Context: an optimization exercise on an open-source flow, tuned for small area and a short achievable clock period. The choices shown serve that exercise and are no tape-out recipe. In this exercise RTL edits were held to simulation tests only and were not proved equivalent to the original. Some runs may be left out. An edit can pass the tests and still lose a function that they never use. No activity file was given, so power comes from the tool's default toggle rates.

--- flow/config.mk ---
export PLATFORM = sky130hd
export DESIGN_NAME = rv32_core
export DESIGN_NICKNAME = rv32_core
export VERILOG_FILES = /design/flow/design.v
export SDC_FILE = /design/flow/constraint.sdc
export NUM_CORES = 4
export LEC_CHECK = 0
export CAP_MARGIN = 20
export CORE_MARGIN = 2
export CORE_UTILIZATION = 40
export SETUP_SLACK_MARGIN = 5
export SLEW_MARGIN = 20
--- flow/constraint.sdc ---
create_clock -name core_clock -period 11.0 [get_ports {clk}]
set_input_delay 2.2000 -clock core_clock [delete_from_list [all_inputs] [get_ports {clk}]]
set_output_delay 2.2000 -clock core_clock [all_outputs]
set_load 0.01 [all_outputs]
--- flow/design.v ---
module rv32_core(
	input clk,
	input reset,
	output [31:2] imem_addr,
	input [31:0] imem_rdata,
	output [31:2] dmem_addr,
	output dmem_we,
	output io_we,
	output [3:0] dmem_be,
	output [31:0] dmem_wdata,
	input [31:0] dmem_rdata,
	input [31:0] io_rdata,
	output rf_we,
	output [4:0] rf_waddr,
	output [31:0] rf_wdata
	);
	reg [31:0] pc;			 
	reg [31:0] d_pc;		 
	reg [31:0] d_opa;		 
	reg [31:0] d_opb;		 
	reg d_cin;			 
	reg d_s_sum, d_s_lts, d_s_ltu, d_s_xor, d_s_or, d_s_and, d_s_sll, d_s_srl;
	reg [31:0] d_rs2;		 
	reg [4:0] d_wbreg;
	reg d_wben;
	reg d_st;			 
	reg d_isS, d_isLD;
	reg [2:0] d_f3;
	reg ebrk;			 
	reg jdet;			 
	reg [31:0] e_alu;
	reg [31:0] e_rs2;
	reg [4:0] e_wbreg;
	reg e_wben;
	reg e_st;
	reg e_isS, e_isLD;
	reg [2:0] e_f3;
	reg [31:0] m_aluv;		 
	reg [4:0] m_wbreg;
	reg m_wben;
	reg [3:0] m_lo [0:1];
	reg [2:0] m_mid [0:1];
	reg m_hi [0:1];
	reg [3:0] m_sxb [0:1];
	reg [3:0] m_sxh [0:1];
	wire [63:0] ldx = {io_rdata, dmem_rdata};
	reg [31:0] wb_data;
	integer j, q;
	always @(*) begin
		wb_data = m_aluv;
		for (q = 0; q < 2; q = q + 1) begin
			for (j = 0; j < 8; j = j + 1)
				wb_data[j] = wb_data[j]
					| (m_lo[q][0] & ldx[q*32 + j]) | (m_lo[q][1] & ldx[q*32 + j + 8])
					| (m_lo[q][2] & ldx[q*32 + j + 16]) | (m_lo[q][3] & ldx[q*32 + j + 24]);
			for (j = 8; j < 16; j = j + 1)
				wb_data[j] = wb_data[j]
					| (m_mid[q][0] & ldx[q*32 + j]) | (m_mid[q][1] & ldx[q*32 + j + 8])
					| (m_mid[q][2] & ldx[q*32 + j + 16])
					| (m_sxb[q][3] & ldx[q*32 + 31]) | (m_sxb[q][2] & ldx[q*32 + 23])
					| (m_sxb[q][1] & ldx[q*32 + 15]) | (m_sxb[q][0] & ldx[q*32 + 7]);
			for (j = 16; j < 32; j = j + 1)
				wb_data[j] = wb_data[j]
					| (m_hi[q] & ldx[q*32 + j])
					| (m_sxh[q][3] & ldx[q*32 + 31]) | (m_sxh[q][2] & ldx[q*32 + 23])
					| (m_sxh[q][1] & ldx[q*32 + 15]) | (m_sxh[q][0] & ldx[q*32 + 7]);
		end
	end
	assign rf_we = m_wben;
	assign rf_waddr = m_wbreg;
	assign rf_wdata = wb_data;
	wire m_fok = m_wben & (m_wbreg != 5'd0);
	wire [31:0] rf_d = wb_data & {32{~reset}};
	reg [31:0] rf [1:31];
	genvar gi;
	generate
		for (gi = 1; gi < 32; gi = gi + 1) begin : g_rf
			always @(posedge clk)
				if (reset | (m_fok & (m_wbreg == gi)))
					rf[gi] <= rf_d;
		end
	endgenerate
	wire [31:0] iw = imem_rdata;
	wire [6:0] op = iw[6:0];
	wire [2:0] f3 = iw[14:12];
	wire [4:0] rd = iw[11:7];
	wire [4:0] r1 = iw[19:15];
	wire [4:0] r2 = iw[24:20];
	wire isR     = (op == 7'b0110011);
	wire isB     = (op == 7'b1100011);
	wire isS     = (op == 7'b0100011);
	wire isLD    = (op == 7'b0000011);
	wire isOPI   = (op == 7'b0010011);
	wire isJAL   = (op == 7'b1101111);
	wire isJALR  = (op == 7'b1100111);
	wire isLUI   = (op == 7'b0110111);
	wire isAUIPC = (op == 7'b0010111);
	wire isEBRK  = (iw == 32'h00100073);
	wire [31:0] alu;
	wire d_fok = d_wben & (d_wbreg != 5'd0);
	wire e_fok = e_wben & (e_wbreg != 5'd0);
	wire f1e = d_fok & (r1 == d_wbreg);
	wire f1m = e_fok & (r1 == e_wbreg);
	wire f1w = m_fok & (r1 == m_wbreg);
	wire f2e = d_fok & (r2 == d_wbreg);
	wire f2m = e_fok & (r2 == e_wbreg);
	wire f2w = m_fok & (r2 == m_wbreg);
	reg [31:0] rf1, rf2;
	integer k;
	always @(*) begin
		rf1 = 32'h0;
		rf2 = 32'h0;
		for (k = 1; k < 32; k = k + 1) begin
			rf1 = rf1 | (rf[k] & {32{r1 == k}});
			rf2 = rf2 | (rf[k] & {32{r2 == k}});
		end
	end
	wire [31:0] v1 = f1e ? alu : f1m ? e_alu : f1w ? wb_data : rf1;
	wire [31:0] v2 = f2e ? alu : f2m ? e_alu : f2w ? wb_data : rf2;
	wire b_eq = (v1 == v2);
	wire b_ltu = (v1 < v2);
	wire b_lt = ($signed(v1) < $signed(v2));
	reg b_cond;
	always @(*) begin
		case (f3)
			3'b000: b_cond = b_eq;
			3'b001: b_cond = ~b_eq;
			3'b100: b_cond = b_lt;
			3'b101: b_cond = ~b_lt;
			3'b110: b_cond = b_ltu;
			3'b111: b_cond = ~b_ltu;
			default: b_cond = 1'b0;
		endcase
	end
	wire jump = ~ebrk & (isJAL | isJALR | (isB & b_cond));
	wire [31:0] imm_b = {{20{iw[31]}}, iw[7], iw[30:25], iw[11:8], 1'b0};
	wire [31:0] imm_j = {{12{iw[31]}}, iw[19:12], iw[20], iw[30:21], 1'b0};
	wire [31:0] tgt_pc = d_pc + (isB ? imm_b : imm_j);
	wire [31:0] tgt_jalr = e_alu + {20'h0, iw[31:20]};
	wire [31:0] tgt = isJALR ? tgt_jalr : tgt_pc;
	wire [31:0] imm_i = {{20{iw[31]}}, iw[31:20]};
	wire [31:0] imm_s = {{20{iw[31]}}, iw[31:25], iw[11:7]};
	wire [31:0] imm_u = {iw[31:12], 12'h0};
	reg n_sum, n_lts, n_ltu, n_xor, n_or, n_and, n_sll, n_srl, n_sub;
	reg [31:0] n_b;
	always @(*) begin
		n_sum = 1'b0; n_lts = 1'b0; n_ltu = 1'b0; n_xor = 1'b0;
		n_or = 1'b0; n_and = 1'b0; n_sll = 1'b0; n_srl = 1'b0; n_sub = 1'b0;
		n_b = imm_i;
		if (isR) begin
			n_b = v2;
			case (f3)
				3'b000: begin n_sum = 1'b1; n_sub = (iw[31:25] != 7'b0); end
				3'b001: n_sll = 1'b1;
				3'b010: begin n_lts = 1'b1; n_sub = 1'b1; end
				3'b100: n_xor = 1'b1;
				3'b101: n_srl = 1'b1;
				3'b110: n_or = 1'b1;
				3'b111: n_and = 1'b1;
				default: ;
			endcase
		end
		else if (isOPI) begin
			case (f3)
				3'b000: n_sum = 1'b1;
				3'b001: n_sll = 1'b1;
				3'b010: begin n_lts = 1'b1; n_sub = 1'b1; end
				3'b011: begin n_ltu = 1'b1; n_sub = 1'b1; end
				3'b100: n_xor = 1'b1;
				3'b101: n_srl = 1'b1;
				3'b110: n_or = 1'b1;
				3'b111: n_and = 1'b1;
			endcase
		end
		else if (isLD) begin
			n_sum = (f3 != 3'b011) && (f3 != 3'b110) && (f3 != 3'b111);
		end
		else if (isS) begin
			n_b = imm_s;
			n_sum = (f3 == 3'b000) || (f3 == 3'b001) || (f3 == 3'b010);
		end
		else if (isLUI | isAUIPC) begin
			n_b = imm_u;
			n_sum = 1'b1;
		end
		else if (isJAL | isJALR) begin
			n_b = 32'd4;
			n_sum = 1'b1;
		end
	end
	wire n_apc = isAUIPC | isJAL | isJALR;
	reg [31:0] v1_rev;
	integer t;
	always @(*)
		for (t = 0; t < 32; t = t + 1)
			v1_rev[t] = v1[31 - t];
	wire halt = ebrk | isEBRK;
	wire kill = jdet & ~jump;
	wire kill_nj = jdet & ~(isB | isJAL | isJALR);
	wire wb_upd = isR | isJALR | isLD | isOPI | isLUI | isAUIPC | isJAL | isS | isB;
	wire wb_rd = isR | isJALR | isLD | isOPI | isLUI | isAUIPC | isJAL;
	always @(posedge clk) begin
		if (reset) begin
			ebrk <= 1'b0;
			jdet <= 1'b0;
			d_pc <= 32'h0;
			d_opa <= 32'h0;
			d_opb <= 32'h0;
			d_cin <= 1'b0;
			{d_s_sum, d_s_lts, d_s_ltu, d_s_xor, d_s_or, d_s_and, d_s_sll, d_s_srl} <= 8'b10000000;
			d_rs2 <= 32'h0;
			d_wbreg <= 5'h0;
			d_wben <= 1'b0;
			d_st <= 1'b0;
			d_isS <= 1'b0;
			d_isLD <= 1'b0;
			d_f3 <= 3'h0;
		end
		else if (halt) begin
			ebrk <= 1'b1;
			d_pc <= 32'h0;
			d_opa <= 32'h0;
			d_opb <= 32'h0;
			d_cin <= 1'b0;
			{d_s_sum, d_s_lts, d_s_ltu, d_s_xor, d_s_or, d_s_and, d_s_sll, d_s_srl} <= 8'b10000000;
			d_rs2 <= 32'h0;
			d_wbreg <= 5'h0;
			d_wben <= 1'b1;
			d_isS <= 1'b0;
			d_isLD <= 1'b0;
			d_f3 <= 3'h0;
		end
		else begin
			jdet <= jump;
			d_pc <= pc;
			d_rs2 <= v2;
			d_st <= isS;
			if (wb_upd) begin
				d_wbreg <= wb_rd ? rd : 5'h0;
				d_wben <= ~isB;
			end
			if (kill_nj | isB) begin
				d_opa <= v1;
				d_opb <= 32'h0;
				d_cin <= 1'b0;
				{d_s_sum, d_s_lts, d_s_ltu, d_s_xor, d_s_or, d_s_and, d_s_sll, d_s_srl} <= {kill, 7'b0};
				d_isS <= 1'b0;
				d_isLD <= 1'b0;
				d_f3 <= 3'h0;
			end
			else begin
				d_opa <= n_apc ? pc : isLUI ? 32'h0 : n_sll ? v1_rev : v1;
				d_opb <= n_sub ? ~n_b : n_b;
				d_cin <= n_sub;
				{d_s_sum, d_s_lts, d_s_ltu, d_s_xor, d_s_or, d_s_and, d_s_sll, d_s_srl} <=
					{n_sum, n_lts, n_ltu, n_xor, n_or, n_and, n_sll, n_srl};
				d_isS <= isS;
				d_isLD <= isLD;
				d_f3 <= f3;
			end
		end
	end
	wire [32:0] sum = {1'b0, d_opa} + {1'b0, d_opb} + {32'h0, d_cin};
	wire lts = (d_opa[31] == d_opb[31]) ? d_opa[31] : sum[31];
	wire ltu = ~sum[32];
	wire [31:0] shr = d_opa >> d_opb[4:0];
	reg [31:0] shl;
	integer u;
	always @(*)
		for (u = 0; u < 32; u = u + 1)
			shl[u] = shr[31 - u];
	assign alu = ({32{d_s_sum}} & sum[31:0])
		| {31'h0, d_s_lts & lts}
		| {31'h0, d_s_ltu & ltu}
		| ({32{d_s_xor}} & (d_opa ^ d_opb))
		| ({32{d_s_or}} & (d_opa | d_opb))
		| ({32{d_s_and}} & (d_opa & d_opb))
		| ({32{d_s_sll}} & shl)
		| ({32{d_s_srl}} & shr);
	always @(posedge clk) begin
		if (reset) begin
			e_alu <= 32'h0;
			e_rs2 <= 32'h0;
			e_wbreg <= 5'h0;
			e_wben <= 1'b0;
			e_st <= 1'b0;
			e_isS <= 1'b0;
			e_isLD <= 1'b0;
			e_f3 <= 3'h0;
		end
		else begin
			e_alu <= alu;
			e_rs2 <= d_rs2;
			e_wbreg <= d_wbreg;
			e_wben <= d_wben;
			e_st <= d_st;
			e_isS <= d_isS;
			e_isLD <= d_isLD;
			e_f3 <= d_f3;
		end
	end
	wire [1:0] e_w = e_f3[1:0];
	wire [1:0] e_a = e_alu[1:0];
	wire st_w = (e_w == 2'b10);
	wire st_h = (e_w == 2'b01);
	wire st_b = (e_w == 2'b00);
	wire [3:0] be =
		{4{e_isS}} & (
		  ({4{st_w}} & 4'b1111)
		| ({4{st_h & (e_a == 2'b00)}} & 4'b0011)
		| ({4{st_h & (e_a == 2'b01)}} & 4'b0110)
		| ({4{st_h & (e_a == 2'b10)}} & 4'b1100)
		| ({4{st_b}} & (4'b0001 << e_a)));
	wire [7:0] lane0 = e_rs2[7:0];
	wire [7:0] lane1 = (st_w | (st_h & (e_a == 2'b00))) ? e_rs2[15:8] : e_rs2[7:0];
	wire [7:0] lane2 = st_w ? e_rs2[23:16] : (st_h & (e_a == 2'b01)) ? e_rs2[15:8] : e_rs2[7:0];
	wire [7:0] lane3 = st_w ? e_rs2[31:24] : st_h ? e_rs2[15:8] : e_rs2[7:0];
	assign dmem_be = be;
	assign dmem_wdata = {lane3 & {8{be[3]}}, lane2 & {8{be[2]}}, lane1 & {8{be[1]}}, lane0 & {8{be[0]}}};
	assign dmem_addr = e_alu[31:2] & {30{e_st | e_isLD}};
	assign dmem_we = e_st & ~e_alu[31];
	assign io_we = e_st & e_alu[31];
	wire ld_w = e_isLD & (e_w == 2'b10);
	wire [2:0] ld_h = {3{e_isLD & (e_w == 2'b01)}} & {e_a == 2'b10, e_a == 2'b01, e_a == 2'b00};
	wire [3:0] ld_b = {4{e_isLD & (e_w == 2'b00)}} & {e_a == 2'b11, e_a == 2'b10, e_a == 2'b01, e_a == 2'b00};
	wire ld_sgn = ~e_f3[2];
	wire [1:0] ld_src = {e_alu[31], ~e_alu[31]};
	integer p;
	always @(posedge clk) begin
		if (reset) begin
			m_aluv <= 32'h0;
			m_wbreg <= 5'h0;
			m_wben <= 1'b0;
			for (p = 0; p < 2; p = p + 1) begin
				m_lo[p] <= 4'h0;
				m_mid[p] <= 3'h0;
				m_hi[p] <= 1'b0;
				m_sxb[p] <= 4'h0;
				m_sxh[p] <= 4'h0;
			end
		end
		else begin
			m_aluv <= e_isLD ? 32'h0 : e_alu;
			m_wbreg <= e_wbreg;
			m_wben <= e_wben;
			for (p = 0; p < 2; p = p + 1) begin
				m_lo[p] <= {4{ld_src[p]}} & {ld_b[0], ld_h[0] | ld_b[1], ld_h[1] | ld_b[2], ld_w | ld_h[2] | ld_b[3]};
				m_mid[p] <= {3{ld_src[p]}} & {ld_h[0], ld_h[1], ld_w | ld_h[2]};
				m_hi[p] <= ld_src[p] & ld_w;
				m_sxb[p] <= {4{ld_src[p] & ld_sgn}} & {ld_b[0], ld_b[1], ld_b[2], ld_b[3]};
				m_sxh[p] <= {4{ld_src[p] & ld_sgn}} & {ld_h[0] | ld_b[0], ld_h[1] | ld_b[1], ld_h[2] | ld_b[2], ld_b[3]};
			end
		end
	end
	always @(posedge clk) begin
		if (reset)
			pc <= 32'h0;
		else
			pc <= jump ? tgt : pc + 32'd4;
	end
	assign imem_addr = pc[31:2];
endmodule
--- flow/run.sh ---
#!/bin/bash
# synth_recipe.tcl (not shown) runs the flow's synth.tcl, then flattens the netlist and writes it again
# the make line also repeats each setting of config.mk as NAME=value (left out here)
make -C /OpenROAD-flow-scripts/flow DESIGN_CONFIG=/design/flow/config.mk WORK_HOME=/design/flow/orfs CLKGATE_MAP_FILE= SYNTH_SCRIPT=/design/flow/synth_recipe.tcl finish
Fig. 1: run 1, routed metal per tile
Scale bar: 100 um. 20 x 20 tiles, from white (low) to dark blue (high), scaled to the fullest tile. Values are wire area over tile area, all layers added.
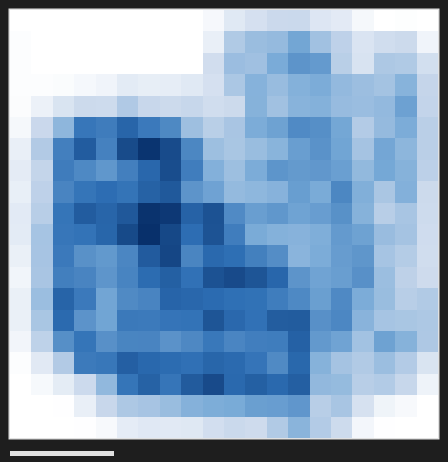
nearly empty tiles: 12%
fullest tile: 1.0
emptiest ninth of the die: top left
densest ninth of the die: middle
mean over tiles: 0.45
tiles over half the peak: 41%

Fig. 2: run 1, top view of the die
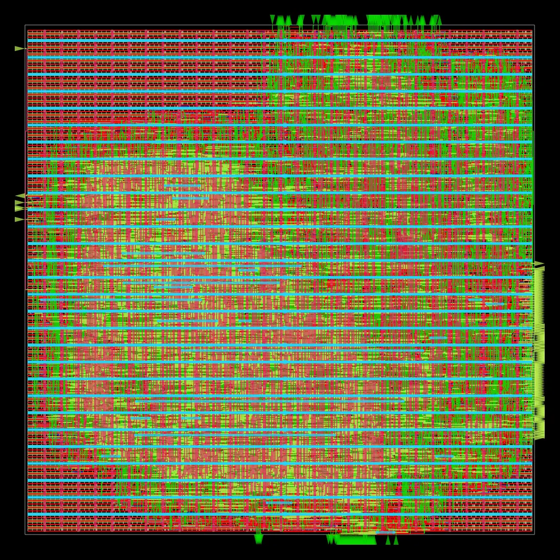
final routed wirelength across all metal layers: 387 mm
count of non-filler cells in the finished layout: 8874
height of the die: 410 um
num ports: 234
final non-filler cell area: 83600 um2

==> flow_metrics.py, run 1 <==
metrics = {
    "synthesis": {
        "asyncSetResetFlopFracSynth_pct": 0,
        "yosys_register_bits": 1319,
        "synth_unique_cells": 105,
        "synthFlopType": "sky130_fd_sc_hd__edfxtp_1",
        "synthesis.nets": 6192,
        "synth_mux_area_share_pct": 2.63,
    },
    "finish": {
        "clkCellAreaFrac_pct": 5.78,
        "fin_nets": 6795,
        "multi_input_combinational_cell_count": 4042,
        "post_route_cells_drive_above_1_share_pct": 22.2,
        "nonClkBufAreaFrac_pct": 11.0,
        "antenna-diode-count": 29,
        "layout_commonest_cell": "sky130_fd_sc_hd__edfxtp_1",
        "final_cell_mix": "sky130_fd_sc_hd__edfxtp_1, sky130_fd_sc_hd__a22oi_1, sky130_fd_sc_hd__buf_4",
        "clock_buffer_count": 178,
        "nonClockBufferCount": 927,
        "inverters_excl_clock": 119,
        "dominant_cells": "flip-flops and latches",
        "largest_register_ff_count": 992,
        "final-seq-area_um2": 36300,
    },
    "route": {
        "route.met3.wl_mm": 60.6,
        "routedWlPerCell_um": 43.6,
        "detailedRoute.firstIterationViolations": 14700,
        "vias_per_cell": 7.36,
        "topRoutingLayerUsed": "met5",
        "drc": 0,
        "routed-via-count": 65300,
    },
    "timing": {
        "setup_tns_ps": 0,
        "timing.hold.ws_ps": 444,
        "final_critical_path_setup_slack_ps": 4240,
        "setup-violations-final": 0,
        "max_clock_freq_ghz": 0.148,
    },
    "placement": {
        "finalWeightedCongestion": 1.07,
        "dpl_worst_slack_ps": 1050,
        "number_of_cells_in_the_design_after_placement": 8195,
        "dp_hpwl_mm": 247,
    },
    "worst_setup_path": {
        "crit_path_end_kind": "flop",
        "r2r_end": "pc[16]",
        "worst-path-buf-inv": 7,
        "startpoint_type": "input pin",
        "r2r.worst_path.cells": 27,
        "worstPathRequired_ps": 11720,
    },
    "worst_hold_path": {
        "hold_path.class": "flop to flop",
        "worstHoldEndpoint": "e_rs2[17]",
    },
    "global_routing": {
        "grt_util_met3_pct": 20.5,
        "global_route.overflow_total": 0,
        "gr-usage-all-layers_pct": 44.4,
        "largest_net_degree_at_the_start_of_global_routing": 102,
        "vias_in_the_first_global_route": 60400,
    },
    "power_and_ir_drop": {
        "power_frac_comb_pct": 15.0,
        "internal-power_mw": 9.13,
        "ir_worst_vdd_mv": 0.171,
        "leakagePower_nw": 31.1,
    },
    "floorplanning": {
        "initial_core_util_pct": 40.3,
        "chipWidth_um": 410,
    },
    "run": {
        "maxCapViolCount": 0,
    },
    "clocking": {
        "tritoncts_clock_tree": "yes",
        "cts_setup_buffers": 339,
        "holdBufCountCts": 0,
        "cts.sink_count": 1319,
    },
    "status": {
        "result_of_the_run": "timing/DRC/antenna clean",
    },
}
Fig. 3: run 1, placed standard cells
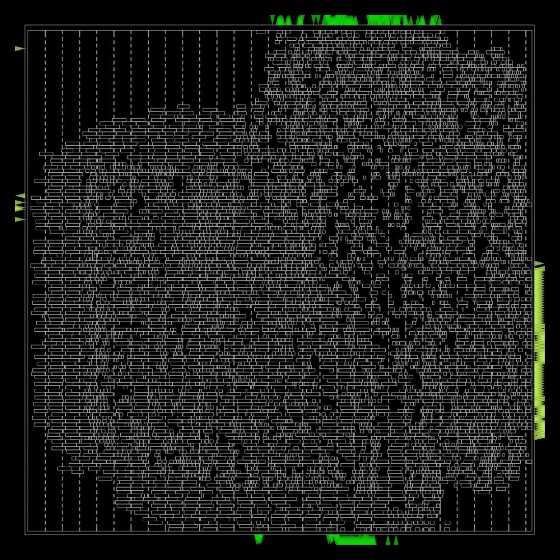
layout sequential cell count: 1319
Placement Rows: 148
# fillers: 14300
proportion of cell area occupied by registers: 43.5%
Tapcell Cnt: 2175

## run 1: power groups by stage
stage / clock network (mW) / registers [mW] / logic, mW
final: 5.08 / 5.88 / 1.93
after global routing: 5.24 / 5.87 / 1.93
after CTS: 5.05 / 5.85 / 1.77
after detailed placement: 0 / 5.95 / 1.57
after global placement: 0 / 5.96 / 1.57
after floorplan: 0 / 5.82 / 0.791
## run 1: synth_stat cells (22+ instances only)
library cell,number,share of area [%]
sky130_fd_sc_hd__edfxtp_1,992,45
sky130_fd_sc_hd__buf_1,35,0.20
sky130_fd_sc_hd__a211oi_1,80,0.91
sky130_fd_sc_hd__ha_1,139,2.6
sky130_fd_sc_hd__mux4_2,30,1.0
sky130_fd_sc_hd__clkbuf_1,282,1.6
sky130_fd_sc_hd__and3_1,40,0.38
sky130_fd_sc_hd__xor2_1,58,0.77
sky130_fd_sc_hd__a221oi_1,86,1.1
sky130_fd_sc_hd__buf_4,43,0.49
sky130_fd_sc_hd__nand2_1,477,2.7
sky130_fd_sc_hd__nor4_1,37,0.35
sky130_fd_sc_hd__nand3_1,184,1.4
sky130_fd_sc_hd__o21bai_1,24,0.27
sky130_fd_sc_hd__o211ai_1,36,0.41
sky130_fd_sc_hd__nor3_1,105,0.80
sky130_fd_sc_hd__mux2i_1,77,1.2
sky130_fd_sc_hd__a22o_1,41,0.55
sky130_fd_sc_hd__nor2_1,420,2.4
sky130_fd_sc_hd__dfxtp_1,327,9.9
sky130_fd_sc_hd__a222oi_1,71,1.1
sky130_fd_sc_hd__or3_1,22,0.21
sky130_fd_sc_hd__a22oi_1,874,10
sky130_fd_sc_hd__a21oi_1,271,2.1
sky130_fd_sc_hd__a21o_1,56,0.64
sky130_fd_sc_hd__nor2b_1,125,1.2
sky130_fd_sc_hd__inv_1,118,0.67
sky130_fd_sc_hd__xnor2_1,77,1.0
sky130_fd_sc_hd__buf_2,106,0.81
sky130_fd_sc_hd__o21ai_0,135,1.0
sky130_fd_sc_hd__mux2_2,22,0.38
sky130_fd_sc_hd__o21ai_1,32,0.24
sky130_fd_sc_hd__nand2b_1,30,0.29
sky130_fd_sc_hd__nand4_1,132,1.3
sky130_fd_sc_hd__a31oi_1,33,0.31
sky130_fd_sc_hd__and2_1,70,0.67
## run 1: cell families after synthesis
family / Yosys count
compound gates: 1917
xor+xnor: 135
fa+ha+maj: 143
buf+inv: 591
flops: 1319
mux: 131
simple gates: 1715
Fig. 4: run 1, cell area per tile
Scale bar: 100 um. 20 x 20 tiles, from white (low) to dark blue (high), 0 to 100% covered.
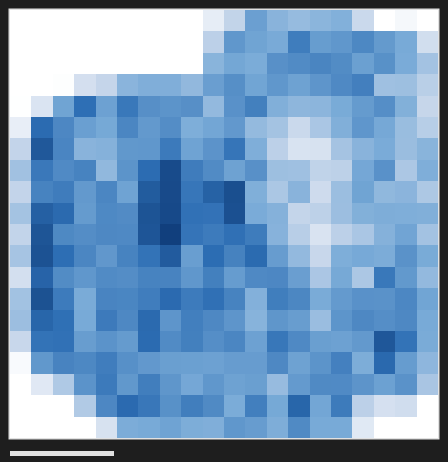

==> run 1 -> run 2 <==
--- a/flow/config.mk
+++ b/flow/config.mk
@@ -9,4 +9,6 @@
 export CORE_MARGIN = 2
 export CORE_UTILIZATION = 40
+export CTS_CLUSTER_DIAMETER = 90
+export CTS_CLUSTER_SIZE = 20
 export SETUP_SLACK_MARGIN = 5
 export SLEW_MARGIN = 20
Fig. 5: run 2, cell area per tile
Scale bar: 100 um. 20 x 20 tiles, from white (low) to dark blue (high), 0 to 100% covered.
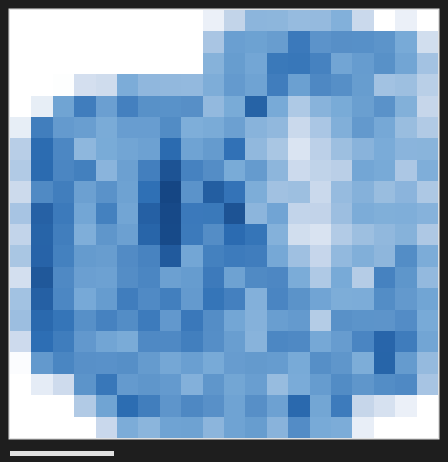
nearly empty tiles: 12%
emptiest ninth of the die: top left
densest ninth of the die: middle
tiles over 75% full: 6.0%

Fig. 6: run 2, placed standard cells
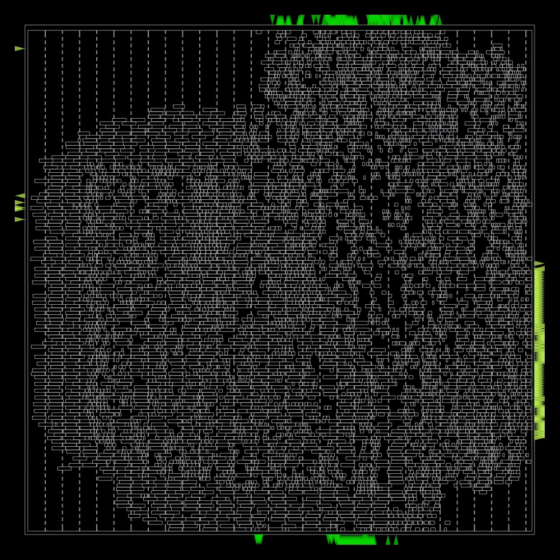
# fillers: 14500
placeable core area: 163000 um2
core occupancy in the finished layout: 49.7%
count of non-filler cells in the finished layout: 8714
proportion of cell area occupied by registers: 44.9%

==> run 2 against run 1 <==
  * Highest routed layer unchanged
  * Fmax down 2.1%
  * Clock power decreased by 35%
  * Clock skew decreased by 4.7 ps
  * Via count fell by 1.1%
  * Synthesized cell count unchanged
  * Critical path type unchanged
  * Still clean
==> flow_metrics.py, run 2 <==
metrics = {
    "status": {
        "result_of_the_run": "timing/DRC/antenna clean",
    },
    "synthesis": {
        "yosysMostFrequentCell": "sky130_fd_sc_hd__edfxtp_1",
        "yosysSeqAreaShare_pct": 55.2,
        "synth_unique_cells": 105,
        "netlist_area_um2": 65800,
        "syn-mean-instance-area_um2": 11.1,
        "yosys_register_bits": 1319,
        "synthesis.nets": 6192,
        "synth.area.top_cells": "sky130_fd_sc_hd__edfxtp_1, sky130_fd_sc_hd__a22oi_1, sky130_fd_sc_hd__dfxtp_1",
        "asyncSetResetFlopFracSynth_pct": 0,
        "synth_top_area_share_pct": 45.3,
        "synthFlopType": "sky130_fd_sc_hd__edfxtp_1",
        "synth.cells.most_frequent": "sky130_fd_sc_hd__edfxtp_1, sky130_fd_sc_hd__a22oi_1, sky130_fd_sc_hd__nand2_1",
        "synth_top_area_cell": "sky130_fd_sc_hd__edfxtp_1",
        "synthesis.yosys.warnings": 7,
    },
    "floorplanning": {
        "initial_core_util_pct": 40.3,
        "io_pins": 234,
        "floorplan.die.height_um": 410,
        "core.rowCount": 148,
        "chipWidth_um": 410,
    },
    "placement": {
        "number_of_cells_in_the_design_after_placement": 8195,
        "finalWeightedCongestion": 1.07,
        "dp_hpwl_mm": 247,
        "numPortBuffers": 233,
    },
    "timing": {
        "setup-violations-final": 0,
        "worst_pin_slew_ps": 1190,
        "finalCriticalPeriod_ps": 6900,
        "max_clock_freq_ghz": 0.145,
        "min_period_over_period_pct": 62.7,
        "final_max_slew_viol_count": 0,
        "timing.hold.ws_ps": 449,
        "setup_tns_ps": 0,
    },
    "power_and_ir_drop": {
        "sw_frac_of_total_pct": 30.5,
        "net_switching_power_mw": 3.38,
        "fin_total_pwr_mw": 11.1,
        "power.density_cell_area_nw_per_um2": 137,
        "power_frac_comb_pct": 17.2,
        "ir_worst_vdd_mv": 0.123,
        "power.share.sequential_pct": 52.8,
        "leakagePower_nw": 29.9,
        "internal-power_mw": 7.72,
        "power_frac_clock_pct": 29.9,
    },
    "finish": {
        "layout_commonest_cell": "sky130_fd_sc_hd__edfxtp_1",
        "registers.top_by_ff_count": "rf",
        "fin_nets": 6717,
        "final_cell_mix": "sky130_fd_sc_hd__edfxtp_1, sky130_fd_sc_hd__a22oi_1, sky130_fd_sc_hd__buf_4",
        "largest_register_ff_count": 992,
        "post_route_cells_drive_above_1_share_pct": 21.1,
        "postLayoutCellArea_um2": 81000,
        "area_growth_syn_to_layout_pct": 23.1,
    },
    "worst_setup_path": {
        "critical-path-top-delay-family": "simple AND/OR/NAND/NOR gates",
        "crit_path_start": "imem_rdata[20]",
        "critical_path_peak_fanout": 9,
        "startpoint_type": "input pin",
        "crit_path_end_kind": "flop",
        "setup.worst_path.class": "input pin to flop",
        "worst-path-buf-inv": 4,
        "worstPathRequired_ps": 11670,
        "worstReg2RegStart": "d_opb[1]",
    },
    "global_routing": {
        "largest_net_degree_at_the_start_of_global_routing": 102,
        "gr-usage-all-layers_pct": 43.9,
        "vias_in_the_first_global_route": 59300,
        "global_route.overflow_total": 0,
        "number_of_antenna_violations_at_the_first_check_in_global_routing": 31,
    },
    "clocking": {
        "cts.sink_count": 1319,
        "tritoncts_clock_tree": "yes",
        "clock_tree.htree_level_count": 3,
        "holdBufCountCts": 0,
        "clkSlewWorstSetupHoldPaths_ps": 80,
    },
    "route": {
        "drt.antenna.violating_nets": 0,
        "routed-via-count": 64600,
        "drc": 0,
        "vias_per_cell": 7.41,
        "routedWlPerCell_um": 44.0,
        "detailedRoute.firstIterationViolations": 14000,
        "finalWirelength_mm": 383,
    },
    "worst_hold_path": {
        "hold_path.class": "flop to flop",
    },
    "run": {
        "maxCapViolCount": 0,
    },
}
Fig. 7: run 2, routed clock nets over the placement
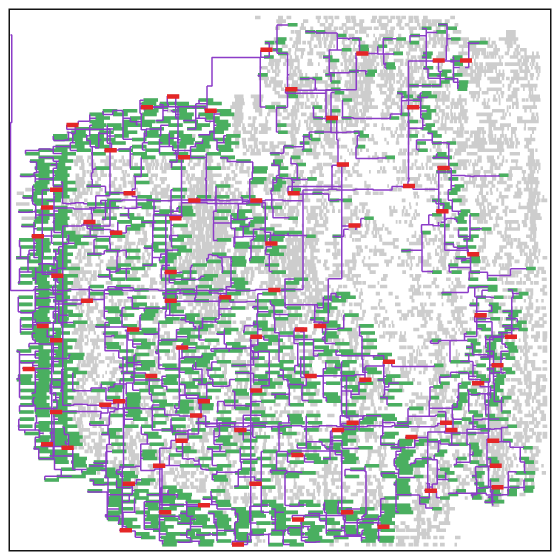
[clock wires] purple | length: 15500 um
[flip-flops] green | count: 1319
[cells driving clock nets] red | count: 82
routed clock nets: 83

[run 2: worst reg2reg max path: cells and delay by family, from the launching register on]
kind / cells / cell delay [ps]
simple gates: 5 / 1200
buf+inv: 3 / 670
mux: 2 / 560
flops: 1 / 350
fa+ha+maj: 2 / 610
compound gates: 14 / 3150
[run 2: layout make-up]
type	instances	area (um2)
antenna	27	67.6
timing repair inverter	1	5.00
multi-input combinational	4042	30000
clock buffer	101	2210
fill	14500	82100
timing repair buffer	912	8940
tap	2175	2720
clock inverter	19	293
inverter	118	454
sequential	1319	36300
[run 2: cells by family (layout without fill, tap and decap cells)]
family | after synthesis | count (layout) | share of synthesized area [%]
buffers and inverters | 591 | 1151 | 3.87
multiplexers | 131 | 131 | 2.63
AO/OA/AOI/OAI | 1917 | 1917 | 21.2
flip-flops | 1319 | 1319 | 55.2
AND/OR/NAND/NOR | 1715 | 1716 | 12.5
XOR/XNOR | 135 | 135 | 1.80
adder cells (fa/ha/maj) | 143 | 143 | 2.76
other | 0 | 27 | 0
[run 2: what timing repair did]
action	in CTS	in global routing
pin swaps	145	104
cloned	10	3
setup buffers	297	61
endpoints found under the hold margin	0	0
setup endpoints to repair	139	72
gates resized for setup	535	168
[run 2: metal layers]
metal,share of wire (%),up-vias,track usage (%)
met4,11,30,33.9
li1,-,24300,-
met3,16,2314,19.8
met5,0.17,-,2.24
met1,33,31100,51.1
met2,40,6849,62.5
[run 2: path summary, 6_finish.rpt]
check                                  to  slack [ps]  cells past startpoint
worst max-delay path               pc[30]        4100                     25
worst min-delay path            e_rs2[17]         450                      1
worst max register to register     pc[30]        4410                     26
worst min register to register  e_rs2[17]         450                      1
[run 2: power groups by stage]
stage / Combinational, mW / Sequential (mW) / Clock (mW)
floorplan: 0.791 / 5.82 / 0
global placement: 1.57 / 5.96 / 0
global route: 1.92 / 5.87 / 3.46
finish: 1.91 / 5.87 / 3.32
detailed placement: 1.57 / 5.95 / 0
CTS: 1.73 / 5.84 / 3.30
[run 2: stage by stage]
stage	utilization, %	worst slack [ps]
after floorplan	-	4570
after global placement	44.3	1010
after detailed placement	44.4	1050
after CTS	48.8	4360
after global routing	49.6	4150
final	49.7	4100
==> run 2 -> run 3 <==
--- a/flow/design.v
+++ b/flow/design.v
@@ -15,5 +15,10 @@
 	output [31:0] rf_wdata
 	);
-	reg [31:0] pc;			 
+	reg [31:0] pc_tgt;
+	reg [31:0] pc_seq;
+	reg j_jal;			 
+	reg j_br;			 
+	reg [2:0] j_f3;			 
+	reg d_kb;			 
 	reg [31:0] d_pc;		 
 	reg [31:0] d_opa;		 
@@ -28,5 +33,4 @@
 	reg [2:0] d_f3;
 	reg ebrk;			 
-	reg jdet;			 
 	reg [31:0] e_alu;
 	reg [31:0] e_rs2;
@@ -118,10 +122,10 @@
 	wire [31:0] v1 = f1e ? alu : f1m ? e_alu : f1w ? wb_data : rf1;
 	wire [31:0] v2 = f2e ? alu : f2m ? e_alu : f2w ? wb_data : rf2;
-	wire b_eq = (v1 == v2);
-	wire b_ltu = (v1 < v2);
-	wire b_lt = ($signed(v1) < $signed(v2));
+	wire b_eq = (d_opa == d_rs2);
+	wire b_ltu = (d_opa < d_rs2);
+	wire b_lt = ($signed(d_opa) < $signed(d_rs2));
 	reg b_cond;
 	always @(*) begin
-		case (f3)
+		case (j_f3)
 			3'b000: b_cond = b_eq;
 			3'b001: b_cond = ~b_eq;
@@ -133,10 +137,14 @@
 		endcase
 	end
-	wire jump = ~ebrk & (isJAL | isJALR | (isB & b_cond));
+	wire jump = j_jal | (j_br & b_cond);	 
+	wire jdet = jump;
+	wire [31:0] pc = jump ? pc_tgt : pc_seq;
 	wire [31:0] imm_b = {{20{iw[31]}}, iw[7], iw[30:25], iw[11:8], 1'b0};
 	wire [31:0] imm_j = {{12{iw[31]}}, iw[19:12], iw[20], iw[30:21], 1'b0};
-	wire [31:0] tgt_pc = d_pc + (isB ? imm_b : imm_j);
+	wire [31:0] tgt_b = d_pc + imm_b;
+	wire [31:0] tgt_j = d_pc + imm_j;
 	wire [31:0] tgt_jalr = e_alu + {20'h0, iw[31:20]};
-	wire [31:0] tgt = isJALR ? tgt_jalr : tgt_pc;
+	wire [31:0] tgt = ({32{isB}} & tgt_b) | ({32{isJALR}} & tgt_jalr)
+		| ({32{~isB & ~isJALR}} & tgt_j);
 	wire [31:0] imm_i = {{20{iw[31]}}, iw[31:20]};
 	wire [31:0] imm_s = {{20{iw[31]}}, iw[31:25], iw[11:7]};
@@ -196,5 +204,4 @@
 			v1_rev[t] = v1[31 - t];
 	wire halt = ebrk | isEBRK;
-	wire kill = jdet & ~jump;
 	wire kill_nj = jdet & ~(isB | isJAL | isJALR);
 	wire wb_upd = isR | isJALR | isLD | isOPI | isLUI | isAUIPC | isJAL | isS | isB;
@@ -203,5 +210,5 @@
 		if (reset) begin
 			ebrk <= 1'b0;
-			jdet <= 1'b0;
+			d_kb <= 1'b0;
 			d_pc <= 32'h0;
 			d_opa <= 32'h0;
@@ -219,4 +226,5 @@
 		else if (halt) begin
 			ebrk <= 1'b1;
+			d_kb <= 1'b0;
 			d_pc <= 32'h0;
 			d_opa <= 32'h0;
@@ -232,5 +240,5 @@
 		end
 		else begin
-			jdet <= jump;
+			d_kb <= isB & jdet;
 			d_pc <= pc;
 			d_rs2 <= v2;
@@ -244,5 +252,5 @@
 				d_opb <= 32'h0;
 				d_cin <= 1'b0;
-				{d_s_sum, d_s_lts, d_s_ltu, d_s_xor, d_s_or, d_s_and, d_s_sll, d_s_srl} <= {kill, 7'b0};
+				{d_s_sum, d_s_lts, d_s_ltu, d_s_xor, d_s_or, d_s_and, d_s_sll, d_s_srl} <= {kill_nj, 7'b0};
 				d_isS <= 1'b0;
 				d_isLD <= 1'b0;
@@ -270,5 +278,6 @@
 		for (u = 0; u < 32; u = u + 1)
 			shl[u] = shr[31 - u];
-	assign alu = ({32{d_s_sum}} & sum[31:0])
+	wire s_sum = d_s_sum | (d_kb & ~jump);
+	assign alu = ({32{s_sum}} & sum[31:0])
 		| {31'h0, d_s_lts & lts}
 		| {31'h0, d_s_ltu & ltu}
@@ -355,7 +364,21 @@
 	always @(posedge clk) begin
 		if (reset)
-			pc <= 32'h0;
+			pc_seq <= 32'h0;
 		else
-			pc <= jump ? tgt : pc + 32'd4;
+			pc_seq <= pc + 32'd4;
+	end
+	always @(posedge clk)
+		pc_tgt <= tgt;
+	always @(posedge clk) begin
+		if (reset) begin
+			j_jal <= 1'b0;
+			j_br <= 1'b0;
+			j_f3 <= 3'h0;
+		end
+		else begin
+			j_jal <= ~ebrk & (isJAL | isJALR);
+			j_br <= ~ebrk & isB;
+			j_f3 <= f3;
+		end
 	end
 	assign imem_addr = pc[31:2];
--- a/flow/config.mk
+++ b/flow/config.mk
@@ -9,6 +9,4 @@
 export CORE_MARGIN = 2
 export CORE_UTILIZATION = 40
-export CTS_CLUSTER_DIAMETER = 90
-export CTS_CLUSTER_SIZE = 20
 export SETUP_SLACK_MARGIN = 5
 export SLEW_MARGIN = 20
Fig. 8: run 3, sequential cells colored by netlist name
Other sequential cells in the stronger gray, the rest of the logic in the fainter gray.
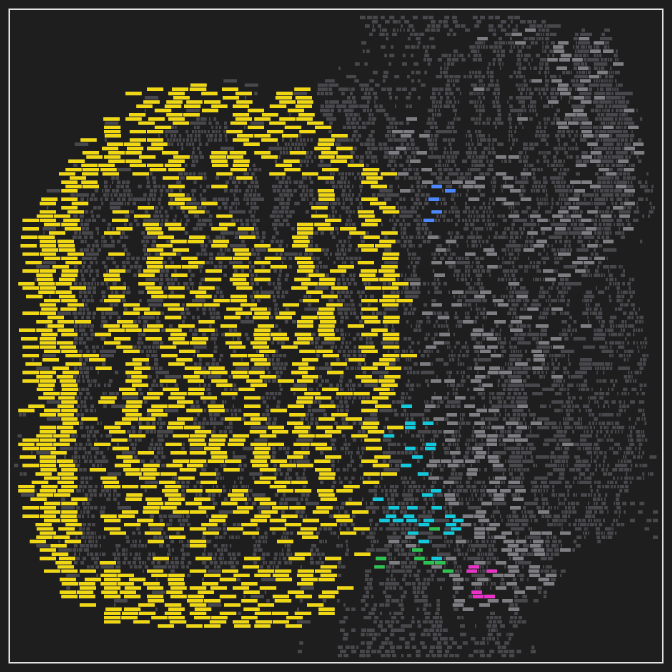
[`rf`] yellow | sequential cells: 992
[`d_wbreg`] blue | sequential cells: 5
[`m_mid`] magenta | sequential cells: 6 | where: bottom right
[`m_sxb`] green | sequential cells: 8
[`m_aluv`] cyan | sequential cells: 32
not colored: 313

Fig. 9: run 3, top view of the die
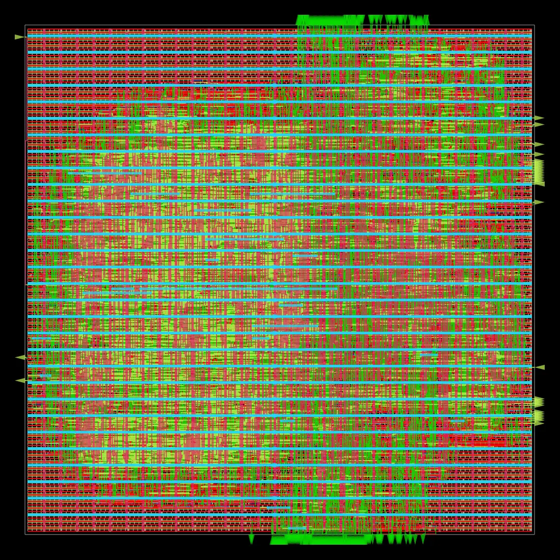
count of non-filler cells in the finished layout: 9138
height of the die: 420 um

==> run 3 against run 2 <==
  * Still clean
  * Final area rose by 2.1%
  * Clock power is 59% higher
  * Core utilization down 1.4 points
  * Sequential power is 2% higher
  * First-iteration DRC count rose by 9.0%
  * Via count increased by 3.6%
  * Fmax rose by 9.0%
  * Critical endpoint is now d_opa[23]
  * Largest cell class unchanged
==> flow_metrics.py, run 3 <==
metrics = {
    "synthesis": {
        "yosysMostFrequentCell": "sky130_fd_sc_hd__edfxtp_1",
        "asyncSetResetFlopFracSynth_pct": 0,
        "synthesis.nets": 6639,
        "syn-mean-instance-area_um2": 10.8,
        "synthesis.yosys.warnings": 7,
        "netlist_area_um2": 69100,
        "synth.area.top_cells": "sky130_fd_sc_hd__edfxtp_1, sky130_fd_sc_hd__dfxtp_1, sky130_fd_sc_hd__a22oi_1",
    },
    "run": {
        "maxCapViolCount": 0,
    },
    "finish": {
        "area_growth_syn_to_layout_pct": 19.7,
        "final_cell_mix": "sky130_fd_sc_hd__edfxtp_1, sky130_fd_sc_hd__a22oi_1, sky130_fd_sc_hd__nand2_1",
        "largest_register_ff_count": 992,
        "post_route_cells_drive_above_1_share_pct": 17.0,
        "core_occupancy_in_the_finished_layout_pct": 48.2,
        "postLayoutCellArea_um2": 82700,
        "fin_nets": 6938,
    },
    "route": {
        "routedWlPerCell_um": 41.8,
        "finalWirelength_mm": 382,
        "drt.antenna.violating_nets": 0,
        "topRoutingLayerUsed": "met5",
        "routed-via-count": 66900,
        "detailedRoute.firstIterationViolations": 15200,
        "vias_per_cell": 7.32,
        "route.met3.wl_mm": 58.2,
    },
    "worst_setup_path": {
        "critical-path-top-delay-family": "compound AO/OA/AOI/OAI gates",
        "flop2flop_setup_slack_ps": 5460,
        "worst-path-buf-inv": 3,
        "setup.worst_path.class": "input pin to flop",
        "worstReg2RegStart": "d_opb[3]",
    },
    "status": {
        "result_of_the_run": "timing/DRC/antenna clean",
    },
    "timing": {
        "min_period_over_period_pct": 57.6,
        "setup_tns_ps": 0,
        "final_max_slew_viol_count": 0,
        "timing.hold.ws_ps": 409,
        "setup-violations-final": 0,
    },
    "power_and_ir_drop": {
        "leakagePower_nw": 31.4,
        "ir_worst_vdd_mv": 0.179,
        "power.density_cell_area_nw_per_um2": 157,
    },
    "placement": {
        "finalWeightedCongestion": 1.07,
        "numPortBuffers": 233,
    },
    "floorplanning": {
        "io_pins": 234,
    },
    "global_routing": {
        "global_route.overflow_total": 0,
        "number_of_antenna_violations_at_the_first_check_in_global_routing": 30,
        "gr-usage-all-layers_pct": 41.9,
    },
    "worst_hold_path": {
        "whs_path_depth": 2,
        "hold_path.class": "flop to flop",
    },
}
Fig. 10: run 3, routed clock nets over the placement
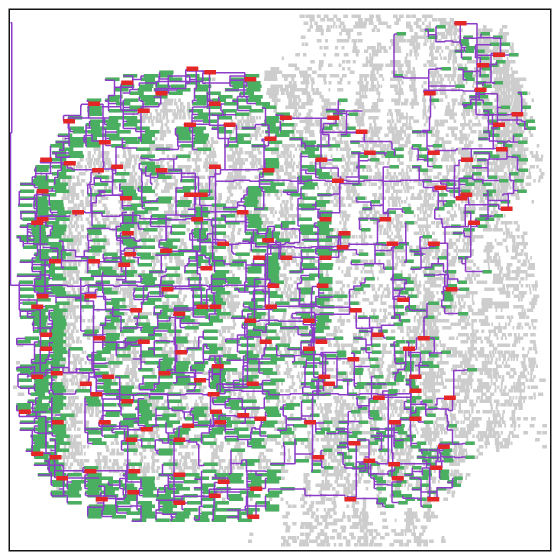
[clock wires] purple | length: 17200 um
[flip-flops] green | count: 1356
[cells driving clock nets] red | count: 149
flops lie: all over the die
routed clock nets: 150

==> run 3: cell type report <==
class,instances,area [um2],area share [%]
antenna,21,52.6,0.0635
clock buffer,180,3930,4.74
clock inverter,95,1190,1.44
inverter,175,674,0.815
multi-input combinational,4346,31100,37.6
sequential,1356,37100,44.9
tap,2310,2890,3.49
timing repair buffer,655,5720,6.91
==> run 3: how the worst max path moves through the flow <==
stage              startpoint       endpoint  slack (ps)  cells after the start
2_1_floorplan   dmem_rdata[7]   rf_wdata[17]        5320                      6
3_3_place_gp   imem_rdata[15]      d_opa[12]        3210                     13
3_5_place_dp   imem_rdata[17]      d_opa[12]        3650                     13
4_1_cts             d_opa[27]  imem_addr[24]        4900                     14
5_1_grt             d_opa[27]  imem_addr[24]        4760                     15
6_report       imem_rdata[19]      d_opa[23]        4670                     13
==> run 3: logic make-up (layout without fill, tap and decap cells) <==
logic type | after synthesis | in the layout | share of synthesized area [%]
other | 0 | 21 | 0
adders and majority gates | 158 | 158 | 2.91
DFF | 1356 | 1356 | 53.7
AOI/OAI and AO/OA | 1916 | 1916 | 20.2
buffers and inverters | 683 | 1105 | 4.07
muxes | 176 | 176 | 3.22
and+or+nand+nor | 1962 | 1963 | 14.2
xor gates and xnor gates | 133 | 133 | 1.69
==> run 3: report_power, final <==
group	total [mW]	switching (mW)	internal [mW]
combinational	1.72	1.23	0.490
sequential	5.97	0.227	5.74
clock	5.28	2.30	2.98
total	13.0	3.76	9.21
==> run 3: through the flow <==
step	cells	worst slack, ps	power, mW
final	9138	4670	13.0
after global routing	9125	4760	13.1
after CTS	9077	4900	12.8
after detailed placement	8667	3650	7.54
after global placement	8665	3210	7.54
after floorplan	6384	5320	6.70
==> run 3: repair_timing <==
| action | CTS | global route |
|---|---|---|
| endpoints found under the setup margin | 89 | 101 |
| cloned | 5 | 1 |
| pin swaps | 70 | 27 |
| resized for setup | 384 | 143 |
| setup buffers | 130 | 38 |
==> run 3: worst reg2reg max path: cells and delay by family, from the launching register on <==
family,cells,cell delay (ps)
compound gates,6,2950
xor+xnor,1,160
fa+ha+maj,1,530
buf+inv,2,890
flops,1,300
simple gates,3,470
==> run 3: per-layer routing <==
layer / track usage (%) / vias up
met5: 1.78 / -
met4: 33.8 / 40
met3: 17.5 / 2303
met2: 60.4 / 7068
met1: 48.5 / 32000
li1: - / 25500
==> run 3 -> run 4 <==
--- a/flow/config.mk
+++ b/flow/config.mk
@@ -9,4 +9,6 @@
 export CORE_MARGIN = 2
 export CORE_UTILIZATION = 40
+export CTS_CLUSTER_DIAMETER = 90
+export CTS_CLUSTER_SIZE = 20
 export SETUP_SLACK_MARGIN = 5
 export SLEW_MARGIN = 20
==> run 4 against run 3 <==
  * Wire length is 0.61% lower
  * Clock skew is 9.4 ps higher
  * Die area unchanged
  * Critical path depth fell by 2
  * Area after synthesis unchanged
  * Sequential share of layout area grew 1.6 points
  * Total power is 15% lower
  * Synthesized cell count stayed put
==> flow_metrics.py, run 4 <==
metrics = {
    "placement": {
        "dp_hpwl_mm": 237,
        "numPortBuffers": 233,
        "finalWeightedCongestion": 1.07,
        "placement.cell_area_um2": 74800,
        "dpl_worst_slack_ps": 3650,
        "number_of_cells_in_the_design_after_placement": 8667,
    },
    "power_and_ir_drop": {
        "fin_total_pwr_mw": 11.0,
        "leakagePower_nw": 30.1,
        "power.density_cell_area_nw_per_um2": 137,
        "ir_worst_vdd_mv": 0.138,
    },
    "global_routing": {
        "gr-usage-all-layers_pct": 41.5,
        "number_of_antenna_violations_at_the_first_check_in_global_routing": 33,
        "vias_in_the_first_global_route": 61100,
        "largest_net_degree_at_the_start_of_global_routing": 66,
        "grt_pass1_wl_mm": 507,
        "global_route.overflow_total": 0,
    },
    "finish": {
        "layout_commonest_cell": "sky130_fd_sc_hd__edfxtp_1",
        "fin_nets": 6862,
        "largest_register_ff_count": 992,
        "final_cell_count_no_fill": 8965,
        "postLayoutCellArea_um2": 79900,
        "post_route_cells_drive_above_1_share_pct": 15.1,
        "registers.top_by_ff_count": "rf",
        "area_growth_syn_to_layout_pct": 15.6,
        "final_cell_mix": "sky130_fd_sc_hd__edfxtp_1, sky130_fd_sc_hd__a22oi_1, sky130_fd_sc_hd__nand2_1",
    },
    "worst_setup_path": {
        "flop2flop_setup_slack_ps": 5540,
        "critical_path_peak_fanout": 65,
        "worst-path-buf-inv": 4,
        "setup.worst_path.class": "input pin to flop",
        "critical-path-top-cell-by-count": "sky130_fd_sc_hd__buf_4",
        "startpoint_type": "input pin",
        "r2r_end": "d_opa[13]",
        "r2r.worst_path.cells": 11,
        "worst_ep_arrival_time_ps": 6820,
        "crit_path_end_kind": "flop",
        "slowest_stage": "sky130_fd_sc_hd__buf_4",
        "worstSetupPathDepth": 11,
        "cpPeakStageDelay_ps": 740,
        "worstReg2RegStart": "d_opa[4]",
        "critical-path-top-delay-family": "buffers and inverters",
        "worstPathRequired_ps": 11650,
    },
    "status": {
        "result_of_the_run": "timing/DRC/antenna clean",
    },
    "route": {
        "detailedRoute.firstIterationViolations": 14800,
        "drt.antenna.violating_nets": 0,
        "drc": 0,
        "drt_pre_antenna_iters": 17,
        "routedWlPerCell_um": 42.3,
        "vias_per_cell": 7.37,
        "m1WireLength_mm": 124,
        "routed-via-count": 66100,
        "topRoutingLayerUsed": "met5",
        "met2RoutedLength_mm": 156,
        "route.met3.wl_mm": 57.7,
    },
    "synthesis": {
        "synth_unique_cells": 106,
        "synth.cells.most_frequent": "sky130_fd_sc_hd__edfxtp_1, sky130_fd_sc_hd__a22oi_1, sky130_fd_sc_hd__nand2_1",
        "synth_top_area_share_pct": 43.1,
        "syn-mean-instance-area_um2": 10.8,
        "asyncSetResetFlopFracSynth_pct": 0,
        "netlist_area_um2": 69100,
        "yosysMostFrequentCell": "sky130_fd_sc_hd__edfxtp_1",
        "yosys_register_bits": 1356,
        "synth_edf_count": 992,
        "synth.area.top_cells": "sky130_fd_sc_hd__edfxtp_1, sky130_fd_sc_hd__dfxtp_1, sky130_fd_sc_hd__a22oi_1",
        "yosysSeqAreaShare_pct": 53.7,
        "synthesis.nets": 6639,
        "synth_top_area_cell": "sky130_fd_sc_hd__edfxtp_1",
        "synthFlopType": "sky130_fd_sc_hd__edfxtp_1",
        "synthesis.yosys.warnings": 7,
    },
    "timing": {
        "finalCriticalPeriod_ps": 6170,
        "max_clock_freq_ghz": 0.162,
        "timing.hold.ws_ps": 443,
        "timing_hold_violations_final": 0,
        "worst_pin_slew_ps": 1220,
        "min_period_over_period_pct": 56.1,
        "slew_limit_headroom_pct": 18.3,
        "setup_tns_ps": 0,
        "setup-violations-final": 0,
        "final_critical_path_setup_slack_ps": 4830,
        "final_max_slew_viol_count": 0,
    },
    "clocking": {
        "tritoncts_clock_tree": "yes",
        "cts.sink_count": 1356,
        "worst_skew_pair.late_latency_ps": 800,
        "clkSlewWorstSetupHoldPaths_ps": 100,
        "clock_tree.htree_level_count": 3,
        "cts_buffers": 84,
        "holdBufCountCts": 0,
    },
    "worst_hold_path": {
        "worstHoldEndpoint": "e_f3[1]",
        "whs_path_depth": 1,
        "hold_path.class": "flop to flop",
        "holdCritStartpoint": "d_f3[1]",
    },
    "floorplanning": {
        "design.die.area_um2": 176000,
        "core_area_um2": 172000,
        "initial_core_util_pct": 40.3,
        "io_pins": 234,
    },
    "run": {
        "maxCapViolCount": 0,
    },
}
## run 4: cell types whose count changed in the layout (fill, tap and decap cells not counted), sizes merged
cell and change:
buf -5, bufinv -16, clkbuf -91, clkdlybuf4s15 -2
clkinv -50, clkinvlp -4, diode -2, dlygate4sd2 -3
dlymetal6s2s +2, inv -2
## run 4: power breakdown
part           internal [mW]  switching, mW
Sequential              5.74          0.227
Combinational          0.485           1.22
Clock                   1.43           1.88
## run 4: area by class of cell
class | count | area [um2]
multi-input combinational | 4346 | 31100
clock inverter | 23 | 335
clock buffer | 92 | 2130
fill | 15800 | 91700
timing repair buffer | 644 | 5620
tap | 2310 | 2890
sequential | 1356 | 37100
antenna | 19 | 47.5
inverter | 175 | 674
## run 4: worst max path at each step
stage | slack, ps | start | end
6_report | 4830 | imem_rdata[20] | d_opa[14]
5_1_grt | 4860 | d_rs2[29] | imem_addr[15]
4_1_cts | 4880 | io_rdata[26] | rf_wdata[2]
3_5_place_dp | 3650 | imem_rdata[17] | d_opa[12]
3_3_place_gp | 3210 | imem_rdata[15] | d_opa[12]
2_1_floorplan | 5320 | dmem_rdata[7] | rf_wdata[17]
## run 4: worst register-to-register path, stage by stage (launching register included)
cell and delay [ps]:
sky130_fd_sc_hd__dfxtp_1 410, sky130_fd_sc_hd__ha_1 330, sky130_fd_sc_hd__nand4_1 250, sky130_fd_sc_hd__nor4_4 400, sky130_fd_sc_hd__and4b_1 340, sky130_fd_sc_hd__nor3_4 90, sky130_fd_sc_hd__a31oi_1 260, sky130_fd_sc_hd__nand3_2 700
sky130_fd_sc_hd__a221oi_1 1320, sky130_fd_sc_hd__a21oi_1 510, sky130_fd_sc_hd__a22oi_1 310, sky130_fd_sc_hd__o21ai_0 330
## run 4: timing repair
action,in CTS,in global routing
hold endpoints to repair,0,0
resized for setup,389,154
cloned,5,1
pin swaps,68,33
buffers inserted,126,30
endpoints found under the setup margin,90,111
## run 4: cell families after synthesis
| kind of cell | share of synthesized area (%) |
|---|---|
| and+or+nand+nor | 14.2 |
| AOI/OAI and AO/OA | 20.2 |
| DFF | 53.7 |
| buffers and inverters | 4.07 |
| muxes | 3.22 |
| adders and majority gates | 2.91 |
| xor gates and xnor gates | 1.69 |
## run 4: metal layers
layer	global-route usage (%)	vias to the layer above
met3	17.2	2305
met1	47.9	31700
li1	-	25200
met5	0.167	-
met2	60.7	6846
met4	33.1	34
Fig. 11: run 4, routed clock nets over the placement
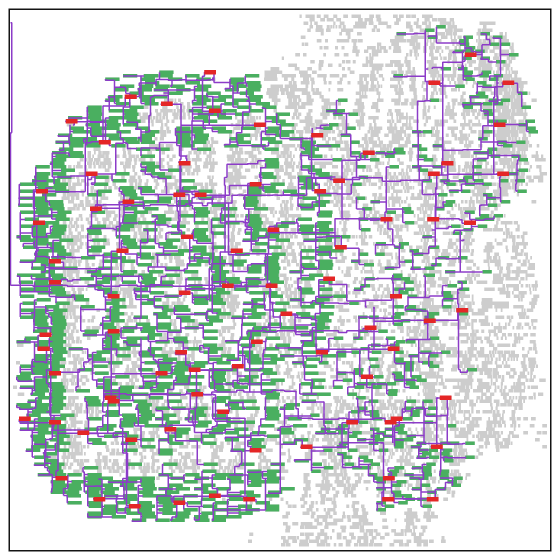
[flip-flops] green | count: 1356
[clock wires] purple | length: 15700 um
[cells driving clock nets] red | count: 84
routed clock nets: 85

Fig. 12: run 4, top view of the die
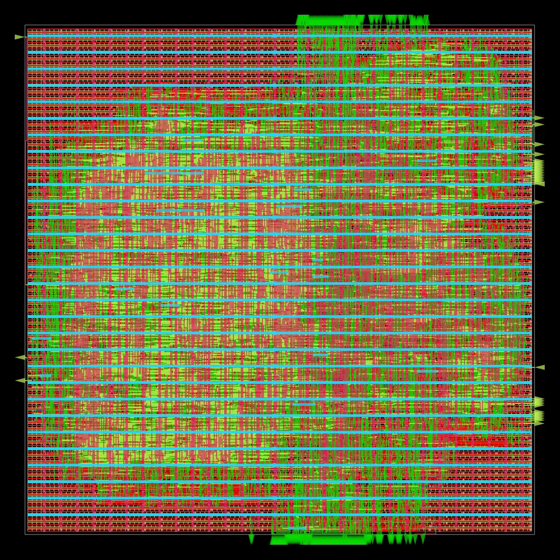
core occupancy in the finished layout: 46.6%
final routed wirelength across all metal layers: 379 mm
Placement Rows: 152
horizontal die dimension: 420 um

Fig. 13: run 4, routed metal per tile
Scale bar: 100 um. 21 x 21 tiles, from white (low) to dark blue (high), scaled to the fullest tile. Values are wire area over tile area, all layers added.
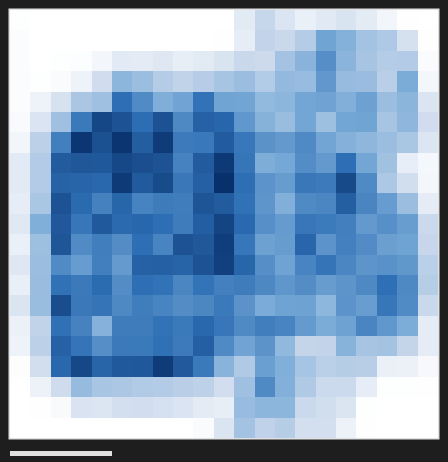
densest ninth of the die: middle
tiles over half the peak: 47%
mean over tiles: 0.41

==> run 4 -> run 5 <==
--- a/flow/design.v
+++ b/flow/design.v
@@ -16,8 +16,7 @@
 	);
 	reg [31:0] pc_tgt;
-	reg [31:0] pc_seq;
+	reg pc_rst;			 
 	reg j_jal;			 
 	reg j_br;			 
-	reg [2:0] j_f3;			 
 	reg d_kb;			 
 	reg [31:0] d_pc;		 
@@ -127,5 +126,5 @@
 	reg b_cond;
 	always @(*) begin
-		case (j_f3)
+		case (d_f3)
 			3'b000: b_cond = b_eq;
 			3'b001: b_cond = ~b_eq;
@@ -139,4 +138,5 @@
 	wire jump = j_jal | (j_br & b_cond);	 
 	wire jdet = jump;
+	wire [31:0] pc_seq = (d_pc + 32'd4) & {32{~pc_rst}};
 	wire [31:0] pc = jump ? pc_tgt : pc_seq;
 	wire [31:0] imm_b = {{20{iw[31]}}, iw[7], iw[30:25], iw[11:8], 1'b0};
@@ -227,5 +227,5 @@
 			ebrk <= 1'b1;
 			d_kb <= 1'b0;
-			d_pc <= 32'h0;
+			d_pc <= pc;	 
 			d_opa <= 32'h0;
 			d_opb <= 32'h0;
@@ -255,5 +255,5 @@
 				d_isS <= 1'b0;
 				d_isLD <= 1'b0;
-				d_f3 <= 3'h0;
+				d_f3 <= isB ? f3 : 3'h0;
 			end
 			else begin
@@ -362,10 +362,6 @@
 		end
 	end
-	always @(posedge clk) begin
-		if (reset)
-			pc_seq <= 32'h0;
-		else
-			pc_seq <= pc + 32'd4;
-	end
+	always @(posedge clk)
+		pc_rst <= reset;
 	always @(posedge clk)
 		pc_tgt <= tgt;
@@ -374,10 +370,8 @@
 			j_jal <= 1'b0;
 			j_br <= 1'b0;
-			j_f3 <= 3'h0;
 		end
 		else begin
 			j_jal <= ~ebrk & (isJAL | isJALR);
 			j_br <= ~ebrk & isB;
-			j_f3 <= f3;
 		end
 	end
Fig. 14: run 5, sequential cells colored by netlist name
Other sequential cells in the stronger gray, the rest of the logic in the fainter gray.
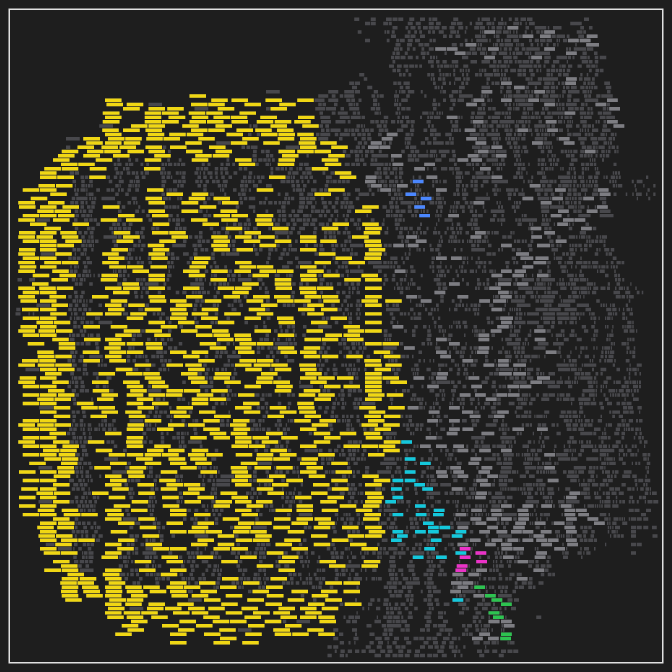
[`m_aluv`] cyan | sequential cells: 32
[`m_mid`] magenta | sequential cells: 6
[`m_sxb`] green | sequential cells: 8 | where: bottom right
[`rf`] yellow | sequential cells: 992
[`d_wbreg`] blue | sequential cells: 5

Fig. 15: run 5, top view of the die
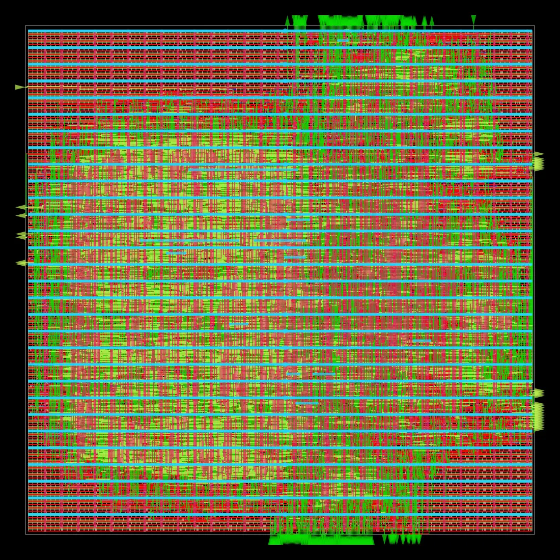
height of the die: 415 um
count of non-filler cells in the finished layout: 8709
core occupancy in the finished layout: 46.8%
horizontal die dimension: 415 um
final routed wirelength across all metal layers: 376 mm

==> run 5 against run 4 <==
  * Still clean on timing, DRC and antenna
  * Sequential cell count down 34
  * Clock power down 2%
  * Clock skew decreased by 20 ps
  * Wire length shrank 0.96%
  * Largest cell class unchanged
==> flow_metrics.py, run 5 <==
metrics = {
    "power_and_ir_drop": {
        "power.density_cell_area_nw_per_um2": 136,
        "ir_worst_vdd_mv": 0.125,
    },
    "floorplanning": {
        "design.die.area_um2": 172000,
        "io_pins": 234,
    },
    "route": {
        "vias_per_cell": 7.47,
        "drc": 0,
        "detailedRoute.firstIterationViolations": 14900,
        "routedWlPerCell_um": 43.1,
        "drt_pre_antenna_iters": 14,
        "routed-via-count": 65100,
    },
    "timing": {
        "max_clock_freq_ghz": 0.157,
        "worst_pin_slew_ps": 1190,
        "min_period_over_period_pct": 57.8,
        "setup-violations-final": 0,
        "slew_limit_headroom_pct": 20.0,
        "final_critical_path_setup_slack_ps": 4640,
        "setup_tns_ps": 0,
        "finalCriticalPeriod_ps": 6360,
        "final_max_slew_viol_count": 0,
    },
    "finish": {
        "area_growth_syn_to_layout_pct": 16.0,
        "largest_register_ff_count": 992,
        "registers.top_by_ff_count": "rf",
        "fin_nets": 6702,
        "post_route_cells_drive_above_1_share_pct": 15.2,
    },
    "global_routing": {
        "number_of_antenna_violations_at_the_first_check_in_global_routing": 28,
        "global_route.overflow_total": 0,
        "vias_in_the_first_global_route": 60300,
    },
    "placement": {
        "numPortBuffers": 233,
        "finalWeightedCongestion": 1.06,
        "dp_hpwl_mm": 232,
        "dpl_worst_slack_ps": 3470,
    },
    "synthesis": {
        "synth_top_family_by_area": "compound AO/OA/AOI/OAI gates",
        "netlist_area_um2": 67600,
        "yosysSeqAreaShare_pct": 53.8,
        "yosysMostFrequentCell": "sky130_fd_sc_hd__edfxtp_1",
        "yosys.area_share.adder_pct": 2.98,
        "synth_mux_area_share_pct": 2.31,
        "yosys.area_share.simple_pct": 13.2,
        "synth_top_area_cell": "sky130_fd_sc_hd__edfxtp_1",
        "syn-mean-instance-area_um2": 10.9,
        "synth_unique_cells": 104,
        "synthXorXnorAreaFrac_pct": 1.92,
        "yosys_register_bits": 1322,
    },
    "worst_setup_path": {
        "startpoint_type": "input pin",
        "worst_ep_arrival_time_ps": 6930,
        "crit_path_end_kind": "flop",
        "critical_path_peak_fanout": 25,
    },
    "clocking": {
        "tritoncts_clock_tree": "yes",
        "clock_tree.htree_level_count": 3,
    },
    "status": {
        "result_of_the_run": "timing/DRC/antenna clean",
    },
    "run": {
        "maxCapViolCount": 0,
    },
    "worst_hold_path": {
        "hold_path.class": "flop to flop",
    },
}
Fig. 16: run 5, placed standard cells
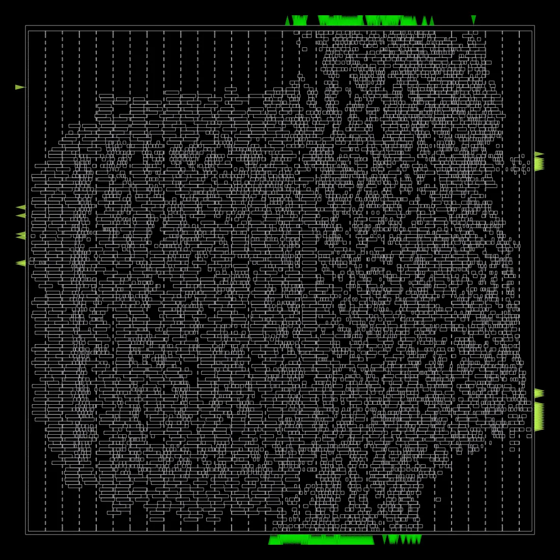
Placement Rows: 150
placeable core area: 168000 um2
Tapcell Cnt: 2204

-- run 5: cell count changes after synthesis, moves of 31 or more --
cell | before | now
sky130_fd_sc_hd__a221oi_1 | 109 | 64
sky130_fd_sc_hd__a22oi_1 | 743 | 845
sky130_fd_sc_hd__dfxtp_1 | 364 | 330
sky130_fd_sc_hd__a222oi_1 | 59 | 95
sky130_fd_sc_hd__mux2i_1 | 111 | 68
sky130_fd_sc_hd__a211oi_1 | 93 | 62
sky130_fd_sc_hd__nand3_1 | 304 | 209
-- run 5: per-stage QoR --
stage	util, %	hold WS, ps	total power, mW	instances	instance area (um2)
6_report	46.8	436	10.7	8709	78400
5_1_grt	46.8	436	10.8	8680	78400
4_1_cts	46.2	430	10.5	8633	77500
3_5_place_dp	43.7	433	7.34	8417	73200
3_3_place_gp	43.7	421	7.34	8415	73200
2_1_floorplan	-	414	6.54	6214	67600
-- run 5: worst max-delay path, stage by stage --
cell and delay (ps):
sky130_fd_sc_hd__clkdlybuf4s50_1 460, sky130_fd_sc_hd__buf_4 300, sky130_fd_sc_hd__and3b_1 880, sky130_fd_sc_hd__and2_2 380, sky130_fd_sc_hd__buf_4 690, sky130_fd_sc_hd__a22oi_1 220
sky130_fd_sc_hd__nand4_1 130, sky130_fd_sc_hd__nor2_1 70, sky130_fd_sc_hd__nand3_1 400, sky130_fd_sc_hd__o211ai_1 360, sky130_fd_sc_hd__a211oi_1 770
-- run 5: final timing paths --
path / to / cells past startpoint / startpoint
worst max-delay path: d_rs2[19] / 11 / imem_rdata[24]
worst min-delay path: e_isLD / 1 / d_isLD
worst max register to register: d_opa[29] / 14 / d_opb[3]
worst min register to register: e_isLD / 1 / d_isLD
-- run 5: area by class of cell --
type | count | area [um2]
fillers | 15200 | 89200
flip-flops and latches | 1322 | 36500
multi-input cells | 4222 | 30400
repair buffers | 635 | 5610
well taps | 2204 | 2760
clock buffers | 90 | 2110
inverters | 185 | 703
clock inverters | 20 | 292
diodes | 31 | 77.6
-- run 5: routing by layer --
layer | track usage, % | vias up | wire, um
met5 | 0 | - | 330
met4 | 34.8 | 24 | 41200
met2 | 60.2 | 6775 | 153000
li1 | - | 24800 | -
met3 | 17.7 | 2256 | 58000
met1 | 48.5 | 31300 | 123000
-- run 5: report_power, final --
| group | switching, mW | internal, mW |
|---|---|---|
| Sequential | 0.225 | 5.60 |
| Clock | 1.81 | 1.43 |
| Combinational | 1.16 | 0.460 |
==> run 5 -> run 6 <==
--- a/flow/config.mk
+++ b/flow/config.mk
@@ -11,4 +11,5 @@
 export CTS_CLUSTER_DIAMETER = 90
 export CTS_CLUSTER_SIZE = 20
+export PLACE_DENSITY = 0.68
 export SETUP_SLACK_MARGIN = 5
 export SLEW_MARGIN = 20
Fig. 17: run 6, cell area per tile
Scale bar: 100 um. 21 x 21 tiles, from white (low) to dark blue (high), 0 to 100% covered.
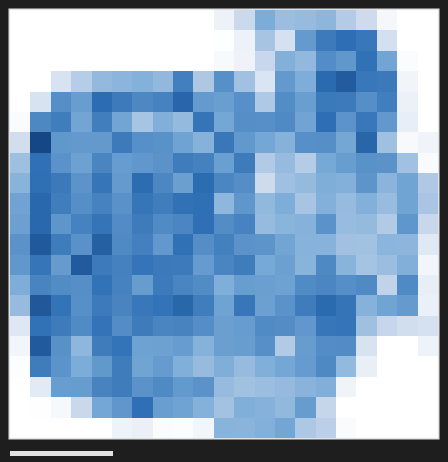
nearly empty tiles: 16%
tiles over 75% full: 4.3%
fullest tile: 91%
mean over tiles: 44%

Fig. 18: run 6, sequential cells colored by netlist name
Other sequential cells in the stronger gray, the rest of the logic in the fainter gray.
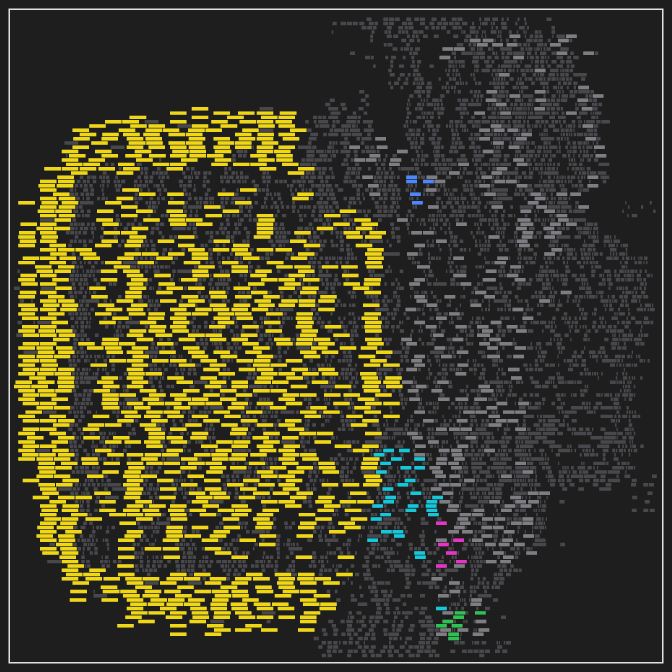
[`d_wbreg`] blue | sequential cells: 5
[`m_sxb`] green | sequential cells: 8
[`m_aluv`] cyan | sequential cells: 32 | where: bottom middle
[`m_mid`] magenta | sequential cells: 6
[`rf`] yellow | sequential cells: 992
not colored: 279

==> run 6 against run 5 <==
  * Combinational power is 2% lower
  * Global-route usage is 1.5 points lower
  * Worst hold slack better by 9.5 ps
  * Area after synthesis stayed put
  * Still clean
  * Final area is 0.60% lower
  * Cell count is 0.38% lower
  * Sequential cell count stayed put
  * Via count is 0.52% higher
  * Total power is 0.66% lower
  * Sequential share of layout area is 0.27 points higher
  * First-iteration DRC count is 3.4% higher
==> flow_metrics.py, run 6 <==
metrics = {
    "status": {
        "result_of_the_run": "timing/DRC/antenna clean",
    },
    "timing": {
        "min_period_over_period_pct": 56.7,
        "timing_hold_violations_final": 0,
        "slew_limit_headroom_pct": 11.2,
        "finalCriticalPeriod_ps": 6240,
        "setup-violations-final": 0,
        "setup_tns_ps": 0,
        "max_clock_freq_ghz": 0.160,
        "final_max_slew_viol_count": 0,
        "worst_pin_slew_ps": 1320,
    },
    "finish": {
        "filler_cell_count": 15200,
        "registers.top_by_ff_count": "rf",
        "nonClockBufferCount": 602,
        "multi_input_combinational_cell_count": 4219,
        "dominant_cells": "flip-flops and latches",
        "fin_nets": 6666,
        "multi_input_comb_area_um2": 30200,
        "inverters_excl_clock": 185,
        "final_cell_mix": "sky130_fd_sc_hd__edfxtp_1, sky130_fd_sc_hd__a22oi_1, sky130_fd_sc_hd__nand2_1",
        "post_route_cells_drive_above_1_share_pct": 14.0,
        "clkCellAreaFrac_pct": 3.05,
        "layout_commonest_cell": "sky130_fd_sc_hd__edfxtp_1",
        "postLayoutCellArea_um2": 78000,
        "multi_input_area_share_pct": 38.8,
        "area_growth_syn_to_layout_pct": 15.3,
        "final-seq-area_um2": 36500,
        "largest_register_ff_count": 992,
        "antenna-diode-count": 31,
        "clock_buffer_count": 93,
    },
    "floorplanning": {
        "initial_core_util_pct": 40.4,
        "core_area_um2": 168000,
        "core.rowCount": 150,
        "n_tap_cell": 2204,
        "design.die.area_um2": 172000,
        "floorplan.die.height_um": 415,
        "chipWidth_um": 415,
        "io_pins": 234,
    },
    "power_and_ir_drop": {
        "sw_frac_of_total_pct": 29.8,
        "power_frac_comb_pct": 14.8,
        "net_switching_power_mw": 3.16,
        "power.density_cell_area_nw_per_um2": 136,
        "internal-power_mw": 7.46,
        "leakagePower_nw": 29.2,
        "ir_worst_vdd_mv": 0.146,
        "fin_total_pwr_mw": 10.6,
        "power.share.sequential_pct": 54.9,
    },
    "synthesis": {
        "synth_top_area_share_pct": 44.0,
        "netlist_area_um2": 67600,
        "asyncSetResetFlopFracSynth_pct": 0,
        "synthFlopType": "sky130_fd_sc_hd__edfxtp_1",
        "yosysMostFrequentCell": "sky130_fd_sc_hd__edfxtp_1",
        "synth.cells.most_frequent": "sky130_fd_sc_hd__edfxtp_1, sky130_fd_sc_hd__a22oi_1, sky130_fd_sc_hd__nand2_1",
        "synth.area.top_cells": "sky130_fd_sc_hd__edfxtp_1, sky130_fd_sc_hd__dfxtp_1, sky130_fd_sc_hd__a22oi_1",
        "yosys_register_bits": 1322,
        "synthesis.yosys.warnings": 7,
        "synthesis.nets": 6469,
        "syn-mean-instance-area_um2": 10.9,
        "syn_inst": 6214,
        "yosysSeqAreaShare_pct": 53.8,
        "synth_top_area_cell": "sky130_fd_sc_hd__edfxtp_1",
        "synth_edf_count": 992,
    },
    "clocking": {
        "cts_buffers": 81,
        "clock_tree.htree_level_count": 3,
        "clk_path_buf_depth": 3,
        "clkSlewWorstSetupHoldPaths_ps": 90,
        "clock-root-buffer": "sky130_fd_sc_hd__clkbuf_16",
        "holdBufCountCts": 0,
        "cts.sink_count": 1322,
        "tritoncts_clock_tree": "yes",
    },
    "global_routing": {
        "vias_in_the_first_global_route": 59900,
        "global_route.overflow_total": 0,
        "grt_pass1_wl_mm": 489,
        "number_of_antenna_violations_at_the_first_check_in_global_routing": 34,
        "largest_net_degree_at_the_start_of_global_routing": 85,
    },
    "route": {
        "drt.antenna.violating_nets": 0,
        "vias_per_cell": 7.54,
        "finalWirelength_mm": 363,
        "routed-via-count": 65400,
        "drt_pre_antenna_iters": 13,
        "detailedRoute.firstIterationViolations": 15400,
        "routedWlPerCell_um": 41.9,
        "drc": 0,
    },
    "placement": {
        "placement.cell_area_um2": 73100,
        "dp_hpwl_mm": 225,
        "finalWeightedCongestion": 1.04,
    },
    "worst_setup_path": {
        "worst_ep_arrival_time_ps": 6890,
        "setup.worst_path.class": "input pin to flop",
        "crit_path_end_kind": "flop",
        "critical_path_peak_fanout": 18,
        "critical-path-top-cell-by-count": "sky130_fd_sc_hd__buf_4",
        "worstPathRequired_ps": 11650,
        "slowest_stage": "sky130_fd_sc_hd__and2_2",
        "crit_path_cell_trace": "clkdlybuf4s50_1 -> buf_4 -> and3b_1 -> and2_2 -> buf_4 -> a22o_1 -> nor4_1 -> and3_1 -> o21ai_0 -> o21a_1 -> mux2i_1 -> a211oi_1",
        "startpoint_type": "input pin",
        "cpPeakStageDelay_ps": 1010,
    },
    "worst_hold_path": {
        "hold_path.class": "flop to flop",
    },
}
Fig. 19: run 6, top view of the die
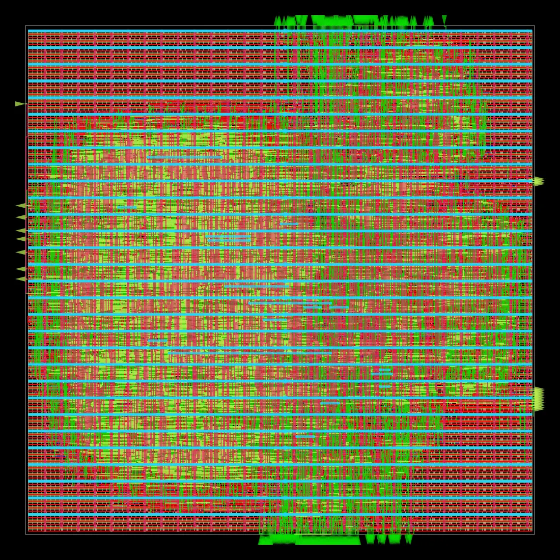
core occupancy in the finished layout: 46.5%
count of non-filler cells in the finished layout: 8676

run 6: changes by cell type in the layout (fill, tap and decap cells not counted), sizes merged:
cell           previous run  this run
and4                     20        18
buf                     436       398
bufbuf                    0         1
clkdlybuf4s50           153       140
dlymetal6s2s              8         5
inv                     192       193
clkdlybuf4s15             3         6
clkbuf                  103       100
dlygate4sd2              22        45
clkinvlp                  3         5
nand3                   211       210
clkinv                    9         6
run 6: cells by family (layout without fill, tap and decap cells):
group / Yosys count / count (layout) / synth area share [%]
compound gates: 2007 / 2007 / 21.7
xor+xnor: 148 / 148 / 1.92
fa+ha+maj: 158 / 158 / 2.98
buf+inv: 673 / 900 / 4.09
flops: 1322 / 1322 / 53.8
mux: 117 / 117 / 2.31
other cells: 0 / 31 / 0
simple gates: 1789 / 1789 / 13.2
run 6: path summary, 6_finish.rpt:
| check | from | to | slack (ps) | cells past startpoint |
|---|---|---|---|---|
| min | d_isLD | e_isLD | 450 | 1 |
| max | imem_rdata[22] | d_opb[6] | 4760 | 12 |
| max reg2reg | d_opb[3] | d_opb[22] | 5580 | 13 |
| min reg2reg | d_isLD | e_isLD | 450 | 1 |
run 6: per-layer routing:
layer  vias up  share of wire, %  wire [um]  track usage (%)
li1      24700                 -          -                -
met2      7071                40     147000             57.8
met1     31100                32     116000             45.6
met4        34                12      41800             33.7
met5         -              0.14        518             1.44
met3      2522                16      57800             19.0
run 6: worst max-delay path, delay by kind of cell:
| kind | cells | cell delay (ps) |
|---|---|---|
| compound gates | 4 | 1280 |
| buf+inv | 3 | 1280 |
| mux | 1 | 210 |
| simple gates | 4 | 1860 |
run 6: power groups by stage:
stage | combinational (mW) | sequential, mW | clock (mW)
detailed placement | 1.39 | 5.91 | 0
floorplan | 0.728 | 5.81 | 0
CTS | 1.44 | 5.80 | 3.19
global placement | 1.38 | 5.91 | 0
finish | 1.58 | 5.83 | 3.22
global route | 1.58 | 5.83 | 3.34
run 6: what timing repair did:
item,in CTS,in global routing
pin swaps,73,28
cloned,7,0
buffers inserted,102,16
resized for setup,413,83
endpoints found under the setup margin,79,62
run 6: per-stage QoR:
stage	hold WS (ps)	util [%]	instances	worst slack (ps)
after floorplan	414	-	6214	5170
after global placement	421	43.6	8403	3770
after detailed placement	435	43.6	8404	3770
after CTS	446	46.2	8626	4870
after global routing	464	46.5	8649	4780
final	445	46.5	8676	4760
==> run 6 -> run 7 <==
--- a/flow/config.mk
+++ b/flow/config.mk
@@ -8,8 +8,7 @@
 export CAP_MARGIN = 20
 export CORE_MARGIN = 2
-export CORE_UTILIZATION = 40
+export CORE_UTILIZATION = 45
 export CTS_CLUSTER_DIAMETER = 90
 export CTS_CLUSTER_SIZE = 20
-export PLACE_DENSITY = 0.68
 export SETUP_SLACK_MARGIN = 5
 export SLEW_MARGIN = 20
Fig. 20: run 7, sequential cells colored by netlist name
Other sequential cells in the stronger gray, the rest of the logic in the fainter gray.
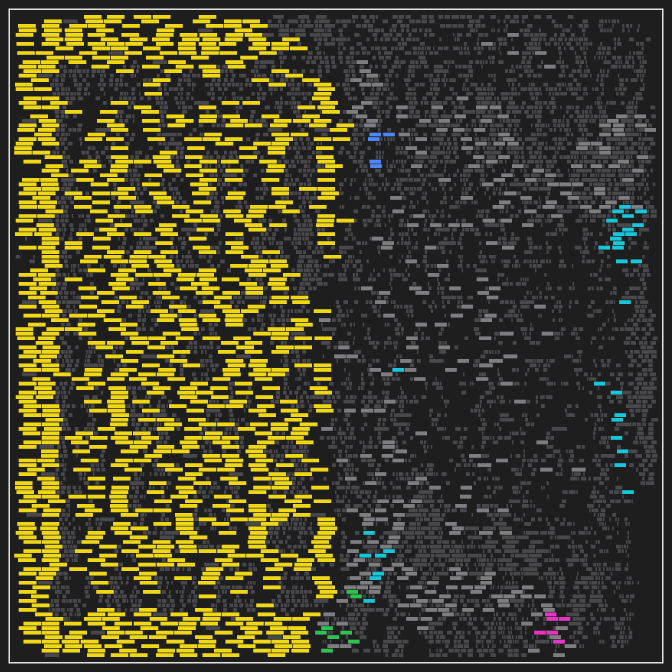
[`m_mid`] magenta | sequential cells: 6 | where: bottom right
[`m_aluv`] cyan | sequential cells: 32
[`d_wbreg`] blue | sequential cells: 5 | where: top middle
[`m_sxb`] green | sequential cells: 8 | where: bottom middle
[`rf`] yellow | sequential cells: 992

Fig. 21: run 7, top view of the die
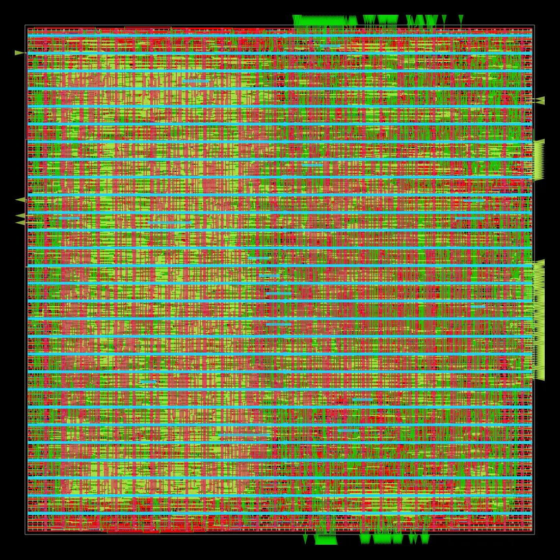
floorplan die area: 153000 um2
horizontal die dimension: 392 um
final routed wirelength across all metal layers: 394 mm
height of the die: 392 um

==> run 7 against run 6 <==
  * Still clean on timing, DRC and antenna
  * Synthesized cell count unchanged
  * Global-route usage up 9.3 points
  * Total power up 1.0%
  * Sequential power about the same
  * Critical endpoint is now d_rs2[13]
  * Highest routed layer unchanged
==> flow_metrics.py, run 7 <==
metrics = {
    "run": {
        "maxCapViolCount": 0,
    },
    "power_and_ir_drop": {
        "power.largest_group": "sequential cells",
        "power.clock.total_mw": 3.23,
        "pwr.group.combinational_mw": 1.68,
        "power_frac_comb_pct": 15.7,
        "ir_worst_vdd_mv": 0.159,
        "power.density_cell_area_nw_per_um2": 137,
        "leakagePower_nw": 29.6,
        "net_switching_power_mw": 3.24,
        "power_frac_clock_pct": 30.1,
        "power.share.sequential_pct": 54.2,
        "sw_frac_of_total_pct": 30.2,
        "pwr.group.sequential_mw": 5.82,
        "internal-power_mw": 7.49,
    },
    "timing": {
        "worst_pin_slew_ps": 1270,
        "setup_tns_ps": 0,
        "slew_limit_headroom_pct": 15.3,
        "final_max_slew_viol_count": 0,
        "setup-violations-final": 0,
        "min_period_over_period_pct": 56.7,
        "max_clock_freq_ghz": 0.160,
        "timing_hold_violations_final": 0,
    },
    "clocking": {
        "cts.sink_count": 1322,
        "holdBufCountCts": 0,
        "clkSlewWorstSetupHoldPaths_ps": 100,
        "cts_buffers": 81,
        "clock_tree.htree_level_count": 3,
        "clock-root-buffer": "sky130_fd_sc_hd__clkbuf_16",
        "clk_path_buf_depth": 3,
        "worst_skew_pair.late_latency_ps": 770,
    },
    "worst_setup_path": {
        "startpoint_type": "input pin",
        "setup.worst_path.class": "input pin to flop",
        "worst_ep_arrival_time_ps": 6830,
        "slowest_stage": "sky130_fd_sc_hd__dlygate4sd2_1",
        "flop2flop_setup_slack_ps": 4980,
        "crit_path_cell_trace": "dlygate4sd2_1 -> nor2b_2 -> buf_4 -> and2_2 -> buf_4 -> a22oi_1 -> nand2_1 -> nor3_1 -> and3_1 -> nor2_1 -> a21oi_1 -> a21o_1 -> a21oi_1",
        "crit_path_end_kind": "flop",
        "worstReg2RegStart": "d_rs2[20]",
        "cpPeakStageDelay_ps": 870,
        "worstPathRequired_ps": 11590,
        "critical_path_peak_fanout": 28,
        "critical-path-top-delay-family": "simple AND/OR/NAND/NOR gates",
    },
    "route": {
        "m1WireLength_mm": 130,
        "routed-via-count": 65200,
        "drt_pre_antenna_iters": 14,
        "met2RoutedLength_mm": 162,
        "vias_per_cell": 7.65,
        "drt.antenna.violating_nets": 0,
        "route.met3.wl_mm": 59.9,
        "detailedRoute.firstIterationViolations": 13700,
        "topRoutingLayerUsed": "met5",
        "routedWlPerCell_um": 46.1,
    },
    "floorplanning": {
        "io_pins": 234,
        "core_area_um2": 150000,
        "core.rowCount": 142,
        "initial_core_util_pct": 45.2,
    },
    "finish": {
        "final-seq-area_um2": 36500,
        "post_route_cells_drive_above_1_share_pct": 15.8,
        "multi_input_comb_area_um2": 30500,
        "registers.top_by_ff_count": "rf",
        "final_cell_mix": "sky130_fd_sc_hd__edfxtp_1, sky130_fd_sc_hd__a22oi_1, sky130_fd_sc_hd__nand2_1",
        "postLayoutCellArea_um2": 78400,
        "filler_cell_count": 13300,
        "largest_register_ff_count": 992,
        "area_growth_syn_to_layout_pct": 15.9,
        "layout_commonest_cell": "sky130_fd_sc_hd__edfxtp_1",
        "fin_nets": 6729,
    },
    "synthesis": {
        "synth_top_area_share_pct": 44.0,
        "synth_edf_count": 992,
        "syn-mean-instance-area_um2": 10.9,
        "yosysMostFrequentCell": "sky130_fd_sc_hd__edfxtp_1",
        "synth_top_area_cell": "sky130_fd_sc_hd__edfxtp_1",
        "synth.cells.most_frequent": "sky130_fd_sc_hd__edfxtp_1, sky130_fd_sc_hd__a22oi_1, sky130_fd_sc_hd__nand2_1",
        "syn_inst": 6214,
        "synthFlopType": "sky130_fd_sc_hd__edfxtp_1",
        "synthesis.yosys.warnings": 7,
        "asyncSetResetFlopFracSynth_pct": 0,
        "synth.area.top_cells": "sky130_fd_sc_hd__edfxtp_1, sky130_fd_sc_hd__dfxtp_1, sky130_fd_sc_hd__a22oi_1",
        "synth_unique_cells": 104,
    },
    "worst_hold_path": {
        "whs_path_depth": 2,
        "holdCritStartpoint": "d_pc[0]",
        "worstHoldEndpoint": "pc_tgt[0]",
        "hold_path.class": "flop to flop",
    },
    "status": {
        "result_of_the_run": "timing/DRC/antenna clean",
    },
    "global_routing": {
        "number_of_antenna_violations_at_the_first_check_in_global_routing": 36,
        "gr-usage-all-layers_pct": 49.7,
        "global_route.overflow_total": 0,
        "grt_pass1_wl_mm": 518,
        "vias_in_the_first_global_route": 60100,
        "largest_net_degree_at_the_start_of_global_routing": 84,
    },
    "placement": {
        "dp_hpwl_mm": 246,
        "placement.cell_area_um2": 73000,
        "numPortBuffers": 233,
    },
}
Fig. 22: run 7, cell area per tile
Scale bar: 100 um. 39 x 39 tiles, from white (low) to dark blue (high), 0 to 100% covered.
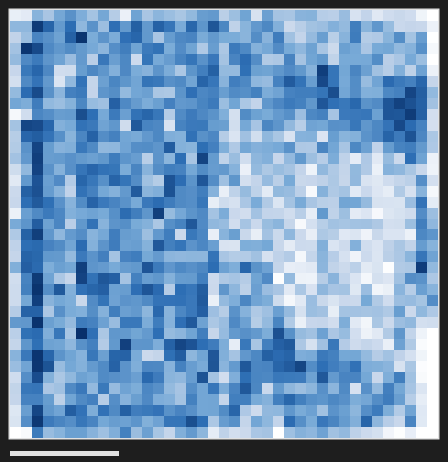
mean over tiles: 49%
fullest tile: 100%
nearly empty tiles: 1.3%
tiles over 75% full: 9.8%
emptiest ninth of the die: right middle

run 7: changes by cell type in the layout (fill, tap and decap cells not counted), sizes merged, moves of 2 or more:
cell | before | now
dlygate4sd2 | 45 | 38
clkinvlp | 5 | 3
clkdlybuf4s15 | 6 | 9
nand3 | 210 | 212
buf | 398 | 463
and4 | 18 | 20
inv | 193 | 195
diode | 31 | 14
dlymetal6s2s | 5 | 8
clkdlybuf4s50 | 140 | 132
run 7: how the worst max path moves through the flow:
stage                                to  slack [ps]  cells past startpoint      startpoint
after floorplan            rf_wdata[18]        5170                      6   dmem_rdata[7]
after global placement         d_rs2[8]        3220                     12  imem_rdata[21]
after detailed placement   rf_wdata[10]        3560                      5  dmem_rdata[31]
after CTS                   rf_wdata[5]        4820                      6    io_rdata[13]
after global routing      imem_addr[30]        4750                     13       d_opa[20]
final                         d_rs2[13]        4760                     13  imem_rdata[21]
run 7: timing repair:
| item | 4_1_cts | 5_1_grt |
|---|---|---|
| endpoints found under the setup margin | 113 | 80 |
| gates cloned | 7 | 0 |
| buffers inserted | 117 | 49 |
| pin swaps | 71 | 62 |
| resized for setup | 446 | 150 |
run 7: stage by stage:
step | utilization, % | std cells | setup slack, ps | total power, mW
after detailed placement | 48.8 | 8233 | 3560 | 7.39
after CTS | 51.8 | 8468 | 4820 | 10.6
after global placement | 48.8 | 8232 | 3220 | 7.40
final | 52.4 | 8532 | 4760 | 10.7
after floorplan | - | 6214 | 5170 | 6.54
after global routing | 52.4 | 8519 | 4750 | 10.9
run 7: cell families (layout without fill, tap and decap cells):
kind of cell | after synthesis | count (layout) | share of synthesized area [%]
AOI/OAI and AO/OA | 2007 | 2007 | 21.7
xor gates and xnor gates | 148 | 148 | 1.92
adders and majority gates | 158 | 158 | 2.98
buffers and inverters | 673 | 957 | 4.09
DFF | 1322 | 1322 | 53.8
muxes | 117 | 117 | 2.31
other | 0 | 14 | 0
and+or+nand+nor | 1789 | 1793 | 13.2
run 7: per-layer routing:
metal / up-vias / track usage (%)
met3: 2134 / 19.6
met1: 31500 / 58.7
met2: 6756 / 71.4
li1: 24800 / -
met4: 32 / 40.4
met5: - / 0
run 7: layout make-up:
type,count,area share (%)
clock inverter,21,0.366
multi-input combinational,4223,38.9
tap,2016,3.22
inverter,185,0.894
sequential,1322,46.5
clock buffer,90,2.66
timing repair buffer,661,7.38
antenna,14,0.0447

==> layout pictures side by side <==
Placed standard cells.
(a)
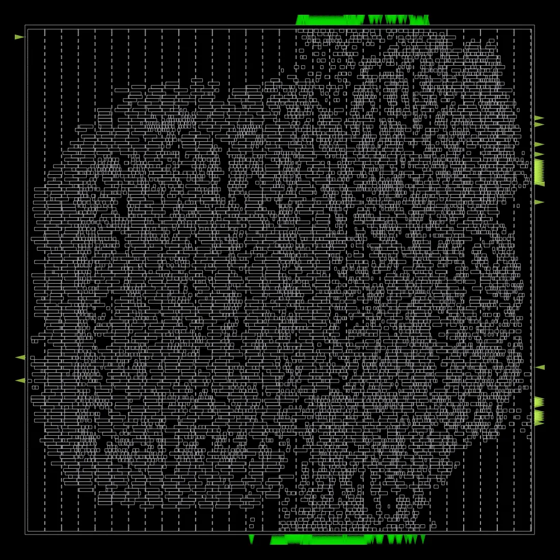
(b)
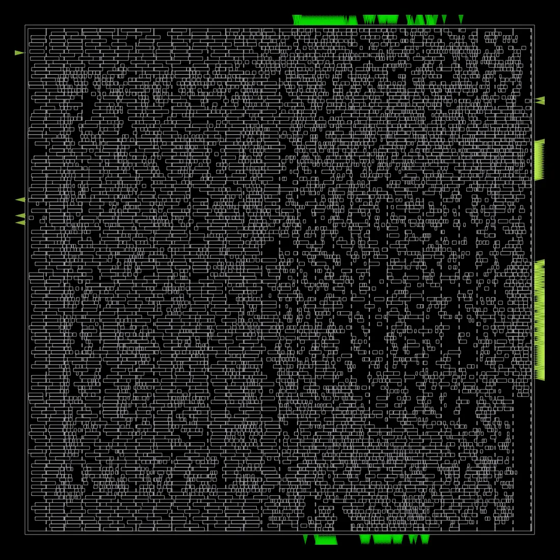
(b) -> run 7
(a) -> run 3

==> re-timing with driven ports <==
In the flow no input, the clock included, has a driving cell. The finished layouts below were timed again as built, in two steps.
Step 1, drivers: a clkbuf_16 drives clk and a buf_2 each remaining input, both assumed.
Step 2 also shifts input and output timing later by t, the mid clock arrival at the registers, as if the neighbouring blocks saw the same clock.
Three values: no drivers, after step 1, after step 2; two values: the first two.
run | shift t [ns] | slack for setup (ns) | worst setup path at the end | worst data-port slew with drivers (ns) | cell pins on the clock port's net
run 1 | 0.895 | 4.242 / 4.169 / 3.274 | input to register | 0.27 | 1
run 2 | 0.838 | 4.098 / 4.027 / 3.189 | input to register | 0.26 | 1
run 3 | 0.896 | 4.669 / 4.725 / 3.829 | input to register | 0.12 | 1
run 4 | 0.851 | 4.831 / 4.818 / 4.035 | input to register | 0.12 | 1
run 5 | 0.833 | 4.639 / 4.668 / 3.835 | input to register | 0.11 | 1
run 6 | 0.844 | 4.762 / 4.787 / 3.943 | input to register | 0.14 | 1
run 7 | 0.823 | 4.760 / 4.688 / 3.995 | input to register | 0.09 | 1
After both steps setup and hold are still met in every run listed. The setup slack of run 1, which loses most, moves by -0.073 ns with the drivers and by -0.968 ns with both steps.
